From an optimization exercise on the open Yosys and OpenROAD flow, aimed at a short achievable clock period and few clock cycles; shortcuts taken in it are not production practice. Function was checked by simulation only, so behaviour that the tests miss may differ from the original. Not every run is shown, and edits may drop behaviour that the tests do not exercise. No activity file was given, so power comes from the tool's default toggle rates.

Fig. 1: run 1, the metal 1 layer
Drawn at 1 px/um.
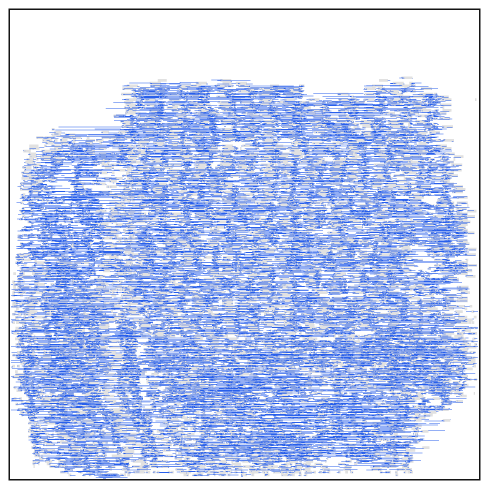
Fig. 2: run 1, pin map
Drawn at 1 px/um. Pins as bars across the die edge, other pins in gray.
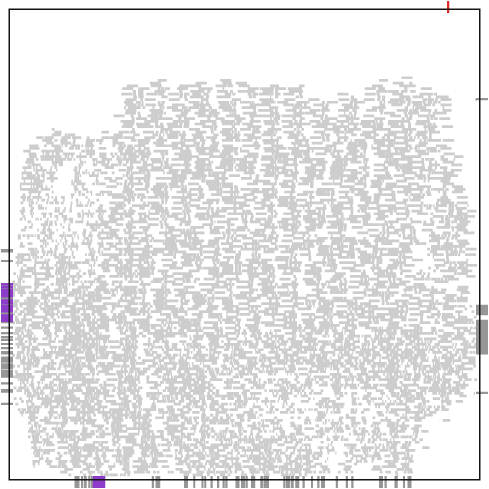
Fig. 3: run 1, congestion heat map
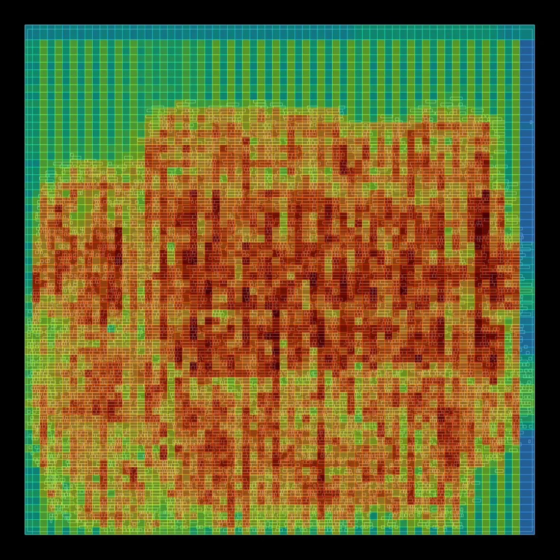
Fig. 4: run 1, sequential cells grouped by signal name
Drawn at 1 px/um.
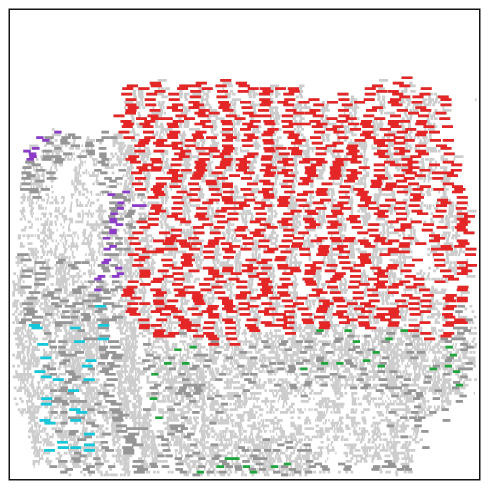
`flow/config.mk`:
```
export PLATFORM = sky130hd
export DESIGN_NAME = top_mips
export DESIGN_NICKNAME = top_mips
export VERILOG_FILES = /design/flow/design.v
export SDC_FILE = /design/flow/constraint.sdc
export NUM_CORES = 4
export LEC_CHECK = 0
export CAP_MARGIN = 20
export CORE_MARGIN = 2
export CORE_UTILIZATION = 40
export SLEW_MARGIN = 20
export SYNTH_HIERARCHICAL = 1
```
`flow/constraint.sdc`:
```
create_clock -name core_clock -period 10.0 [get_ports {clk}]
set_input_delay 2.0000 -clock core_clock [delete_from_list [all_inputs] [get_ports {clk}]]
set_output_delay 2.0000 -clock core_clock [all_outputs]
set_load 0.01 [all_outputs]
```
`flow/design.v`:
```
`timescale 1ns / 1ps
module adder #(parameter N = 32)
              (input  logic [N-1:0] a, b,
               input  logic         cin,
               output logic [N-1:0] y);
  localparam int L = (N <= 2) ? 1 : (N <= 4) ? 2 : (N <= 8) ? 3 : (N <= 16) ? 4 : (N <= 32) ? 5 : 6;
  logic [N-1:0] g [0:L];
  logic [N-1:0] p [0:L];
  logic [N-1:0] c;
  assign g[0] = a & b;
  assign p[0] = a ^ b;
  genvar k, i;
  generate
    for (k = 0; k < L; k++) begin : lvl
      for (i = 0; i < N; i++) begin : bit_
        if (i >= (1 << k)) begin : comb
          assign g[k+1][i] = g[k][i] | (p[k][i] & g[k][i - (1 << k)]);
          assign p[k+1][i] = p[k][i] & p[k][i - (1 << k)];
        end else begin : pass
          assign g[k+1][i] = g[k][i];
          assign p[k+1][i] = p[k][i];
        end
      end
    end
  endgenerate
  assign c[0] = cin;
  generate
    for (i = 1; i < N; i++) begin : carry
      assign c[i] = g[L][i-1] | (p[L][i-1] & cin);
    end
  endgenerate
  assign y = p[0] ^ c;
endmodule
`timescale 1ns / 1ps
module alu (input  logic [31:0] a, b,
            input  logic [3:0]  op,
            output logic [31:0] y);
  logic [31:0] sum;
  adder #(32) add (a, op[1] ? ~b : b, op[1], sum);
  assign y = op[2] ? (a & b) : op[3] ? (a | b) : sum;
endmodule
module alu_long (input  logic [31:0] a, b,
                 input  logic        sh,
                 output logic [31:0] y);
  logic        lt;
  logic [31:0] nb, gl, pl;
  assign nb = ~b;
  always_comb begin
    gl = a & nb;
    pl = a | nb;
    for (int d = 1; d < 32; d = d * 2)
      for (int k = 0; k < 32; k = k + 2 * d) begin
        gl[k+2*d-1] = gl[k+2*d-1] | (pl[k+2*d-1] & gl[k+d-1]);
        pl[k+2*d-1] = pl[k+2*d-1] & pl[k+d-1];
      end
  end
  assign lt = ~(gl[31] | pl[31]);
  assign y = sh ? ((b[31:5] != 27'd0) ? 32'd0 : (a >> b[4:0])) : {31'd0, lt};
endmodule
`timescale 1ns / 1ps
`timescale 1ns / 1ps
`timescale 1ns / 1ps
`timescale 1ns / 1ps
module mux2 #(parameter WIDTH = 8)
             (input  logic [WIDTH-1:0] d0, d1,
              input  logic             s,
              output logic [WIDTH-1:0] y);
   assign y = s ? d1 : d0;
endmodule
`timescale 1ns / 1ps
`timescale 1ns / 1ps
module pctarget (input  logic [15:0] pc,
                 input  logic [15:0] imm,
                 output logic [15:0] y);
  logic [15:0] g, p, gn, pn, c;
  always_comb begin
    g = pc & imm;
    p = pc ^ imm;
    for (int d = 1; d < 16; d = d * 2) begin
      gn = g;
      pn = p;
      for (int i = d; i < 16; i++) begin
        gn[i] = g[i] | (p[i] & g[i-d]);
        pn[i] = p[i] & p[i-d];
      end
      g = gn;
      p = pn;
    end
    c[0] = 1'b1;
    for (int i = 1; i < 16; i++) c[i] = g[i-1] | p[i-1];
  end
  assign y = pc ^ imm ^ c;
endmodule
`timescale 1ns / 1ps
module eq32 (input  logic [31:0] a, b,
             output logic        y);
  assign y = (a == b);
endmodule
`timescale 1ns / 1ps
module regfile (input  logic        clk, we,
                input  logic [4:0]  wa,
                input  logic [31:0] wd,
                input  logic [31:1] s1, s2, s3,
                output logic [31:0] rd1, rd2, rd3);
  logic [31:0] rf [1:31];
  always_ff @(posedge clk)
    if (we) rf[wa] <= wd;
  always_comb begin
    rd1 = 32'd0;
    rd2 = 32'd0;
    rd3 = 32'd0;
    for (int i = 1; i < 32; i++) begin
      rd1 = rd1 | (rf[i] & {32{s1[i]}});
      rd2 = rd2 | (rf[i] & {32{s2[i]}});
      rd3 = rd3 | (rf[i] & {32{s3[i]}});
    end
  end
endmodule
`timescale 1ns / 1ps
module nextpc (input  logic        isBeqE, predE, eqE,
               input  logic        canResD, predD, rsEqRtD, eqAddiD, fixD,
               input  logic        stall, predF, reset,
               input  logic [29:0] altE, altD, tgtD, pc, pc1,
               input  logic [15:0] targetLo,
               output logic        mispE, mispD,
               output logic [29:0] y, yr);
  logic        selT;
  logic [29:0] x, xr, xt;
  assign mispE = isBeqE & (eqE ^ predE);
  assign mispD = canResD & ((rsEqRtD | eqAddiD) ^ predD);
  assign selT  = predF & ~stall & ~mispE & ~mispD & ~fixD;
  assign x  = mispE ? altE : mispD ? altD : fixD ? tgtD : stall ? pc : pc1;
  assign xr = reset ? 30'd0 : x;
  mux2 #(16) my  (x[15:0],  targetLo, selT, y[15:0]);
  mux2 #(16) myr (xr[15:0], targetLo, selT & ~reset, yr[15:0]);
  assign y[29:16]  = selT ? pc[29:16] : x[29:16];
  assign yr[29:16] = (selT & ~reset) ? pc[29:16] : xr[29:16];
endmodule
`timescale 1ns / 1ps
`timescale 1ns / 1ps
module exfwd (input  logic [31:0] opA, opB,
              input  logic [3:0]  op,           
              input  logic [31:0] negImm,
              input  logic [31:0] rA, rB, rC, resM, dImm,
              input  logic        mA, mB, mC,
              input  logic        fA, fB, fC, useImm, isAcc,
              output logic [31:0] a, sum, fast,
              output logic        eq, eqNegImm,
              output logic [31:0] nA, nB, nC, nSD);
  logic [31:0] b, bx, g, p, gn, pn, c, logicv;
  logic [31:0] eA, eB, eC, eS, iA, iB, iC, iS;
  logic        isLogic;
  assign a  = opA;
  assign b  = opB;
  assign bx = op[1] ? ~b : b;
  always_comb begin
    g = a & bx;
    p = a ^ bx;
    for (int d = 1; d < 32; d = d * 2) begin
      gn = g;
      pn = p;
      for (int i = d; i < 32; i++) begin
        gn[i] = g[i] | (p[i] & g[i-d]);
        pn[i] = p[i] & p[i-d];
      end
      g = gn;
      p = pn;
    end
    c[0] = op[1];
    for (int i = 1; i < 32; i++) c[i] = g[i-1] | (p[i-1] & op[1]);
  end
  assign sum = a ^ bx ^ c;
  assign isLogic = op[2] | op[3];
  assign logicv  = op[2] ? (a & b) : (a | b);
  assign fast    = isLogic ? logicv : sum;
  assign eq       = (a == b);
  assign eqNegImm = (a == negImm);
  assign eA = (fA & isLogic) ? logicv : rA;
  assign eB = useImm ? dImm : ((fB & isLogic) ? logicv : rB);
  assign eC = ~isAcc ? 32'd0 : ((fC & isLogic) ? logicv : rC);
  assign eS = (fB & isLogic) ? logicv : rB;
  mux2 #(32) ia (eA, resM, mA & ~fA, iA);
  mux2 #(32) ib (eB, resM, mB & ~fB & ~useImm, iB);
  mux2 #(32) ic (eC, resM, mC & ~fC & isAcc, iC);
  mux2 #(32) is (eS, resM, mB & ~fB, iS);
  mux2 #(32) ma (iA, sum, fA & ~isLogic, nA);
  mux2 #(32) mb (iB, sum, fB & ~isLogic & ~useImm, nB);
  mux2 #(32) mc (iC, sum, fC & ~isLogic & isAcc, nC);
  mux2 #(32) ms (iS, sum, fB & ~isLogic, nSD);
endmodule
`timescale 1ns / 1ps
`timescale 1ns / 1ps
`timescale 1ns / 1ps
`timescale 1ns / 1ps
`timescale 1ns / 1ps
module top_mips (input  logic        clk, reset,
                 output logic [31:0] imem_addr,
                 input  logic [31:0] imem_rdata,
                 output logic [31:0] dmem_addr, dmem_wdata,
                 output logic        dmem_we,
                 input  logic [31:0] dmem_rdata);
  logic [29:0] pcF;              
  logic [29:0] pcOut;            
  logic [29:0] pcNext;
  logic        validD, predD;
  logic [31:0] instrD;
  logic [31:1] selAD, selBD, selCD;  
  logic [29:0] pcD, pc1D, altD, tgtD;
  logic        fixD;
  logic        regwriteE, isLoadE, isStoreE, isBeqE, isAddiE, isLongE, predE;
  logic [4:0]  destE;
  logic [5:0]  aluopE;           
  logic [29:0] altE;
  logic [31:0] opAE, opBE, opCE, sdE, negImmE;
  logic        fwdCME, fwdSME;
  logic        regwriteM, isLoadM, weM;
  logic [4:0]  destM;
  logic [31:0] aluOutM, addrM, cM, wdataM;
  logic [29:0] pc1F;
  logic [15:0] targetF;
  logic        predF;
  adder #(30) pcinc (pcF, 30'd1, 1'b0, pc1F);
  pctarget tgt (pcF[15:0], imem_rdata[15:0], targetF);
  assign predF = (imem_rdata[31:26] == 6'b000100) &
                 (imem_rdata[15] | (imem_rdata[25:21] == imem_rdata[20:16]));
  logic [5:0] opD, fD;
  logic [4:0] rsD, rtD, rdD, destD;
  logic isRD, isAccD, isAddiD, isLwD, isSwD, isBeqD, useImmD, isLongD, shLtD;
  logic regwriteD, useBD, stall, mispredictE, mispredictD, canResD;
  logic depA, depB, depC, depMA, depMB, depMC, ldE, fastE;
  logic [5:0] aluopD;
  logic [31:0] resultM, rfA, rfB, rfC, immD;
  assign opD = instrD[31:26];
  assign fD  = instrD[5:0];
  assign rsD = instrD[25:21];
  assign rtD = instrD[20:16];
  assign rdD = instrD[15:11];
  assign isRD    = validD & (opD == 6'b000000);
  assign isAccD  = validD & (opD == 6'b001100);
  assign isAddiD = validD & (opD == 6'b001000);
  assign isLwD   = validD & (opD == 6'b100011);
  assign isSwD   = validD & (opD == 6'b101011);
  assign isBeqD  = validD & (opD == 6'b000100);
  assign useImmD = isAddiD | isLwD | isSwD;
  assign immD    = {{16{instrD[15]}}, instrD[15:0]};
  assign destD     = (isRD | isAccD) ? rdD : rtD;
  assign regwriteD = (isRD | isAccD | isAddiD | isLwD) & (destD != 5'd0);
  assign useBD     = isRD | isAccD | isBeqD;
  always_comb begin
    aluopD = 6'b000001;
    if (isRD | isAccD)
      case (fD)
        6'b100010: aluopD = 6'b000010;
        6'b100100: aluopD = 6'b000100;
        6'b100101: aluopD = 6'b001000;
        6'b101010: aluopD = 6'b010000;
        6'b011110: aluopD = 6'b100000;
        default:   aluopD = 6'b000001;
      endcase
  end
  assign shLtD   = (isRD | isAccD) & (aluopD[4] | aluopD[5]);
  assign isLongD = isAccD | shLtD;
  logic [31:0] sumM;
  adder #(32) accadd (aluOutM, cM, 1'b0, sumM);
  assign resultM = isLoadM ? dmem_rdata : sumM;
  regfile rf (clk, regwriteM, destM, resultM, selAD, selBD, selCD, rfA, rfB, rfC);
  logic [31:1] valid, validNext, ohA, ohB, ohC;
  logic [4:0]  raN, rbN, rcN;
  assign raN = stall ? rsD : imem_rdata[25:21];
  assign rbN = stall ? rtD : imem_rdata[20:16];
  assign rcN = stall ? rdD : imem_rdata[15:11];
  always_comb
    for (int i = 1; i < 32; i++) begin
      ohA[i] = (raN == i);
      ohB[i] = (rbN == i);
      ohC[i] = (rcN == i);
      validNext[i] = valid[i] | (regwriteM & (destM == i));
    end
  always_ff @(posedge clk, posedge reset)
    if (reset) valid <= '0;
    else valid <= validNext;
  always_ff @(posedge clk) begin
    selAD <= ohA & validNext;
    selBD <= ohB & validNext;
    selCD <= ohC & validNext;
  end
  assign depMA = regwriteM & (destM == rsD);
  assign depMB = regwriteM & (destM == rtD);
  assign depMC = regwriteM & (destM == rdD);
  assign ldE   = isLoadE;
  assign fastE = ~isLoadE & ~isLongE;
  assign depA  = regwriteE & (destE == rsD);
  assign depB  = regwriteE & (destE == rtD);
  assign depC  = regwriteE & (destE == rdD);
  assign stall = (ldE | isLongE) & ((validD & depA) | (useBD & depB));
  logic [31:0] aE, nA, nB, nC, nSD;
  logic        eqAddiD;
  assign canResD = isBeqD & ~stall &
                   ((rsD == rtD) | (isAddiE & depA & (rtD == 5'd0)));
  logic [31:0] fastE_res, fullE, longE;
  logic        eqE;
  logic [31:0] sumE;
  exfwd    exf (opAE, opBE, aluopE[3:0], negImmE,
                rfA, rfB, rfC, resultM, immD, depMA, depMB, depMC,
                depA & fastE, depB & fastE, depC & fastE,
                useImmD, isAccD,
                aE, sumE, fastE_res, eqE, eqAddiD, nA, nB, nC, nSD);
  alu_long exl (opAE, opBE, aluopE[5], longE);
  assign fullE = (aluopE[4] | aluopE[5]) ? longE : fastE_res;
  logic [29:0] pcNextR;
  nextpc npc (isBeqE, predE, eqE, canResD, predD, rsD == rtD, eqAddiD, fixD,
              stall, predF, reset, altE, altD, tgtD, pcF, pc1F, targetF,
              mispredictE, mispredictD, pcNext, pcNextR);
  always_ff @(posedge clk, posedge reset)
    if (reset) pcF <= 30'd0;
    else pcF <= pcNext;
  always_ff @(posedge clk)
    pcOut <= pcNextR;
  always_ff @(posedge clk, posedge reset)
    if (reset) validD <= 1'b0;
    else if (mispredictE | mispredictD | fixD) validD <= 1'b0;
    else if (!stall) validD <= 1'b1;
  always_ff @(posedge clk)
    if (!stall) begin
      instrD <= imem_rdata;
      predD  <= predF;
      pcD    <= pcF;
      pc1D   <= pc1F;
    end
  adder #(30) tgtd (pcD, immD[29:0], 1'b1, tgtD);
  assign altD = predD ? pc1D : tgtD;
  logic [16:0] lo17D;
  assign lo17D = {1'b0, pcD[15:0]} + {1'b0, immD[15:0]} + 17'd1;
  assign fixD  = isBeqD & predD & ~stall & (lo17D[16] ^ immD[15]);
  always_ff @(posedge clk, posedge reset)
    if (reset) begin
      regwriteE <= 1'b0;
      isLoadE   <= 1'b0;
      isStoreE  <= 1'b0;
      isBeqE    <= 1'b0;
      isAddiE   <= 1'b0;
      isLongE   <= 1'b0;
    end else if (mispredictE | stall) begin
      regwriteE <= 1'b0;
      isLoadE   <= 1'b0;
      isStoreE  <= 1'b0;
      isBeqE    <= 1'b0;
      isAddiE   <= 1'b0;
      isLongE   <= 1'b0;
    end else begin
      regwriteE <= regwriteD;
      isLoadE   <= isLwD;
      isStoreE  <= isSwD;
      isBeqE    <= isBeqD & ~canResD;
      isAddiE   <= isAddiD;
      isLongE   <= isLongD;
    end
  always_ff @(posedge clk) begin
    destE   <= destD;
    aluopE  <= aluopD;
    predE   <= predD;
    altE    <= altD;
    opAE    <= nA;
    opBE    <= nB;
    opCE    <= nC;
    sdE     <= nSD;
    negImmE <= -immD;
    fwdCME  <= depC & ~fastE & isAccD;
    fwdSME  <= depB & ~fastE;
  end
  always_ff @(posedge clk, posedge reset)
    if (reset) begin
      regwriteM <= 1'b0;
      isLoadM   <= 1'b0;
    end else begin
      regwriteM <= regwriteE;
      isLoadM   <= isLoadE;
    end
  always_ff @(posedge clk) begin
    destM   <= destE;
    aluOutM <= fullE;
    addrM   <= sumE;
    weM     <= isStoreE;
    cM      <= fwdCME ? resultM : opCE;
    wdataM  <= fwdSME ? resultM : sdE;
  end
  assign imem_addr  = {pcOut, 2'b00};
  assign dmem_addr  = addrM;
  assign dmem_wdata = wdataM;
  assign dmem_we    = weM;
endmodule
```
`flow/flow/run.sh`:
```
#!/bin/bash
set -u
export SETUP_SLACK_MARGIN=6.5
export BUFFER_PORTS_ARGS="-buffer_cell sky130_fd_sc_hd__buf_4"
bash standard.sh synth > synth.log 2>&1 || exit 1
bash standard.sh finish > layout.log 2>&1 || exit 1
```
`flow/standard.sh`:
```
#!/bin/bash
# synth_recipe.tcl (not shown) runs the flow's synth.tcl, then flattens the netlist and writes it again
# the make line also repeats each setting of config.mk as NAME=value (left out here)
make -C /OpenROAD-flow-scripts/flow DESIGN_CONFIG=/design/flow/config.mk WORK_HOME=/design/flow/orfs CLKGATE_MAP_FILE= SYNTH_SCRIPT=/design/flow/synth_recipe.tcl "${@:-finish}"
```
==> out/results.ini, run 1 <==
[grt]
grt_max_degree = 101
antenna_found_initial = 13
grt.total_usage_pct = 31.6
grt_pass1_vias = 67800
grt_pass1_wl_mm = 506
grt_overflow = 0

[final_layout]
fin_cells = 10700
fillCellCount = 19400
area_growth_pct = 14.8
num-nets-final = 8023
drive_above_1_share_pct = 20.2

[clock_network]
cts_buffers = 174
root_buffer = clkbuf_16
clock_path_buffers = 3
cts_htree_levels = 4
cts_tree = done
cts_sinks = 1615
path_clk_slew_ns = 0.06
clock_latency_ns = 0.84
cts_hold_buffers = 0

[status]
status = timing/DRC/antenna clean

[die]
rows = 170
core_sq_mm = 0.215
ioPinCount = 163
initial_core_util_pct = 40.3
die_area_sq_mm = 0.220

[route]
firstDrtPassIters = 10
vias_per_cell = 6.82
post_drt_wl_per_cell_um = 34.0
drt_iter0_markers = 12900
ant_nets = 0
drc = 0

[setup_path]
arrival_ns = 4.39
timing_worst_setup_path_type = in -> reg
crit_chain = buf_6 > or4b_4 > nor4_4 > nor3b_4 > a21bo_4 > nor3_4 > buf_6 > mux2_4
reg2regPathDepth = 14
cp_max_fo = 8
cp_slowest_cell = or4b_4
cp_common_cell = buf_6
critPathRequiredTime_ns = 10.70
slowest_delay_ns = 0.54
worstSetupStartpointType = primary input
cp-end-kind = register

[place]
dpl.cell_count = 10200
hpwlAfterDp_mm = 231
gp_congestion = 0.990
dpl_worst_slack_ns = 4.55

[yosys]
syn_inst = 7558
yosys_warnings = 17
syn_avg_cell_area_sq_um = 11.4
synth_area_sq_mm = 0.0865

[run]
maxCapViolCount = 0

[sta]
fin_crit_sh_pct = 36.9
rsz0062_at_grt = true
fin_worst_skew_ns = 0.0379
whs_ns = 0.373
period_needed_ns = 3.69
slew_viol_final = 0
worstMarginPinSlew_ns = 1.18
final.setup.tns_ns = 0
timing.final.ws_setup_ns = 6.31
maxSlewHeadroom_pct = 21.3
hold_viol_final = 0
finalSetupViolCount = 0
max_clock_freq_ghz = 0.271

[pwr]
ir_drop_mv = 0.160
power_leakage_nw = 35.7
power_density_mw_per_mm2 = 196

[worst_hold_path]
hold_depth = 0
hold_class = reg -> reg

Testbench counts for the RTL of run 1, summed over its fixed seeds: cycles 60,268.
Back to the opening pictures, Fig. 1:
7562 nets have wire on it. The wires run mostly horizontal.
GR Util met1: 42.1%
via count: 73200
routed wire length: 365 mm

Back to the opening pictures, Fig. 2:
Key: purple = imem_rdata [pins 32, direction input, edge 21 left, 11 bottom]; red = clk [pins 1, direction input, edge top]
All pins by edge: 71 bottom, 57 left, 34 right, 1 top.
# port buffers: 160
die width: 469 um
Die Y: 469 um

Back to the opening pictures, Fig. 3:
post-layout util: 46.2%
met2 usage: 47.8%
Most Used Layer, Global Route: met2

Back to the opening pictures, Fig. 4:
Key: green = sdE [sequential cells 32]; purple = selAD [sequential cells 31, where middle left]; cyan = pc1D [sequential cells 30, where lower left]; red = rf.rf [sequential cells 992]
Another 530 sequential cells are not colored.
Register Area: 0.0436 sq mm
P_seq: 8.19 mW
fraction of area in registers: 43.9%

[run 1: cell type report]
type,instances,area [sq um],share of cell area [%]
repair buffers,474,4120,4.15
diodes,8,20.0,0.0202
clock buffers,219,4760,4.80
well taps,2838,3550,3.58
multi-input cells,5203,41000,41.3
clock inverters,105,1080,1.09
flip-flops and latches,1615,43600,43.9
repair inverters,17,128,0.129
inverters,247,1020,1.03
[run 1: routing by layer]
layer  vias up  routed length [um]  global-route usage [%]
li1      30400                   -                       -
met1     35900              137000                    42.1
met2      5806              158000                    47.8
met3      1113               42300                    5.98
met4        10               27400                    18.6
met5         -                  85                       0
[run 1: critical path, delay by kind of cell]
kind	cells	cell delay [ns]
muxes	1	0.31
AOI/OAI and AO/OA	1	0.27
buffers and inverters	2	0.34
and+or+nand+nor	4	1.46
[run 1: through the flow]
step                      util [%]  power [mW]  area (sq um)
final                         46.2        19.5         99300
after detailed placement      42.0        12.3         90300
after global placement        42.0        12.2         90300
after floorplan                  -        10.9         86700
after global routing          46.2        20.1         99300
after CTS                     45.6        19.1         98100
[run 1: state kept, by name (all words and copies together) (netlist names), 32 cells and up]
name,flops
addrM,32
aluOutM,32
cM,32
instrD,32
negImmE,32
opAE,32
opBE,32
opCE,32
rf.rf,992
sdE,32
wdataM,32
[run 1: layout by cell type (no fill, tap or decap), types with 69 or more instances in the layout]
master and instances:
a22o_1 91, buf_4 419, clkbuf_16 187, nor2_1 292, ha_1 201, nor3_1 71
xor2_1 138, edfxtp_1 1085, xnor2_1 85, nand4_1 215, nand3_1 265, or4_1 157
mux2_4 273, mux2_2 109, dfxtp_1 415, dfrtp_1 69, a222oi_1 97, a22oi_1 1162
a21oi_1 323, inv_1 215, mux2i_1 119, o21ai_0 302, nand2_1 304
[run 1: report_power, final]
group / internal [mW] / switching (mW) / leakage (nW)
sequential: 7.79 / 0.398 / 14.8
clock: 3.85 / 2.86 / 2.86
combinational: 1.83 / 2.74 / 18.1
total: 13.5 / 6.00 / 35.7
[run 1: worst paths after layout]
kind	from	endpoint	slack, ns
hold / removal	isStoreE$_DFF_PP0_	weM$_DFF_P_	0.37
max in group asynchronous	reset	valid[9]$_DFF_PP0_	7.33
setup reg to reg	isLoadE$_DFF_PP0_	pcOut[8]$_DFF_P_	6.32
hold reg to reg	isStoreE$_DFF_PP0_	weM$_DFF_P_	0.37
setup / recovery	imem_rdata[27]	pcOut[11]$_DFF_P_	6.31
min in group asynchronous	reset	pcF[6]$_DFF_PP0_	1.43
[run 1: timing repair]
action | in CTS | in global routing
gates resized for setup | 219 | 151
setup endpoints to repair | 802 | 322
buffers inserted | 80 | 41
pin swaps | 18 | 39
cloned | 27 | 7
Fig. 5: run 1, a small window of the routed layout
Region (214, 214) to (254, 254) um. Cells in gray, sequential cells in the stronger gray; small squares are vias.
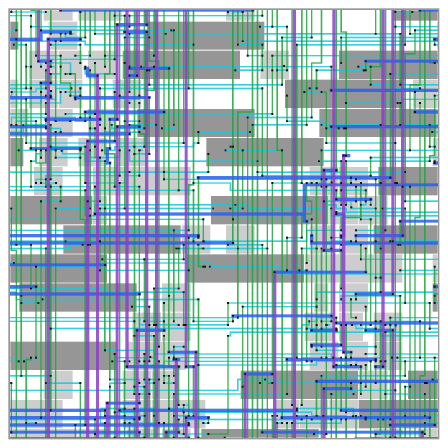

--- run 2 (diff from run 1) ---
--- a/flow/design.v
+++ b/flow/design.v
@@ -70,2 +70,9 @@
 `timescale 1ns / 1ps
+module predsel (input  logic [31:0] instr,
+                input  logic        en,
+                output logic        pred, sel);
+  assign pred = (instr[31:26] == 6'b000100) &
+                (instr[15] | (instr[25:21] == instr[20:16]));
+  assign sel  = pred & en;
+endmodule
 `timescale 1ns / 1ps
@@ -121,3 +128,4 @@
                input  logic        canResD, predD, rsEqRtD, eqAddiD, fixD,
-               input  logic        stall, predF, reset,
+               input  logic        stall, reset,
+               input  logic [31:0] instrF,
                input  logic [29:0] altE, altD, tgtD, pc, pc1,
@@ -126,3 +134,3 @@
                output logic [29:0] y, yr);
-  logic        selT;
+  logic        selT, selTr, predF, predFr;
   logic [29:0] x, xr, xt;
@@ -130,3 +138,4 @@
   assign mispD = canResD & ((rsEqRtD | eqAddiD) ^ predD);
-  assign selT  = predF & ~stall & ~mispE & ~mispD & ~fixD;
+  predsel ps  (instrF, ~stall & ~mispE & ~mispD & ~fixD, predF, selT);
+  predsel psr (instrF, ~stall & ~mispE & ~mispD & ~fixD & ~reset, predFr, selTr);
   assign x  = mispE ? altE : mispD ? altD : fixD ? tgtD : stall ? pc : pc1;
@@ -134,5 +143,5 @@
   mux2 #(16) my  (x[15:0],  targetLo, selT, y[15:0]);
-  mux2 #(16) myr (xr[15:0], targetLo, selT & ~reset, yr[15:0]);
+  mux2 #(16) myr (xr[15:0], targetLo, selTr, yr[15:0]);
   assign y[29:16]  = selT ? pc[29:16] : x[29:16];
-  assign yr[29:16] = (selT & ~reset) ? pc[29:16] : xr[29:16];
+  assign yr[29:16] = selTr ? pc[29:16] : xr[29:16];
 endmodule
@@ -140,4 +149,4 @@
 `timescale 1ns / 1ps
-module exfwd (input  logic [31:0] opA, opB,
-              input  logic [3:0]  op,           
+module exfwd (input  logic [31:0] opA, opB, lng,
+              input  logic [5:0]  op,           
               input  logic [31:0] negImm,
@@ -150,3 +159,3 @@
   logic [31:0] b, bx, g, p, gn, pn, c, logicv;
-  logic [31:0] eA, eB, eC, eS, iA, iB, iC, iS;
+  logic [31:0] eB, eC, iA, iB, iC, iS;
   logic        isLogic;
@@ -172,19 +181,17 @@
   assign sum = a ^ bx ^ c;
-  assign isLogic = op[2] | op[3];
-  assign logicv  = op[2] ? (a & b) : (a | b);
-  assign fast    = isLogic ? logicv : sum;
-  assign eq       = (a == b);
-  assign eqNegImm = (a == negImm);
-  assign eA = (fA & isLogic) ? logicv : rA;
-  assign eB = useImm ? dImm : ((fB & isLogic) ? logicv : rB);
-  assign eC = ~isAcc ? 32'd0 : ((fC & isLogic) ? logicv : rC);
-  assign eS = (fB & isLogic) ? logicv : rB;
-  mux2 #(32) ia (eA, resM, mA & ~fA, iA);
+  assign isLogic = op[2] | op[3] | op[4] | op[5];
+  assign logicv  = op[2] ? (a & b) : op[3] ? (a | b) : lng;
+  mux2 #(32) mf (sum, logicv, isLogic, fast);
+  eq32 eqab (a, b, eq);           
+  eq32 eqni (a, negImm, eqNegImm);
+  assign eB = useImm ? dImm : rB;
+  assign eC = isAcc ? rC : 32'd0;
+  mux2 #(32) ia (rA, resM, mA & ~fA, iA);
   mux2 #(32) ib (eB, resM, mB & ~fB & ~useImm, iB);
   mux2 #(32) ic (eC, resM, mC & ~fC & isAcc, iC);
-  mux2 #(32) is (eS, resM, mB & ~fB, iS);
-  mux2 #(32) ma (iA, sum, fA & ~isLogic, nA);
-  mux2 #(32) mb (iB, sum, fB & ~isLogic & ~useImm, nB);
-  mux2 #(32) mc (iC, sum, fC & ~isLogic & isAcc, nC);
-  mux2 #(32) ms (iS, sum, fB & ~isLogic, nSD);
+  mux2 #(32) is (rB, resM, mB & ~fB, iS);
+  mux2 #(32) ma (iA, fast, fA, nA);
+  mux2 #(32) mb (iB, fast, fB & ~useImm, nB);
+  mux2 #(32) mc (iC, fast, fC & isAcc, nC);
+  mux2 #(32) ms (iS, fast, fB, nSD);
 endmodule
@@ -261,3 +268,3 @@
   assign shLtD   = (isRD | isAccD) & (aluopD[4] | aluopD[5]);
-  assign isLongD = isAccD | shLtD;
+  assign isLongD = isAccD;
   logic [31:0] sumM;
@@ -294,3 +301,14 @@
   assign depC  = regwriteE & (destE == rdD);
-  assign stall = (ldE | isLongE) & ((validD & depA) | (useBD & depB));
+  logic       stallR, stallNext, useBF;
+  logic [5:0] opF;
+  assign opF   = imem_rdata[31:26];
+  assign useBF = (opF == 6'b000000) | (opF == 6'b001100) | (opF == 6'b000100);
+  assign stallNext = ~stall & ~mispredictE & ~mispredictD & ~fixD &
+                     regwriteD & (isLwD | isLongD) &
+                     ((imem_rdata[25:21] == destD) |
+                      (useBF & (imem_rdata[20:16] == destD)));
+  always_ff @(posedge clk, posedge reset)
+    if (reset) stallR <= 1'b0;
+    else stallR <= stallNext;
+  assign stall = stallR;
   logic [31:0] aE, nA, nB, nC, nSD;
@@ -302,3 +320,4 @@
   logic [31:0] sumE;
-  exfwd    exf (opAE, opBE, aluopE[3:0], negImmE,
+  alu_long exl (opAE, opBE, aluopE[5], longE);
+  exfwd    exf (opAE, opBE, longE, aluopE, negImmE,
                 rfA, rfB, rfC, resultM, immD, depMA, depMB, depMC,
@@ -307,7 +326,6 @@
                 aE, sumE, fastE_res, eqE, eqAddiD, nA, nB, nC, nSD);
-  alu_long exl (opAE, opBE, aluopE[5], longE);
-  assign fullE = (aluopE[4] | aluopE[5]) ? longE : fastE_res;
+  assign fullE = fastE_res;
   logic [29:0] pcNextR;
   nextpc npc (isBeqE, predE, eqE, canResD, predD, rsD == rtD, eqAddiD, fixD,
-              stall, predF, reset, altE, altD, tgtD, pcF, pc1F, targetF,
+              stall, reset, imem_rdata, altE, altD, tgtD, pcF, pc1F, targetF,
               mispredictE, mispredictD, pcNext, pcNextR);
--- a/flow/flow/run.sh
+++ b/flow/flow/run.sh
@@ -2,3 +2,3 @@
 set -u
-export SETUP_SLACK_MARGIN=6.5
+export SETUP_SLACK_MARGIN=7
 export BUFFER_PORTS_ARGS="-buffer_cell sky130_fd_sc_hd__buf_4"
Fig. 6: run 2, a small window of the routed layout
Region (210, 210) to (250, 250) um. Cells in gray, sequential cells in the stronger gray; small squares are vias.
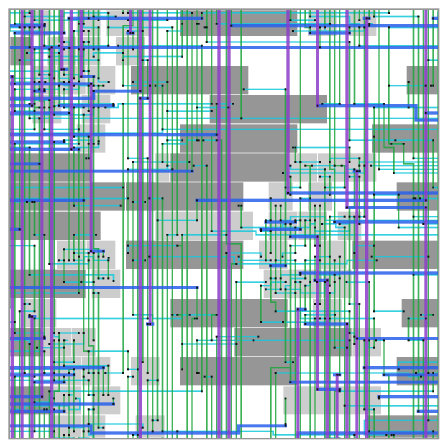
Key: blue = met3; cyan = met1; purple = met4; green = met2
Sequential cells in the window: 17. Most frequent: a22oi_1 (30), edfxtp_1 (17), nand4_1 (8). 63 logic cells have their middle in the window. Netlist names of flops here include rf.rf (17).

==> run 2 against run 1 <==
Compared with the run above:
- clock skew rose by 0.0094 ns
- clock-buffer cell count grew 2
- critical endpoint is now opAE[26]$_DFF_P_
- largest cell class unchanged
- utilization up 2.9 points
- synthesized cell count decreased by 7.2%
- combinational power is 13% higher
- highest routed layer unchanged
- global-route usage increased by 0.38 points
==> out/results.ini, run 2 <==
[status]
status = timing/DRC/antenna clean

[final_layout]
final_cell_area_sq_mm = 0.102  ; +2.4%
fin_cells = 10400  ; -3.4%
top_register = rf.rf
num-nets-final = 7643  ; -4.7%
fillCellCount = 17900  ; -7.8%
largest_reg_flops = 992  ; unchanged
drive_above_1_share_pct = 28.5  ; +8.3 points
multi_input_area_sq_mm = 0.0409  ; -0.26%
area_growth_pct = 22.0
final_cell_mix = a22oi_1 (1155), edfxtp_1 (1085), buf_4 (385), mux2_4 (315), dfxtp_1 (296)
mostFrequentLayoutCell = a22oi_1

[pwr]
ir_drop_mv = 0.172  ; +7.8%
power_density_mw_per_mm2 = 197  ; +0.42%
power_leakage_nw = 36.7  ; +2.9%
p_total_mw = 20.0  ; +2.9%

[place]
gp_congestion = 0.990  ; about the same
dpl.cell_count = 9691  ; -5.3%
port_buffers = 160  ; unchanged
hpwlAfterDp_mm = 218  ; -5.5%
dpl_cell_area_sq_mm = 0.0881  ; -2.4%

[sta]
rsz0062_at_grt = true
fin_crit_sh_pct = 35.3  ; -1.6 points
max_clock_freq_ghz = 0.283  ; +4.6%
finalSetupViolCount = 0  ; unchanged
slew_viol_final = 0  ; unchanged
maxSlewHeadroom_pct = 24.1  ; +2.8 points
period_needed_ns = 3.53  ; -0.161 ns
fin_worst_skew_ns = 0.0473  ; +0.00944 ns
hold_viol_final = 0  ; unchanged
worstMarginPinSlew_ns = 1.13  ; -0.0473 ns
final.setup.tns_ns = 0  ; unchanged
whs_ns = 0.402  ; +0.0283 ns

[die]
die_y_um = 461  ; -1.8%
rows = 167  ; -1.8%
die_x_um = 461  ; -1.8%
initial_core_util_pct = 40.3  ; about the same
die_area_sq_mm = 0.212  ; -3.6%
ioPinCount = 163  ; unchanged
core_sq_mm = 0.207  ; -3.6%

[setup_path]
arrival_ns = 4.25  ; -0.14 ns
cp-end-kind = register
cp_max_fo = 5  ; -3
timing_worst_setup_path_type = reg -> reg
worstSetupStartpointType = register
critPathRequiredTime_ns = 10.72  ; +0.02 ns

[route]
ant_nets = 0  ; unchanged
drc = 0  ; unchanged
drt_iter0_markers = 12500  ; -3.4%
totalWireLength_mm = 357  ; -2.2%
firstDrtPassIters = 13  ; +3
vias = 70300  ; -3.9%
vias_per_cell = 6.79  ; -0.51%
post_drt_wl_per_cell_um = 34.4  ; +1.3%

[clock_network]
cts_buffers = 175  ; +0.57%
root_buffer = clkbuf_16
cts_tree = done
clock_latency_ns = 0.86  ; +0.02 ns
cts_hold_buffers = 0  ; unchanged
cts_sinks = 1616  ; +0.062%
path_clk_slew_ns = 0.06  ; about the same
clock_path_buffers = 3  ; unchanged
cts_htree_levels = 4  ; unchanged

[grt]
grt_max_degree = 72  ; -29%
antenna_found_initial = 13  ; unchanged
grt_pass1_wl_mm = 491  ; -2.9%
grt.total_usage_pct = 32.0  ; +0.38 points
grt_overflow = 0  ; unchanged
grt_pass1_vias = 67100  ; -1.1%

[yosys]
synth_area_sq_mm = 0.0834  ; -3.6%
syn_avg_cell_area_sq_um = 11.9  ; +3.9%
syn_inst = 7011  ; -7.2%
yosys_warnings = 17  ; unchanged

[worst_hold_path]
hold_class = reg -> reg

[run]
maxCapViolCount = 0  ; unchanged

Testbench counts for the RTL of run 2, summed over its fixed seeds: cycles 59,725.
Fig. 7: run 2, sequential cells grouped by signal name
Drawn at 1 px/um.
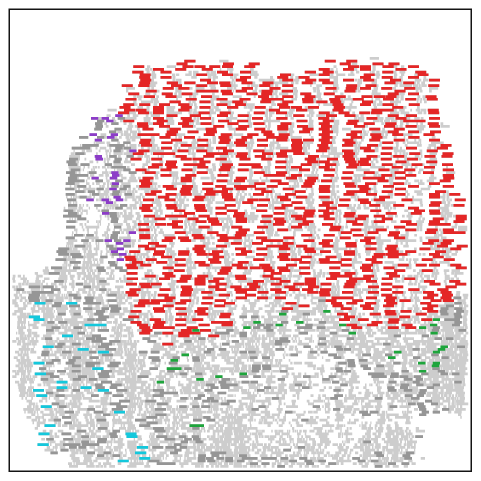
Key: cyan = pc1D [sequential cells 30, where lower left]; red = rf.rf [sequential cells 992]; purple = selAD [sequential cells 31]; green = sdE [sequential cells 32]
Another 531 sequential cells are not colored.
fraction of area in registers: 43.2%
post-layout util: 49.1%
Register Area: 0.0439 sq mm

-- run 2: final cells by class --
class	count	share of cell area, %
diodes	6	0.0148
clock buffers	221	4.78
clock inverters	105	0.931
inverters	162	0.958
multi-input cells	4806	40.2
flip-flops and latches	1616	43.2
well taps	2788	3.43
repair buffers	628	6.25
repair inverters	25	0.263
-- run 2: layer usage --
layer	track usage, %	part of all wire [%]	vias up
met4	22.3	8.7	8
met3	6.69	11	1324
met5	0.0459	0.017	-
met1	41.4	37	34500
li1	-	-	29000
met2	47.8	43	5523
-- run 2: per-stage QoR --
| step | utilization, % | setup WS [ns] |
|---|---|---|
| 2_1_floorplan | - | 6.37 |
| 3_3_place_gp | 42.6 | 5.46 |
| 3_5_place_dp | 42.6 | 5.38 |
| 4_1_cts | 47.9 | 6.51 |
| 5_1_grt | 49.1 | 6.41 |
| 6_report | 49.1 | 6.47 |
-- run 2: what timing repair did --
item	4_1_cts	5_1_grt
gates cloned	34	20
resized for setup	788	334
buffers inserted	200	80
endpoints found under the setup margin	835	726
pin swaps	140	104
-- run 2: report_power, final --
| group | internal (mW) | switching, mW | total (mW) |
|---|---|---|---|
| registers | 7.80 | 0.427 | 8.23 |
| clock network | 3.77 | 2.88 | 6.64 |
| logic | 2.28 | 2.87 | 5.15 |
| total | 13.9 | 6.17 | 20.0 |
-- run 2: critical path: stages, from the launching register on --
cell	delay [ns]
dfxtp_4	0.40
buf_16	0.16
buf_6	0.12
xor2_4	0.15
ha_4	0.28
o211ai_1	0.17
or3_4	0.41
a21o_1	0.23
a2111o_1	0.50
or2b_4	0.28
a311oi_4	0.11
mux2_4	0.33
mux2_4	0.26
-- run 2: path summary, 6_finish.rpt --
check / startpoint / end / slack, ns / cells past startpoint
hold / removal: isStoreE$_DFF_PP0_ / weM$_DFF_P_ / 0.40 / 0
setup reg to reg: aluopE[1]$_SDFF_PP0_ / opAE[26]$_DFF_P_ / 6.47 / 12
min in group asynchronous: reset / pcF[10]$_DFF_PP0_ / 1.29 / 2
hold reg to reg: isStoreE$_DFF_PP0_ / weM$_DFF_P_ / 0.40 / 0
setup / recovery: aluopE[1]$_SDFF_PP0_ / opAE[26]$_DFF_P_ / 6.47 / 12
max in group asynchronous: reset / isLoadM$_DFF_PP0_ / 7.52 / 3
Fig. 8: run 2, pin map
Drawn at 1 px/um. Pins as bars across the die edge, other pins in gray.
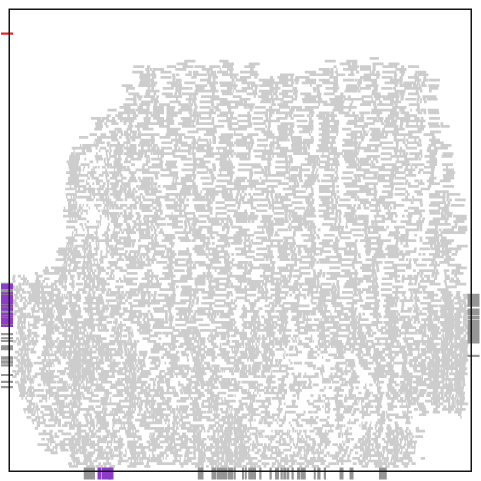

--- run 3 (changed files replaced; the others as in run 2) ---
==> flow/design.v <==
`timescale 1ns / 1ps
module adder #(parameter N = 32)
              (input  logic [N-1:0] a, b,
               input  logic         cin,
               output logic [N-1:0] y,
               output logic         co);
  localparam int L = (N <= 2) ? 1 : (N <= 4) ? 2 : (N <= 8) ? 3 : (N <= 16) ? 4 : (N <= 32) ? 5 : 6;
  logic [N-1:0] g [0:L];
  logic [N-1:0] t [0:L];
  logic [N-1:0] x, c;
  assign x = a ^ b;
  genvar k, i;
  generate
    pg_in0 cin0 (a[0], b[0], cin, g[0][0], t[0][0]);
    for (i = 1; i < N; i++) begin : lvl0
      pg_in u (a[i], b[i], g[0][i], t[0][i]);
    end
    for (k = 0; k < L; k++) begin : lvl
      for (i = 0; i < N; i++) begin : bit_
        if (i >= (1 << k)) begin : comb
          if (k % 2 == 0) begin : fromInv
            pg_oai u (g[k][i], t[k][i], g[k][i - (1 << k)], t[k][i - (1 << k)],
                         g[k+1][i], t[k+1][i]);
          end else begin : fromTrue
            pg_aoi u (g[k][i], t[k][i], g[k][i - (1 << k)], t[k][i - (1 << k)],
                         g[k+1][i], t[k+1][i]);
          end
        end else begin : pass
          pg_inv u (g[k][i], t[k][i], g[k+1][i], t[k+1][i]);
        end
      end
    end
  endgenerate
  generate
    if (L % 2 == 1) begin : truePol
      assign c  = {g[L][N-2:0], cin};
      assign y  = x ^ c;
      assign co = g[L][N-1];
    end else begin : invPol
      assign c  = {g[L][N-2:0], ~cin};
      assign y  = ~(x ^ c);
      assign co = ~g[L][N-1];
    end
  endgenerate
endmodule
module pg_in (input logic a, b, output logic gn, tn);
  assign gn = ~(a & b);
  assign tn = ~(a | b);
endmodule
module pg_in0 (input logic a, b, cin, output logic gn, tn);
  assign gn = ~((a & b) | ((a | b) & cin));
  assign tn = ~(a | b);
endmodule
module pg_oai (input logic gnh, tnh, gnl, tnl, output logic g, t);
  assign g = ~(gnh & (tnh | gnl));
  assign t = ~(tnh | tnl);
endmodule
module pg_aoi (input logic gh, th, gl, tl, output logic gn, tn);
  assign gn = ~(gh | (th & gl));
  assign tn = ~(th & tl);
endmodule
module pg_inv (input logic g, t, output logic gn, tn);
  assign gn = ~g;
  assign tn = ~t;
endmodule
`timescale 1ns / 1ps
module alu (input  logic [31:0] a, b,
            input  logic [3:0]  op,
            output logic [31:0] y);
  logic [31:0] sum;
  adder #(32) add (a, op[1] ? ~b : b, op[1], sum, );
  assign y = op[2] ? (a & b) : op[3] ? (a | b) : sum;
endmodule
module alu_long (input  logic [31:0] a, b,
                 input  logic        sh,
                 output logic [31:0] y);
  logic        lt;
  logic [31:0] nb, gl, pl;
  assign nb = ~b;
  always_comb begin
    gl = a & nb;
    pl = a | nb;
    for (int d = 1; d < 32; d = d * 2)
      for (int k = 0; k < 32; k = k + 2 * d) begin
        gl[k+2*d-1] = gl[k+2*d-1] | (pl[k+2*d-1] & gl[k+d-1]);
        pl[k+2*d-1] = pl[k+2*d-1] & pl[k+d-1];
      end
  end
  assign lt = ~(gl[31] | pl[31]);
  assign y = sh ? ((b[31:5] != 27'd0) ? 32'd0 : (a >> b[4:0])) : {31'd0, lt};
endmodule
`timescale 1ns / 1ps
`timescale 1ns / 1ps
`timescale 1ns / 1ps
`timescale 1ns / 1ps
module mux2 #(parameter WIDTH = 8)
             (input  logic [WIDTH-1:0] d0, d1,
              input  logic             s,
              output logic [WIDTH-1:0] y);
   assign y = s ? d1 : d0;
endmodule
`timescale 1ns / 1ps
module predsel (input  logic [31:0] instr,
                input  logic        en,
                output logic        pred, sel);
  assign pred = (instr[31:26] == 6'b000100) &
                (instr[15] | (instr[25:21] == instr[20:16]));
  assign sel  = pred & en;
endmodule
`timescale 1ns / 1ps
module pctarget (input  logic [15:0] pc,
                 input  logic [15:0] imm,
                 output logic [15:0] y,
                 output logic        co);
  adder #(16) add (pc, imm, 1'b1, y, co);
endmodule
`timescale 1ns / 1ps
module eq32 (input  logic [31:0] a, b,
             output logic        y);
  assign y = (a == b);
endmodule
`timescale 1ns / 1ps
module regfile (input  logic        clk, we,
                input  logic [4:0]  wa,
                input  logic [31:0] wd,
                input  logic [31:1] s1, s2, s3,
                output logic [31:0] rd1, rd2, rd3);
  logic [31:0] rf [1:31];
  logic [1023:0] flat;             
  always_ff @(posedge clk)
    if (we) rf[wa] <= wd;
  always_comb begin
    flat[31:0] = 32'd0;
    for (int i = 1; i < 32; i++) flat[32*i +: 32] = rf[i];
  end
  rdport p1 (flat, {s1, 1'b0}, rd1);
  rdport p2 (flat, {s2, 1'b0}, rd2);
  rdport p3 (flat, {s3, 1'b0}, rd3);
endmodule
module rdport (input  logic [1023:0] rf,
               input  logic [31:0] s,
               output logic [31:0] y);
  genvar j, i;
  generate
    for (j = 0; j < 32; j++) begin : bit_
      logic [15:0] l1;
      logic [3:0]  l2;
      logic [1:0]  l3;
      for (i = 0; i < 16; i++) begin : a
        rd_ao22n u (rf[64*i + j], s[2*i], rf[64*i + 32 + j], s[2*i+1], l1[i]);
      end
      for (i = 0; i < 4; i++) begin : b
        rd_nand4 u (l1[4*i], l1[4*i+1], l1[4*i+2], l1[4*i+3], l2[i]);
      end
      for (i = 0; i < 2; i++) begin : c
        rd_nor2 u (l2[2*i], l2[2*i+1], l3[i]);
      end
      rd_nand2 d (l3[0], l3[1], y[j]);
    end
  endgenerate
endmodule
module rd_ao22n (input logic a, sa, b, sb, output logic y);
  assign y = ~((a & sa) | (b & sb));
endmodule
module rd_nand4 (input logic a, b, c, d, output logic y);
  assign y = ~(a & b & c & d);
endmodule
module rd_nor2 (input logic a, b, output logic y);
  assign y = ~(a | b);
endmodule
module rd_nand2 (input logic a, b, output logic y);
  assign y = ~(a & b);
endmodule
`timescale 1ns / 1ps
module nextpc (input  logic        isBeqE, predE, eqE,
               input  logic        canResD, predD, rsEqRtD, eqAddiD, fixD,
               input  logic        stall, reset,
               input  logic [31:0] instrF,
               input  logic [29:0] altE, altD, tgtD, pc, pc1,
               input  logic [15:0] targetLo,
               output logic        mispE, mispD,
               output logic [29:0] y, yr);
  logic        selT, selTr, predF, predFr, misp;
  logic [29:0] x0, x0r, tgt, yN, yNr, yM, yMr, altEr, altDr;
  assign mispE = isBeqE & (eqE ^ predE);
  assign mispD = canResD & ((rsEqRtD | eqAddiD) ^ predD);
  assign misp  = mispE | mispD;
  predsel ps  (instrF, ~stall & ~fixD, predF, selT);
  predsel psr (instrF, ~stall & ~fixD & ~reset, predFr, selTr);
  assign x0    = fixD ? tgtD : stall ? pc : pc1;
  assign x0r   = reset ? 30'd0 : x0;
  assign altEr = reset ? 30'd0 : altE;
  assign altDr = reset ? 30'd0 : altD;
  assign tgt   = {pc[29:16], targetLo};
  mux2 #(30) mn  (x0,    tgt,   selT,  yN);
  mux2 #(30) mm  (altD,  altE,  mispE, yM);
  mux2 #(30) my  (yN,    yM,    misp,  y);
  mux2 #(30) mnr (x0r,   tgt,   selTr, yNr);
  mux2 #(30) mmr (altDr, altEr, mispE, yMr);
  mux2 #(30) myr (yNr,   yMr,   misp,  yr);
endmodule
`timescale 1ns / 1ps
`timescale 1ns / 1ps
module exfwd (input  logic [31:0] opA, opB, lng, ld,
              input  logic        isLd,
              input  logic [5:0]  op,           
              input  logic [31:0] negImm,
              input  logic [31:0] rA, rB, rC, resM, dImm,
              input  logic        mA, mB, mC,
              input  logic        fA, fB, fC, useImm, isAcc,
              output logic [31:0] a, sum, fast,
              output logic        eq, eqNegImm,
              output logic [31:0] nA, nB, nC, nSD);
  logic [31:0] b, bx, logicv;
  logic [31:0] eB, eC, iA, iB, iC, iS;
  logic        isLogic;
  assign a  = opA;
  assign b  = opB;
  assign bx = op[1] ? ~b : b;
  adder #(32) add (a, bx, op[1], sum, );
  assign isLogic = op[2] | op[3] | op[4] | op[5];
  assign logicv  = op[2] ? (a & b) : op[3] ? (a | b) : lng;
  logic [31:0] f0;
  mux2 #(32) mf (sum, logicv, isLogic, f0);
  mux2 #(32) ml (f0, ld, isLd, fast);        
  eq32 eqab (a, b, eq);           
  eq32 eqni (a, negImm, eqNegImm);
  assign eB = useImm ? dImm : rB;
  assign eC = isAcc ? rC : 32'd0;
  mux2 #(32) ia (rA, resM, mA & ~fA, iA);
  mux2 #(32) ib (eB, resM, mB & ~fB & ~useImm, iB);
  mux2 #(32) ic (eC, resM, mC & ~fC & isAcc, iC);
  mux2 #(32) is (rB, resM, mB & ~fB, iS);
  mux2 #(32) ma (iA, fast, fA, nA);
  mux2 #(32) mb (iB, fast, fB & ~useImm, nB);
  mux2 #(32) mc (iC, fast, fC & isAcc, nC);
  mux2 #(32) ms (iS, fast, fB, nSD);
endmodule
`timescale 1ns / 1ps
`timescale 1ns / 1ps
`timescale 1ns / 1ps
`timescale 1ns / 1ps
`timescale 1ns / 1ps
module top_mips (input  logic        clk, reset,
                 output logic [31:0] imem_addr,
                 input  logic [31:0] imem_rdata,
                 output logic [31:0] dmem_addr, dmem_wdata,
                 output logic        dmem_we,
                 input  logic [31:0] dmem_rdata);
  logic [29:0] pcF;              
  logic [29:0] pcOut;            
  logic [29:0] pcNext;
  logic        validD, predD;
  logic [31:0] instrD;
  logic [31:1] selAD, selBD, selCD;  
  logic [29:0] pcD, pc1D, altD, tgtD;
  logic        fixD, fixRegD;
  logic        regwriteE, isLoadE, isBeqE, isAddiE, isLongE, predE;
  logic [4:0]  destE;
  logic [5:0]  aluopE;           
  logic [29:0] altE;
  logic [31:0] opAE, opBE, opCE, negImmE;
  logic        fwdCME;
  logic [31:0] addrE, wdataE;    
  logic        weE;
  logic        regwriteM, isLongM;
  logic [4:0]  destM;
  logic [31:0] aluOutM, cM;
  logic [29:0] pc1F;
  logic [15:0] targetF;
  logic        predF;
  adder #(30) pcinc (pcF, 30'd1, 1'b0, pc1F, );
  logic        c16F;
  pctarget tgt (pcF[15:0], imem_rdata[15:0], targetF, c16F);
  assign predF = (imem_rdata[31:26] == 6'b000100) &
                 (imem_rdata[15] | (imem_rdata[25:21] == imem_rdata[20:16]));
  logic [5:0] opD, fD;
  logic [4:0] rsD, rtD, rdD, destD;
  logic isRD, isAccD, isAddiD, isLwD, isSwD, isBeqD, useImmD, isLongD, shLtD;
  logic regwriteD, useBD, stall, mispredictE, mispredictD, canResD;
  logic depA, depB, depC, depMA, depMB, depMC, ldE, fastE;
  logic [5:0] aluopD;
  logic [31:0] resultM, rfA, rfB, rfC, immD;
  assign opD = instrD[31:26];
  assign fD  = instrD[5:0];
  assign rsD = instrD[25:21];
  assign rtD = instrD[20:16];
  assign rdD = instrD[15:11];
  assign isRD    = validD & (opD == 6'b000000);
  assign isAccD  = validD & (opD == 6'b001100);
  assign isAddiD = validD & (opD == 6'b001000);
  assign isLwD   = validD & (opD == 6'b100011);
  assign isSwD   = validD & (opD == 6'b101011);
  assign isBeqD  = validD & (opD == 6'b000100);
  assign useImmD = isAddiD | isLwD | isSwD;
  assign immD    = {{16{instrD[15]}}, instrD[15:0]};
  assign destD     = (isRD | isAccD) ? rdD : rtD;
  assign regwriteD = (isRD | isAccD | isAddiD | isLwD) & (destD != 5'd0);
  assign useBD     = isRD | isAccD | isBeqD;
  always_comb begin
    aluopD = 6'b000001;
    if (isRD | isAccD)
      case (fD)
        6'b100010: aluopD = 6'b000010;
        6'b100100: aluopD = 6'b000100;
        6'b100101: aluopD = 6'b001000;
        6'b101010: aluopD = 6'b010000;
        6'b011110: aluopD = 6'b100000;
        default:   aluopD = 6'b000001;
      endcase
  end
  assign shLtD   = (isRD | isAccD) & (aluopD[4] | aluopD[5]);
  assign isLongD = isAccD;
  adder #(32) accadd (aluOutM, cM, 1'b0, resultM, );
  regfile rf (clk, regwriteM, destM, resultM, selAD, selBD, selCD, rfA, rfB, rfC);
  logic [31:1] valid, validNext, ohA, ohB, ohC;
  logic [4:0]  raN, rbN, rcN;
  assign raN = stall ? rsD : imem_rdata[25:21];
  assign rbN = stall ? rtD : imem_rdata[20:16];
  assign rcN = stall ? rdD : imem_rdata[15:11];
  always_comb
    for (int i = 1; i < 32; i++) begin
      ohA[i] = (raN == i);
      ohB[i] = (rbN == i);
      ohC[i] = (rcN == i);
      validNext[i] = valid[i] | (regwriteM & (destM == i));
    end
  always_ff @(posedge clk, posedge reset)
    if (reset) valid <= '0;
    else valid <= validNext;
  always_ff @(posedge clk) begin
    selAD <= ohA & validNext;
    selBD <= ohB & validNext;
    selCD <= ohC & validNext;
  end
  assign depMA = regwriteM & (destM == rsD);
  assign depMB = regwriteM & (destM == rtD);
  assign depMC = regwriteM & (destM == rdD);
  assign ldE   = isLoadE;
  assign fastE = ~isLongE;
  assign depA  = regwriteE & (destE == rsD);
  assign depB  = regwriteE & (destE == rtD);
  assign depC  = regwriteE & (destE == rdD);
  logic       stallR, stallNext, stallS, stallN, useBF, memF, swF, memD;
  logic [5:0] opF;
  logic [4:0] rsF, rtF;
  assign opF  = imem_rdata[31:26];
  assign rsF  = imem_rdata[25:21];
  assign rtF  = imem_rdata[20:16];
  assign useBF = (opF == 6'b000000) | (opF == 6'b001100) | (opF == 6'b000100);
  assign swF   = (opF == 6'b101011);
  assign memF  = (opF == 6'b100011) | swF;
  assign memD  = isLwD | isSwD;
  assign stallS = memD & isLongE & depA;
  assign stallN = (isLongD & regwriteD &
                   ((~memF & (rsF == destD)) | (useBF & (rtF == destD)) |
                    (swF & (rtF == destD)))) |
                  (memF & regwriteD & (rsF == destD)) |
                  (memF & isLongE & regwriteE & (rsF == destE));
  assign stallNext = ~mispredictE & ~mispredictD & ~fixD &
                     (stall ? stallS : stallN);
  always_ff @(posedge clk, posedge reset)
    if (reset) stallR <= 1'b0;
    else stallR <= stallNext;
  assign stall = stallR;
  logic [31:0] aguD;
  adder #(32) agu (depMA ? aluOutM : rfA, immD, 1'b0, aguD, );
  logic [31:0] aE, nA, nB, nC, nSD;
  logic        eqAddiD;
  assign canResD = isBeqD & ~stall &
                   ((rsD == rtD) | (isAddiE & depA & (rtD == 5'd0)));
  logic [31:0] fastE_res, fullE, longE;
  logic        eqE;
  logic [31:0] sumE;
  alu_long exl (opAE, opBE, aluopE[5], longE);
  exfwd    exf (opAE, opBE, longE, dmem_rdata, isLoadE, aluopE, negImmE,
                rfA, rfB, rfC, resultM, immD, depMA, depMB, depMC,
                depA & fastE, depB & fastE, depC & fastE,
                useImmD, isAccD,
                aE, sumE, fastE_res, eqE, eqAddiD, nA, nB, nC, nSD);
  assign fullE = fastE_res;
  logic [29:0] pcNextR;
  nextpc npc (isBeqE, predE, eqE, canResD, predD, rsD == rtD, eqAddiD, fixD,
              stall, reset, imem_rdata, altE, altD, tgtD, pcF, pc1F, targetF,
              mispredictE, mispredictD, pcNext, pcNextR);
  always_ff @(posedge clk, posedge reset)
    if (reset) pcF <= 30'd0;
    else pcF <= pcNext;
  always_ff @(posedge clk)
    pcOut <= pcNextR;
  always_ff @(posedge clk, posedge reset)
    if (reset) validD <= 1'b0;
    else if (mispredictE | mispredictD | fixD) validD <= 1'b0;
    else if (!stall) validD <= 1'b1;
  always_ff @(posedge clk)
    if (!stall) begin
      instrD <= imem_rdata;
      predD  <= predF;
      pcD    <= pcF;
      fixRegD <= predF & (c16F ^ imem_rdata[15]);
      pc1D   <= pc1F;
    end
  adder #(30) tgtd (pcD, immD[29:0], 1'b1, tgtD, );
  assign altD = predD ? pc1D : tgtD;
  assign fixD = validD & fixRegD & ~stall;
  always_ff @(posedge clk, posedge reset)
    if (reset) begin
      regwriteE <= 1'b0;
      isLoadE   <= 1'b0;
      isBeqE    <= 1'b0;
      isAddiE   <= 1'b0;
      isLongE   <= 1'b0;
    end else if (mispredictE | stall) begin
      regwriteE <= 1'b0;
      isLoadE   <= 1'b0;
      isBeqE    <= 1'b0;
      isAddiE   <= 1'b0;
      isLongE   <= 1'b0;
    end else begin
      regwriteE <= regwriteD;
      isLoadE   <= isLwD;
      isBeqE    <= isBeqD & ~canResD;
      isAddiE   <= isAddiD;
      isLongE   <= isLongD;
    end
  always_ff @(posedge clk) begin
    destE   <= destD;
    aluopE  <= aluopD;
    predE   <= predD;
    altE    <= altD;
    opAE    <= nA;
    opBE    <= nB;
    opCE    <= nC;
    negImmE <= -immD;
    fwdCME  <= depC & ~fastE & isAccD;
  end
  always_ff @(posedge clk) begin
    addrE  <= aguD;
    wdataE <= nSD;
    weE    <= isSwD & ~stall & ~mispredictE;
  end
  always_ff @(posedge clk, posedge reset)
    if (reset) begin
      regwriteM <= 1'b0;
      isLongM   <= 1'b0;
    end else begin
      regwriteM <= regwriteE;
      isLongM   <= isLongE;
    end
  always_ff @(posedge clk) begin
    destM   <= destE;
    aluOutM <= fullE;
    cM      <= fwdCME ? resultM : opCE;
  end
  assign imem_addr  = {pcOut, 2'b00};
  assign dmem_addr  = addrE;
  assign dmem_wdata = wdataE;
  assign dmem_we    = weE;
endmodule
Fig. 9: run 3, pin map
Drawn at 1 px/um. Pins as bars across the die edge, other pins in gray.
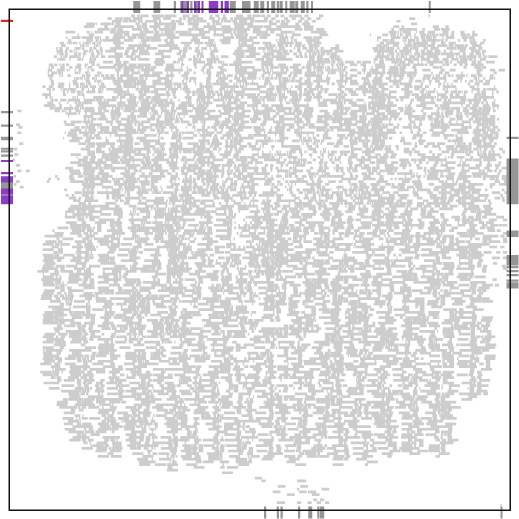
Key: red = clk [pins 1, direction input, edge left]; purple = imem_rdata [pins 32, direction input, edge 16 top, 16 left]
All pins by edge: 71 top, 53 right, 29 left, 10 bottom.

==> run 3 against run 2 <==
Compared with the run above:
- clock skew rose by 0.0088 ns
- first-iteration DRC count decreased by 18%
- sequential share of layout area shrank 6.8 points
- routed wire length increased by 25%
- worst hold slack better by 0.054 ns
- critical endpoint is now dmem_addr[31]
- global-route usage is 2.3 points higher
- sequential power up 1%
- non-clock buffer count grew 18
- die area up 18%
- clock power is 3.9% higher
==> out/results.ini, run 3 <==
[clock_network]
cts_hold_buffers = 0  ; unchanged
cts_buffers = 179  ; +2.3%
clock_path_buffers = 3  ; unchanged
cts_sinks = 1582  ; -2.1%
cts_htree_levels = 4  ; unchanged
clock_latency_ns = 0.91  ; +0.05 ns
path_clk_slew_ns = 0.06  ; about the same
root_buffer = clkbuf_16
cts_tree = done

[route]
ant_nets = 0  ; unchanged
drt_iter0_markers = 10200  ; -18%
firstDrtPassIters = 8  ; -5
post_drt_wl_per_cell_um = 36.9  ; +7.3%
vias_per_cell = 6.56  ; -3.3%

[sta]
slew_viol_final = 0  ; unchanged
hold_viol_final = 0  ; unchanged
maxSlewHeadroom_pct = 17.2  ; -6.9 points
finalSetupViolCount = 0  ; unchanged
period_needed_ns = 3.43  ; -0.105 ns
fin_worst_skew_ns = 0.0561  ; +0.00880 ns
fin_crit_sh_pct = 34.3  ; -1.1 points
worstMarginPinSlew_ns = 1.24  ; +0.108 ns
final.setup.tns_ns = 0  ; unchanged
rsz0062_at_grt = true
max_clock_freq_ghz = 0.292  ; +3.1%
timing.final.ws_setup_ns = 6.57  ; +0.105 ns

[status]
status = timing/DRC/antenna clean

[grt]
grt.total_usage_pct = 34.3  ; +2.3 points
grt_pass1_wl_mm = 603  ; +23%
grt_max_degree = 61  ; -15%
grt_overflow = 0  ; unchanged
antenna_found_initial = 31  ; +18
grt_pass1_vias = 76400  ; +14%

[worst_hold_path]
hold_depth = 1  ; +1
hold_class = reg -> reg
holdPathEnd = cM[19]$_DFF_P_
hold_start = opCE[19]$_DFF_P_

[die]
ioPinCount = 163  ; unchanged
core_sq_mm = 0.244  ; +18%
initial_core_util_pct = 40.3  ; +0.040 points
rows = 181  ; +8.4%
die_area_sq_mm = 0.249  ; +18%
die_x_um = 499  ; +8.5%

[final_layout]
drive_above_1_share_pct = 52.4  ; +24 points
top_register = rf.rf
final_cell_mix = a22oi_2 (1537), edfxtp_1 (1086), mux2_4 (520), nand2_1 (471), nor2_1 (449)
mostFrequentLayoutCell = a22oi_2
regArea_sq_mm = 0.0435  ; -1.0%
multi_input_area_sq_mm = 0.0578  ; +41%
largest_reg_flops = 992  ; unchanged
num-nets-final = 8733  ; +14%
fillCellCount = 21100  ; +18%
area_growth_pct = 21.8

[place]
hpwlAfterDp_mm = 274  ; +26%
gp_congestion = 0.991  ; +0.17%
dpl_worst_slack_ns = 5.74  ; +0.357 ns
port_buffers = 160  ; unchanged

[setup_path]
r2r_start = selBD[7]$_DFF_P_
crit_chain = buf_6
cp_max_fo = 1  ; -4
arrival_ns = 1.43  ; -2.82 ns
r2r_end = opBE[14]$_DFF_P_
slowest_delay_ns = 0.43  ; -0.07 ns
cp_top_family = flip-flops
timing_worst_setup_path_type = reg -> out
reg2regPathDepth = 8  ; -4
rrSetupSlack_ns = 6.58  ; +0.11 ns
critPathRequiredTime_ns = 8.00  ; -2.72 ns
cp_slowest_cell = dfxtp_4
worstSetupStartpointType = register
cp_num_buf_inv = 1  ; -1
cp-end-kind = primary output

[yosys]
synth_area_sq_mm = 0.0982  ; +18%
syn_avg_cell_area_sq_um = 12.7  ; +7.0%
syn_inst = 7721  ; +10%
yosys_warnings = 18  ; +1

[run]
maxCapViolCount = 0  ; unchanged

[pwr]
power_density_mw_per_mm2 = 184  ; -6.6%
ir_drop_mv = 0.200  ; +16%
power_leakage_nw = 40.9  ; +12%

Testbench counts for the RTL of run 3, summed over its fixed seeds: cycles 58,683.
Fig. 10: run 3, the metal 1 layer
Drawn at 1 px/um.
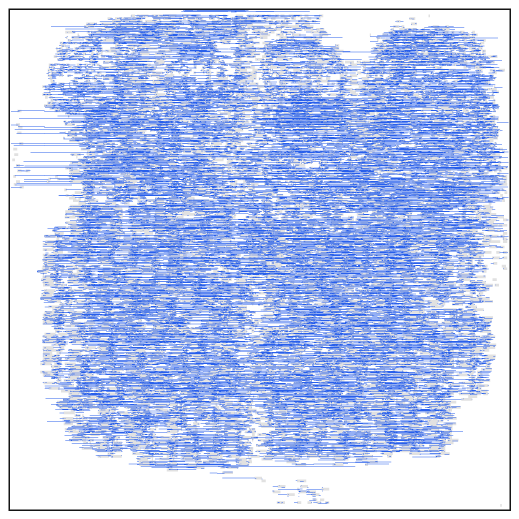
8324 nets have wire on it. The layer carries 172 mm of wire.
via count: 79100
GR Util met1: 43.7%
routed wire length: 445 mm

-- run 3: cell types whose count changed in the layout (fill, tap and decap cells not counted), moves of 177 or more --
cell     previous run  this run
a22oi_2             0      1537
a22oi_1          1155        35
o21ai_2            15       339
conb_1             39       296
nor2_1            237       449
a21oi_2            43       254
nand3_1           218        12
mux2_4            315       520
nand4_1           214       394
nand2_1           294       471
-- run 3: timing repair --
action	in CTS	in global routing
buffers inserted	240	71
gates cloned	20	6
endpoints found under the setup margin	399	412
pin swaps	176	119
resized for setup	1045	190
-- run 3: per-stage QoR --
stage | cells | util (%) | hold WS, ns | instance area (sq um) | total power [mW]
floorplan | 8013 | - | 0.329 | 99600 | 12.6
global placement | 11300 | 43.1 | 0.440 | 105000 | 14.5
detailed placement | 11300 | 43.1 | 0.441 | 105000 | 14.6
CTS | 11900 | 48.4 | 0.457 | 118000 | 21.7
global route | 12000 | 49.1 | 0.464 | 120000 | 22.6
finish | 12000 | 49.1 | 0.455 | 120000 | 22.0
-- run 3: how the worst max path moves through the flow --
stage                    startpoint                  end  slack, ns  depth (start not counted)
6_report          addrE[31]$_DFF_P_        dmem_addr[31]       6.57                          1
5_1_grt           addrE[31]$_DFF_P_        dmem_addr[31]       6.56                          1
4_1_cts           addrE[31]$_DFF_P_        dmem_addr[31]       6.57                          1
3_5_place_dp       opAE[24]$_DFF_P_  regwriteE$_DFF_PP0_       5.74                         11
3_3_place_gp         imem_rdata[19]     pcOut[6]$_DFF_P_       5.71                          8
2_1_floorplan  instrD[15]$_DFFE_PN_    pcOut[27]$_DFF_P_       5.82                         11
-- run 3: routing by layer --
metal,part of all wire (%),GRT usage (%),up-vias
met1,39,43.7,39800
met4,7.6,22.1,18
met2,41,48.4,5654
li1,-,-,32100
met3,13,12.9,1499
met5,0.098,0.945,-
-- run 3: final cells by class --
cell class | count | area share (%)
Tap cell | 3202 | 3.35
Multi-Input combinational cell | 5999 | 48.3
Antenna cell | 36 | 0.0753
Clock buffer | 232 | 4.14
Clock inverter | 96 | 0.933
Inverter | 255 | 0.815
Sequential cell | 1582 | 36.3
Timing Repair Buffer | 646 | 6.06
-- run 3: where the power goes --
part           internal, mW  switching (mW)  leakage [nW]  total (mW)
logic                  3.07            3.71          23.5        6.78
clock network          3.99            2.91          2.95        6.90
registers              7.73           0.596          14.5        8.33
total                  14.8            7.22          40.9        22.0
-- run 3: worst reg2reg max path: stages (launching register included) --
cell and delay, ns:
dfxtp_4 0.46, buf_4 0.38, a22oi_2 0.22, nand4_1 0.12, nor2_1 0.79, nand2_1 0.42
mux2_2 0.38, mux2_4 0.27, mux2_4 0.26
Fig. 11: run 3, congestion heat map
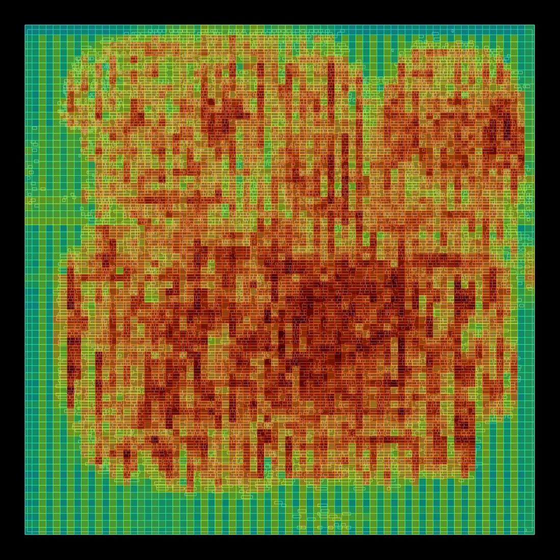

--- run 4 (diff from run 3) ---
--- a/flow/config.mk
+++ b/flow/config.mk
@@ -10,2 +10,4 @@
 export CORE_UTILIZATION = 40
+export CTS_CLUSTER_DIAMETER = 80
+export CTS_CLUSTER_SIZE = 30
 export SLEW_MARGIN = 20
Fig. 12: run 4, congestion heat map
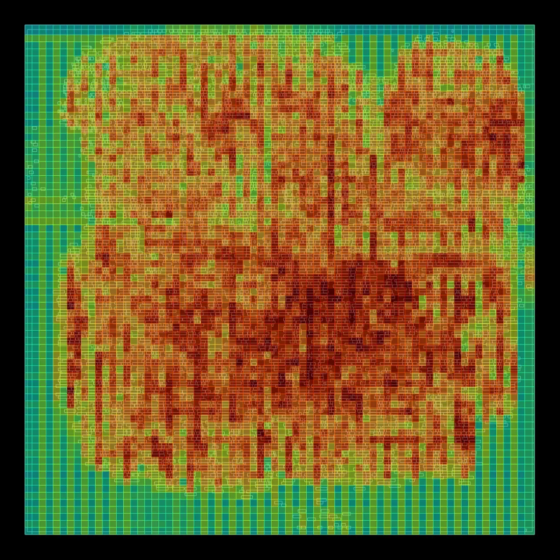
GR Util met1: 44.0%
DR WL/cell: 37.2 um

==> run 4 against run 3 <==
Compared with the run above:
- still clean
- combinational power about the same
- design area decreased by 1.2%
- sequential power about the same
- routed wire length decreased by 0.46%
- cell count decreased by 1.0%
- global-route usage decreased by 0.18 points
- clock-buffer cell count decreased by 126
- via count decreased by 0.50%
- clock skew increased by 0.049 ns
- first-iteration DRC count increased by 3.5%
- sequential share of layout area increased by 0.47 points
- critical path depth increased by 7
- critical endpoint is now opBE[14]$_DFF_P_
==> out/results.ini, run 4 <==
[clock_network]
cts_sinks = 1582  ; unchanged
cts_buffers = 103  ; -42%
path_clk_slew_ns = 0.11  ; +0.05 ns
clock_latency_ns = 0.85  ; -0.06 ns
root_buffer = clkbuf_16
cts_tree = done
cts_htree_levels = 3  ; -1
clock_path_buffers = 3  ; unchanged

[setup_path]
cp_max_fo = 20  ; +19
critPathRequiredTime_ns = 10.72  ; +2.72 ns
arrival_ns = 4.13  ; +2.70 ns
timing_worst_setup_path_type = reg -> reg
worstSetupStartpointType = register
cp-end-kind = register

[sta]
whs_ns = 0.451  ; -0.00405 ns
rsz0062_at_grt = true
final.setup.tns_ns = 0  ; unchanged
slew_viol_final = 0  ; unchanged
finalSetupViolCount = 0  ; unchanged
period_needed_ns = 3.41  ; -0.0144 ns
worstMarginPinSlew_ns = 1.24  ; -0.00296 ns
max_clock_freq_ghz = 0.293  ; +0.42%
maxSlewHeadroom_pct = 17.4  ; +0.20 points
fin_crit_sh_pct = 34.1  ; -0.14 points
fin_worst_skew_ns = 0.105  ; +0.0492 ns
hold_viol_final = 0  ; unchanged

[grt]
grt_pass1_wl_mm = 602  ; -0.32%
grt.total_usage_pct = 34.1  ; -0.18 points
grt_max_degree = 61  ; unchanged
grt_pass1_vias = 75900  ; -0.62%
grt_overflow = 0  ; unchanged
antenna_found_initial = 37  ; +19%

[pwr]
power_leakage_nw = 40.2  ; -1.8%
power_density_mw_per_mm2 = 171  ; -7.1%
ir_drop_mv = 0.138  ; -31%

[final_layout]
num-nets-final = 8674  ; -0.68%
top_register = rf.rf
mostFrequentLayoutCell = a22oi_2
largest_reg_flops = 992  ; unchanged
area_growth_pct = 20.3
drive_above_1_share_pct = 52.3  ; -0.15 points
final_cell_mix = a22oi_2 (1536), edfxtp_1 (1086), mux2_4 (522), nor2_1 (464), nand2_1 (458)
fin_cells = 11900  ; -1.0%

[die]
initial_core_util_pct = 40.3  ; unchanged
rows = 181  ; unchanged
ioPinCount = 163  ; unchanged
die_y_um = 499
core_sq_mm = 0.244  ; unchanged
die_area_sq_mm = 0.249  ; unchanged
die_x_um = 499  ; unchanged

[place]
dpl.cell_count = 11300  ; unchanged
port_buffers = 160  ; unchanged
gp_congestion = 0.991  ; unchanged
hpwlAfterDp_mm = 274  ; unchanged

[run]
maxCapViolCount = 0  ; unchanged

[route]
totalWireLength_mm = 443  ; -0.46%
drt_iter0_markers = 10500  ; +3.5%
drc = 0
ant_nets = 0  ; unchanged
vias = 78700  ; -0.50%
firstDrtPassIters = 8  ; unchanged
vias_per_cell = 6.60  ; +0.53%

[yosys]
syn_inst = 7721  ; unchanged
synth_area_sq_mm = 0.0982  ; unchanged
syn_avg_cell_area_sq_um = 12.7  ; unchanged
yosys_warnings = 18  ; unchanged

[status]
status = timing/DRC/antenna clean

[worst_hold_path]
hold_class = reg -> reg

Fig. 13: run 4, a small window of the routed layout
Region (230, 230) to (270, 270) um. Cells in gray, sequential cells in the stronger gray; small squares are vias.
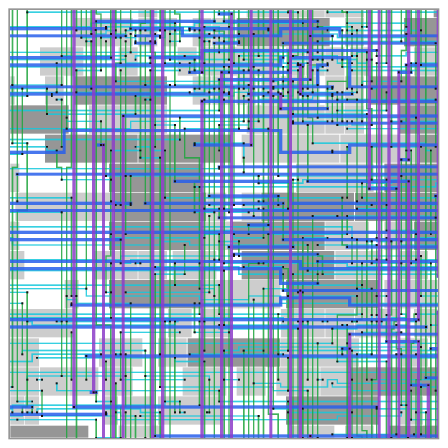
Key: cyan = met1; purple = met4; green = met2; blue = met3
Most frequent: nor3_1 (26), dfxtp_4 (19), buf_4 (15). 91 logic cells have their middle in the window. Netlist names of flops here include selAD (8), selBD (7), selCD (4). Sequential cells in the window: 19.

==> run 4: repair_timing <==
action                                 4_1_cts  5_1_grt
gates cloned                                17        6
endpoints found under the hold margin        0        0
resized for setup                         1154      177
pin swaps                                  177       86
hold buffers                                 0        0
setup endpoints to repair                  397      411
setup buffers                              280       51
==> run 4: cell type report <==
class,count,area (sq um)
antenna,29,72.6
clock buffer,106,2590
clock inverter,88,1330
fill,21200,126000
inverter,255,982
multi-input combinational,5999,58300
sequential,1582,43500
tap,3202,4010
timing repair buffer,663,7420
==> run 4: critical path, cell delays in order, from the launching register on <==
cell and delay (ns):
dfxtp_4 0.48, buf_4 0.37, a22oi_2 0.21, nand4_1 0.13, nor2_1 0.75, nand2_1 0.45
mux2_2 0.39, mux2_4 0.27, mux2_4 0.26
==> run 4: report_power, final <==
| part | switching, mW | total (mW) | internal [mW] |
|---|---|---|---|
| sequential | 0.595 | 8.31 | 7.72 |
| combinational | 3.72 | 6.80 | 3.08 |
| clock | 2.86 | 5.08 | 2.22 |
| total | 7.18 | 20.2 | 13.0 |
==> run 4: path summary, 6_finish.rpt <==
check / depth (start not counted) / startpoint / slack [ns] / end
max: 8 / selBD[7]$_DFF_P_ / 6.59 / opBE[14]$_DFF_P_
min: 0 / destE[2]$_DFF_P_ / 0.45 / destM[2]$_DFF_P_
max reg2reg: 8 / selBD[7]$_DFF_P_ / 6.59 / opBE[14]$_DFF_P_
min reg2reg: 0 / destE[2]$_DFF_P_ / 0.45 / destM[2]$_DFF_P_
max in group asynchronous: 3 / reset / 7.18 / stallR$_DFF_PP0_
min in group asynchronous: 2 / reset / 1.49 / pcF[20]$_DFF_PP0_
==> run 4: stage by stage <==
step	setup WS, ns	utilization (%)	instance area (sq um)	total power, mW
after CTS	6.61	47.9	117000	19.9
after global routing	6.59	48.5	118000	20.8
after detailed placement	5.74	43.1	105000	14.6
final	6.59	48.5	118000	20.2
after global placement	5.71	43.1	105000	14.5
after floorplan	5.82	-	99600	12.6
==> run 4: layer usage <==
layer	part of all wire, %	routed length, um	vias to the layer above	GRT usage (%)
met1	38	169000	39600	44.0
met5	0.044	195	-	0.135
met2	41	183000	5701	48.6
met3	13	57900	1405	11.9
li1	-	-	31900	-
met4	7.5	33400	16	21.4
Fig. 14: run 4, sequential cells grouped by signal name
Drawn at 1 px/um.
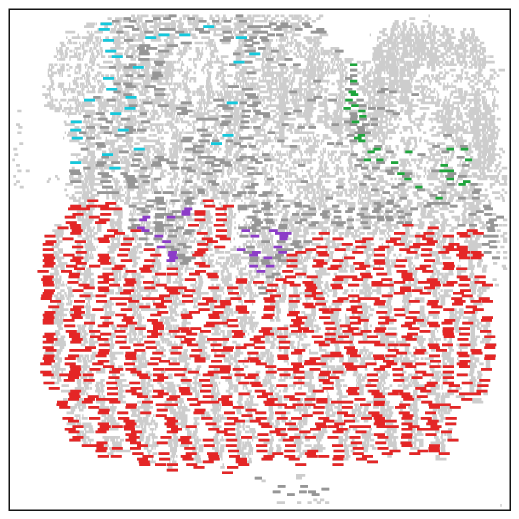

--- run 5 (diff from run 4) ---
--- a/flow/flow/run.sh
+++ b/flow/flow/run.sh
@@ -2,3 +2,3 @@
 set -u
-export SETUP_SLACK_MARGIN=7
+export SETUP_SLACK_MARGIN=7.5
 export BUFFER_PORTS_ARGS="-buffer_cell sky130_fd_sc_hd__buf_4"
--- a/flow/config.mk
+++ b/flow/config.mk
@@ -10,4 +10,2 @@
 export CORE_UTILIZATION = 40
-export CTS_CLUSTER_DIAMETER = 80
-export CTS_CLUSTER_SIZE = 30
 export SLEW_MARGIN = 20
Fig. 15: run 5, sequential cells grouped by signal name
Drawn at 1 px/um.
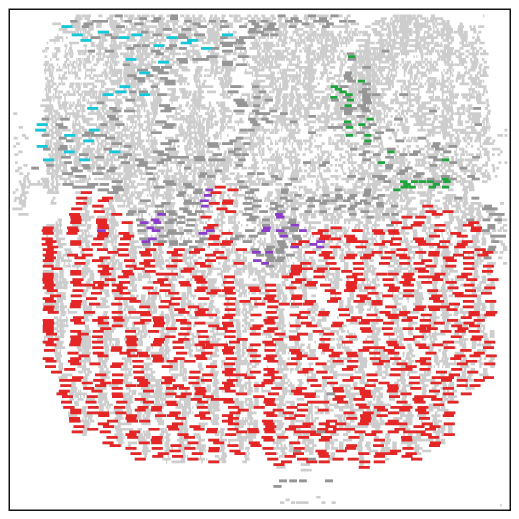
Key: cyan = pc1D [sequential cells 30, where upper left]; green = negImmE [sequential cells 32, where upper right]; purple = selAD [sequential cells 31, where center]; red = rf.rf [sequential cells 992]
fraction of area in registers: 35.9%
post-layout util: 49.9%
Register Area: 0.0436 sq mm

==> run 5 against run 4 <==
Compared with the run above:
- still clean on timing, DRC and antenna
- flip-flop and latch count is the same
- utilization rose by 1.4 points
- die area is the same
- maximum frequency fell by 1.9%
- worst hold slack improved by 0.0016 ns
- cell count is 1.3% higher
- critical endpoint is now opBE[26]$_DFF_P_
- largest cell class unchanged
- highest routed layer unchanged
==> out/results.ini, run 5 <==
[setup_path]
critPathRequiredTime_ns = 10.75  ; +0.03 ns
timing_worst_setup_path_type = reg -> reg
cp-end-kind = register
worstSetupStartpointType = register
rrSetupSlack_ns = 6.52  ; -0.07 ns
r2r_start = selBD[4]$_DFF_P_
cp_max_fo = 32  ; +60%
cp-endpoint = opBE[26]$_DFF_P_
r2r_end = opBE[26]$_DFF_P_
reg2regPathDepth = 8  ; unchanged
arrival_ns = 4.23  ; +0.10 ns

[sta]
timing.final.ws_setup_ns = 6.52  ; -0.0664 ns
finalSetupViolCount = 0  ; unchanged
fin_crit_sh_pct = 34.8  ; +0.66 points
rsz0062_at_grt = true
hold_viol_final = 0  ; unchanged
slew_viol_final = 0  ; unchanged
fin_worst_skew_ns = 0.0747  ; -0.0306 ns
max_clock_freq_ghz = 0.288  ; -1.9%
period_needed_ns = 3.48  ; +0.0664 ns
maxSlewHeadroom_pct = 28.5  ; +11 points
final.setup.tns_ns = 0  ; unchanged
worstMarginPinSlew_ns = 1.07  ; -0.170 ns

[clock_network]
cts_sinks = 1582  ; unchanged
clock_latency_ns = 0.88  ; +0.03 ns
path_clk_slew_ns = 0.06  ; -0.05 ns
clock_path_buffers = 3  ; unchanged
cts_hold_buffers = 0  ; unchanged
root_buffer = clkbuf_16
cts_tree = done
cts_buffers = 181  ; +76%
cts_htree_levels = 4  ; +1

[place]
hpwlAfterDp_mm = 274  ; about the same
gp_congestion = 1.02  ; +2.8%
dpl.cell_count = 11300  ; -0.053%
dpl_cell_area_sq_mm = 0.106  ; +1.3%
dpl_worst_slack_ns = 5.53  ; -0.211 ns
port_buffers = 160  ; unchanged

[route]
vias_per_cell = 6.57  ; -0.43%
vias = 79400  ; +0.90%
wl_met3_mm = 53.7  ; -7.4%
drt_iter0_markers = 10700  ; +2.0%
top_layer = met5
drc = 0  ; unchanged
wl_met1_mm = 171  ; +1.2%
ant_nets = 0  ; unchanged
firstDrtPassIters = 8  ; unchanged
totalWireLength_mm = 443  ; about the same
wl_met2_mm = 185  ; +1.3%

[grt]
grt_pass1_wl_mm = 602  ; about the same
grt_overflow = 0  ; unchanged
grt_pass1_vias = 76900  ; +1.4%
grt.total_usage_pct = 34.2  ; +0.041 points
grt_max_degree = 65  ; +6.6%
antenna_found_initial = 30  ; -19%

[pwr]
power.internal_mw = 14.8  ; +13%
p_sw_share_pct = 33.5  ; -2.1 points
switching_power_mw = 7.43  ; +3.5%
power_density_mw_per_mm2 = 183  ; +6.9%
ir_drop_mv = 0.197  ; +43%
power_leakage_nw = 41.6  ; +3.4%
pwr-share-clk_pct = 30.3  ; +5.2 points
pwr-share-comb_pct = 32.4  ; -1.3 points

[yosys]
syn_inst = 7721  ; unchanged
syn_avg_cell_area_sq_um = 12.7  ; unchanged
yosys_warnings = 18  ; unchanged
synth_area_sq_mm = 0.0982  ; unchanged

[die]
initial_core_util_pct = 40.3  ; unchanged
die_area_sq_mm = 0.249  ; unchanged
rows = 181  ; unchanged
die_y_um = 499  ; unchanged
ioPinCount = 163  ; unchanged
die_x_um = 499  ; unchanged
core_sq_mm = 0.244  ; unchanged

[final_layout]
multi_input_area_sq_mm = 0.0591  ; +1.4%
area_growth_pct = 23.7
mostFrequentLayoutCell = a22oi_2
fillCellCount = 21000  ; -0.72%
final_cell_area_sq_mm = 0.121  ; +2.8%
top_register = rf.rf
num-nets-final = 8782  ; +1.2%
final_cell_mix = a22oi_2 (1537), edfxtp_1 (1086), mux2_4 (530), nand2_1 (432), nand4_1 (394)
largest_reg_flops = 992  ; unchanged
drive_above_1_share_pct = 54.9  ; +2.6 points
fin_cells = 12100  ; +1.3%

[status]
status = timing/DRC/antenna clean

[worst_hold_path]
hold_class = reg -> reg

[run]
maxCapViolCount = 0  ; unchanged

Fig. 16: run 5, a small window of the routed layout
Region (230, 230) to (270, 270) um. Cells in gray, sequential cells in the stronger gray; small squares are vias.
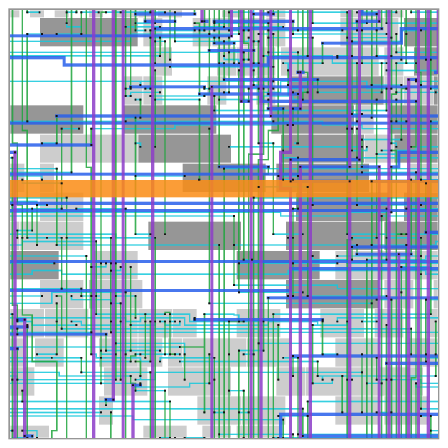
Key: green = met2; purple = met4; blue = met3; cyan = met1; orange = met5
Most frequent: nor3_1 (17), nor2_4 (11). 77 logic cells have their middle in the window. Sequential cells in the window: 16. Netlist names of flops here include selCD (6), selAD (4), selBD (4).

## run 5: area by class of cell
cell class / instances / share of cell area, %
inverter: 255 / 0.851
multi-input combinational: 6005 / 48.6
clock buffer: 238 / 4.06
antenna: 13 / 0.0268
sequential: 1582 / 35.9
timing repair buffer: 687 / 6.49
clock inverter: 101 / 0.789
tap: 3202 / 3.30
## run 5: repair_timing
item | 4_1_cts | 5_1_grt
hold endpoints to repair | 0 | 0
buffers inserted | 256 | 88
pin swaps | 208 | 135
resized for setup | 1088 | 295
endpoints found under the setup margin | 2071 | 860
gates cloned | 40 | 6
## run 5: through the flow
stage | total power [mW] | util, %
6_report | 22.2 | 49.9
5_1_grt | 22.8 | 49.8
4_1_cts | 21.8 | 49.0
3_5_place_dp | 14.7 | 43.7
3_3_place_gp | 14.6 | 43.6
2_1_floorplan | 12.7 | -
## run 5: how the worst min path moves through the flow
stage	startpoint	cells past startpoint	endpoint
after CTS	opCE[1]$_DFF_P_	1	cM[1]$_DFF_P_
after global routing	opCE[2]$_DFF_P_	1	cM[2]$_DFF_P_
after global placement	opCE[7]$_DFF_P_	1	cM[7]$_DFF_P_
after detailed placement	opCE[1]$_DFF_P_	1	cM[1]$_DFF_P_
after floorplan	destE[1]$_DFF_P_	0	destM[1]$_DFF_P_
final	opCE[1]$_DFF_P_	1	cM[1]$_DFF_P_
## run 5: power groups by stage
stage / Sequential [mW] / Combinational [mW] / Clock, mW
2_1_floorplan: 8.22 / 4.46 / 0
3_3_place_gp: 8.35 / 6.29 / 0
3_5_place_dp: 8.36 / 6.37 / 0
4_1_cts: 8.26 / 6.77 / 6.76
5_1_grt: 8.31 / 7.51 / 7.01
6_report: 8.27 / 7.20 / 6.72
## run 5: worst max-delay path, cell delays in order (launching register included)
cell     delay (ns)
dfxtp_4        0.33
buf_4          0.39
a22oi_2        0.28
nand4_1        0.40
nor2_1         0.87
nand2_1        0.19
mux2_2         0.32
mux2_4         0.26
mux2_4         0.26
## run 5: layer usage
layer,track usage (%),vias up
met5,0.424,-
met4,21.9,18
met3,11.0,1467
met2,49.2,5608
met1,44.1,40100
li1,-,32200
--- run 6 (diff from run 5) ---
--- a/flow/design.v
+++ b/flow/design.v
@@ -66,9 +66,2 @@
 `timescale 1ns / 1ps
-module alu (input  logic [31:0] a, b,
-            input  logic [3:0]  op,
-            output logic [31:0] y);
-  logic [31:0] sum;
-  adder #(32) add (a, op[1] ? ~b : b, op[1], sum, );
-  assign y = op[2] ? (a & b) : op[3] ? (a | b) : sum;
-endmodule
 module alu_long (input  logic [31:0] a, b,
@@ -265,3 +258,3 @@
   logic        weE;
-  logic        regwriteM, isLongM;
+  logic        regwriteM;
   logic [4:0]  destM;
@@ -278,5 +271,5 @@
   logic [4:0] rsD, rtD, rdD, destD;
-  logic isRD, isAccD, isAddiD, isLwD, isSwD, isBeqD, useImmD, isLongD, shLtD;
+  logic isRD, isAccD, isAddiD, isLwD, isSwD, isBeqD, useImmD, isLongD;
   logic regwriteD, useBD, stall, mispredictE, mispredictD, canResD;
-  logic depA, depB, depC, depMA, depMB, depMC, ldE, fastE;
+  logic depA, depB, depC, depMA, depMB, depMC, fastE;
   logic [5:0] aluopD;
@@ -311,3 +304,2 @@
   end
-  assign shLtD   = (isRD | isAccD) & (aluopD[4] | aluopD[5]);
   assign isLongD = isAccD;
@@ -338,3 +330,2 @@
   assign depMC = regwriteM & (destM == rdD);
-  assign ldE   = isLoadE;
   assign fastE = ~isLongE;
@@ -442,9 +433,4 @@
   always_ff @(posedge clk, posedge reset)
-    if (reset) begin
-      regwriteM <= 1'b0;
-      isLongM   <= 1'b0;
-    end else begin
-      regwriteM <= regwriteE;
-      isLongM   <= isLongE;
-    end
+    if (reset) regwriteM <= 1'b0;
+    else regwriteM <= regwriteE;
   always_ff @(posedge clk) begin
--- a/flow/flow/run.sh
+++ b/flow/flow/run.sh
@@ -2,3 +2,3 @@
 set -u
-export SETUP_SLACK_MARGIN=7.5
+export SETUP_SLACK_MARGIN=7
 export BUFFER_PORTS_ARGS="-buffer_cell sky130_fd_sc_hd__buf_4"
Fig. 17: run 6, sequential cells grouped by signal name
Drawn at 1 px/um.
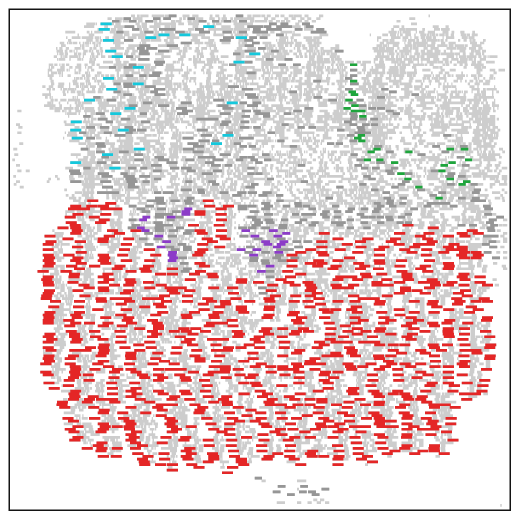
Key: purple = selAD [sequential cells 31, where center]; green = negImmE [sequential cells 32, where upper right]; cyan = pc1D [sequential cells 30, where upper left]; red = rf.rf [sequential cells 992]
Another 497 sequential cells are not colored.
post-layout util: 49.1%
fraction of area in registers: 36.3%
P_seq: 8.33 mW

==> run 6 against run 5 <==
Compared with the run above:
- design area fell by 1.5%
- setup slack improved by 0.052 ns
- critical endpoint is now dmem_addr[31]
- largest power group unchanged
- maximum frequency rose by 1.5%
- flip-flop and latch count did not move
- clock power rose by 3%
- utilization fell by 0.76 points
- clock skew fell by 0.019 ns
- sequential power rose by 0.7%
- combinational power fell by 5.8%
- clock-buffer cell count fell by 6
==> out/results.ini, run 6 <==
[status]
status = timing/DRC/antenna clean

[final_layout]
regArea_sq_mm = 0.0435  ; -0.20%
fillCellCount = 21100  ; +0.19%
final_cell_mix = a22oi_2 (1537), edfxtp_1 (1086), mux2_4 (520), nand2_1 (471), nor2_1 (449)
drive_above_1_share_pct = 52.4  ; -2.5 points
mostFrequentLayoutCell = a22oi_2
num-nets-final = 8733  ; -0.56%
largest_reg_flops = 992  ; unchanged
top_register = rf.rf
multi_input_area_sq_mm = 0.0578  ; -2.2%
area_growth_pct = 21.8

[sta]
worstMarginPinSlew_ns = 1.24  ; +0.173 ns
period_needed_ns = 3.43  ; -0.0521 ns
hold_viol_final = 0  ; unchanged
maxSlewHeadroom_pct = 17.2  ; -11 points
max_clock_freq_ghz = 0.292  ; +1.5%
timing.final.ws_setup_ns = 6.57  ; +0.0521 ns
slew_viol_final = 0  ; unchanged
fin_crit_sh_pct = 34.3  ; -0.52 points
finalSetupViolCount = 0  ; unchanged
fin_worst_skew_ns = 0.0561  ; -0.0186 ns
final.setup.tns_ns = 0  ; unchanged
rsz0062_at_grt = true

[setup_path]
slowest_delay_ns = 0.43  ; -0.44 ns
critPathRequiredTime_ns = 8.00  ; -2.75 ns
cp_max_fo = 1  ; -97%
crit_chain = buf_6
r2r_start = selBD[7]$_DFF_P_
rrSetupSlack_ns = 6.58  ; +0.06 ns
arrival_ns = 1.43  ; -2.80 ns
r2r_end = opBE[14]$_DFF_P_
cp-end-kind = primary output
cp_top_family = flip-flops
cp_num_buf_inv = 1  ; unchanged
worstSetupStartpointType = register
reg2regPathDepth = 8  ; unchanged
timing_worst_setup_path_type = reg -> out
cp_slowest_cell = dfxtp_4

[grt]
grt.total_usage_pct = 34.3  ; +0.14 points
grt_overflow = 0  ; unchanged
grt_pass1_vias = 76400  ; -0.76%
antenna_found_initial = 31  ; +3.3%
grt_pass1_wl_mm = 603  ; +0.25%
grt_max_degree = 61  ; -6.2%

[yosys]
syn_inst = 7721  ; unchanged
syn_avg_cell_area_sq_um = 12.7  ; unchanged
yosys_warnings = 18  ; unchanged
synth_area_sq_mm = 0.0982  ; unchanged

[route]
vias = 79100  ; -0.39%
drc = 0  ; unchanged
vias_per_cell = 6.56  ; about the same
drt_iter0_markers = 10200  ; -5.2%
top_layer = met5
totalWireLength_mm = 445  ; +0.45%
wl_met3_mm = 57.0  ; +6.3%
firstDrtPassIters = 8  ; unchanged
ant_nets = 0  ; unchanged
wl_met1_mm = 172  ; +0.31%
wl_met2_mm = 182  ; -1.5%
post_drt_wl_per_cell_um = 36.9

[worst_hold_path]
holdPathEnd = cM[19]$_DFF_P_
hold_start = opCE[19]$_DFF_P_
hold_class = reg -> reg
hold_depth = 1  ; unchanged

[clock_network]
cts_buffers = 179  ; -1.1%
cts_htree_levels = 4  ; unchanged
cts_sinks = 1582  ; unchanged
cts_hold_buffers = 0  ; unchanged
path_clk_slew_ns = 0.06  ; about the same
cts_tree = done
clock_path_buffers = 3  ; unchanged
clock_latency_ns = 0.91  ; +0.03 ns
root_buffer = clkbuf_16

[place]
dpl_worst_slack_ns = 5.74  ; +0.211 ns
hpwlAfterDp_mm = 274  ; about the same
port_buffers = 160  ; unchanged
gp_congestion = 0.991  ; -2.8%

[die]
ioPinCount = 163  ; unchanged
rows = 181  ; unchanged
die_y_um = 499  ; unchanged
die_area_sq_mm = 0.249  ; unchanged
die_x_um = 499  ; unchanged
initial_core_util_pct = 40.3  ; unchanged
core_sq_mm = 0.244  ; unchanged

[pwr]
ir_drop_mv = 0.200  ; +1.5%
power_density_mw_per_mm2 = 184  ; +0.70%
power_leakage_nw = 40.9  ; -1.6%
p_total_mw = 22.0  ; -0.84%

[run]
maxCapViolCount = 0  ; unchanged

Testbench counts for the RTL of run 6, summed over its fixed seeds: cycles 58,683.
Fig. 18: run 6, a small window of the routed layout
Region (230, 230) to (270, 270) um. Cells in gray, sequential cells in the stronger gray; small squares are vias.
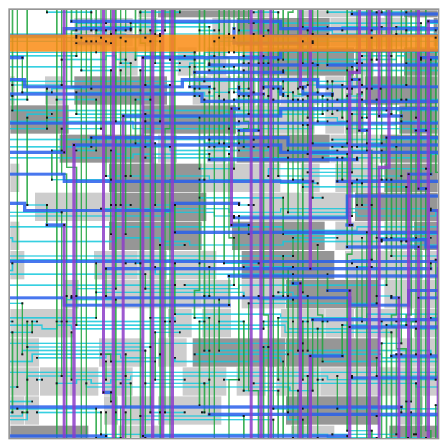
Key: orange = met5; purple = met4; cyan = met1; green = met2; blue = met3
Most frequent: nor3_1 (24), dfxtp_4 (19), buf_4 (15). Netlist names of flops here include selAD (9), selBD (7), selCD (4). 89 logic cells have their middle in the window. Sequential cells in the window: 20.

-- run 6: cell types whose count changed in the layout (fill, tap and decap cells not counted), moves of 23 or more --
cell,change
o21ai_4,-24
buf_6,-27
o21ai_2,+25
dfxtp_1,+33
nor2_2,-47
diode_2,+23
nor2_1,+82
nor2_4,-35
nand2_1,+39
-- run 6: power by group --
part           leakage, nW  internal (mW)  switching [mW]
Combinational         23.5           3.07            3.71
Sequential            14.5           7.73           0.596
Clock                 2.95           3.99            2.91
-- run 6: layer usage --
layer  up-vias  track usage, %
li1      32100               -
met1     39800            43.7
met2      5654            48.4
met3      1499            12.9
met4        18            22.1
met5         -           0.945
-- run 6: timing repair --
action	4_1_cts	5_1_grt
endpoints found under the hold margin	0	0
pin swaps	176	119
setup buffers	240	71
gates resized for setup	1045	190
endpoints found under the setup margin	399	412
gates cloned	20	6
-- run 6: area by class of cell --
type / count / area share (%)
Multi-Input combinational cell: 5999 / 48.3
Sequential cell: 1582 / 36.3
Timing Repair Buffer: 646 / 6.06
Clock buffer: 232 / 4.14
Tap cell: 3202 / 3.35
Clock inverter: 96 / 0.933
Inverter: 255 / 0.815
Antenna cell: 36 / 0.0753
-- run 6: worst max path at each step --
stage          slack, ns                 start                  end  cells past startpoint
6_report            6.57     addrE[31]$_DFF_P_        dmem_addr[31]                      1
5_1_grt             6.56     addrE[31]$_DFF_P_        dmem_addr[31]                      1
4_1_cts             6.57     addrE[31]$_DFF_P_        dmem_addr[31]                      1
3_5_place_dp        5.74      opAE[24]$_DFF_P_  regwriteE$_DFF_PP0_                     11
3_3_place_gp        5.71        imem_rdata[19]     pcOut[6]$_DFF_P_                      8
2_1_floorplan       5.82  instrD[15]$_DFFE_PN_    pcOut[27]$_DFF_P_                     11
-- run 6: metrics by stage --
step	cell area, sq um	instances	util, %	hold slack, ns
floorplan	99600	8013	-	0.329
global placement	105000	11300	43.1	0.440
detailed placement	105000	11300	43.1	0.441
CTS	118000	11900	48.4	0.457
global route	120000	12000	49.1	0.464
finish	120000	12000	49.1	0.455

## separate check: timing with driven ports
How much do the figures lean on ideal ports? The routed layouts below were timed once more, with nothing changed but the port constraints.
Step 1 (the two cells are an assumption about what drives the block):
set clk [get_ports {clk}]
set_driving_cell -lib_cell sky130_fd_sc_hd__clkbuf_16 $clk
set_driving_cell -lib_cell sky130_fd_sc_hd__buf_2 [delete_from_list [all_inputs] $clk]
Step 2 times the ports against the registers' clock, not the clock port: input delays grow and output delays shrink by t, the midpoint of the rising clock arrivals with the driver on.
Slacks: ideal ports / drivers / drivers and shift; pairs: ideal ports / drivers.
run | shift t [ns] | setup WS [ns] | pins driven straight from the clock port
run 1 | 0.917 | 6.308 / 6.323 / 5.455 | 1
run 2 | 0.925 | 6.469 / 6.469 / 5.957 | 1
run 3 | 0.968 | 6.574 / 6.480 / 5.866 | 1
run 4 | 0.908 | 6.589 / 6.556 / 5.857 | 1
run 5 | 0.941 | 6.522 / 6.510 / 6.012 | 1
run 6 | 0.968 | 6.574 / 6.480 / 5.866 | 1
After both steps setup and hold are still met in every run listed. The setup slack of run 1, which loses most, moves by +0.015 ns with the drivers and by -0.853 ns with both steps.
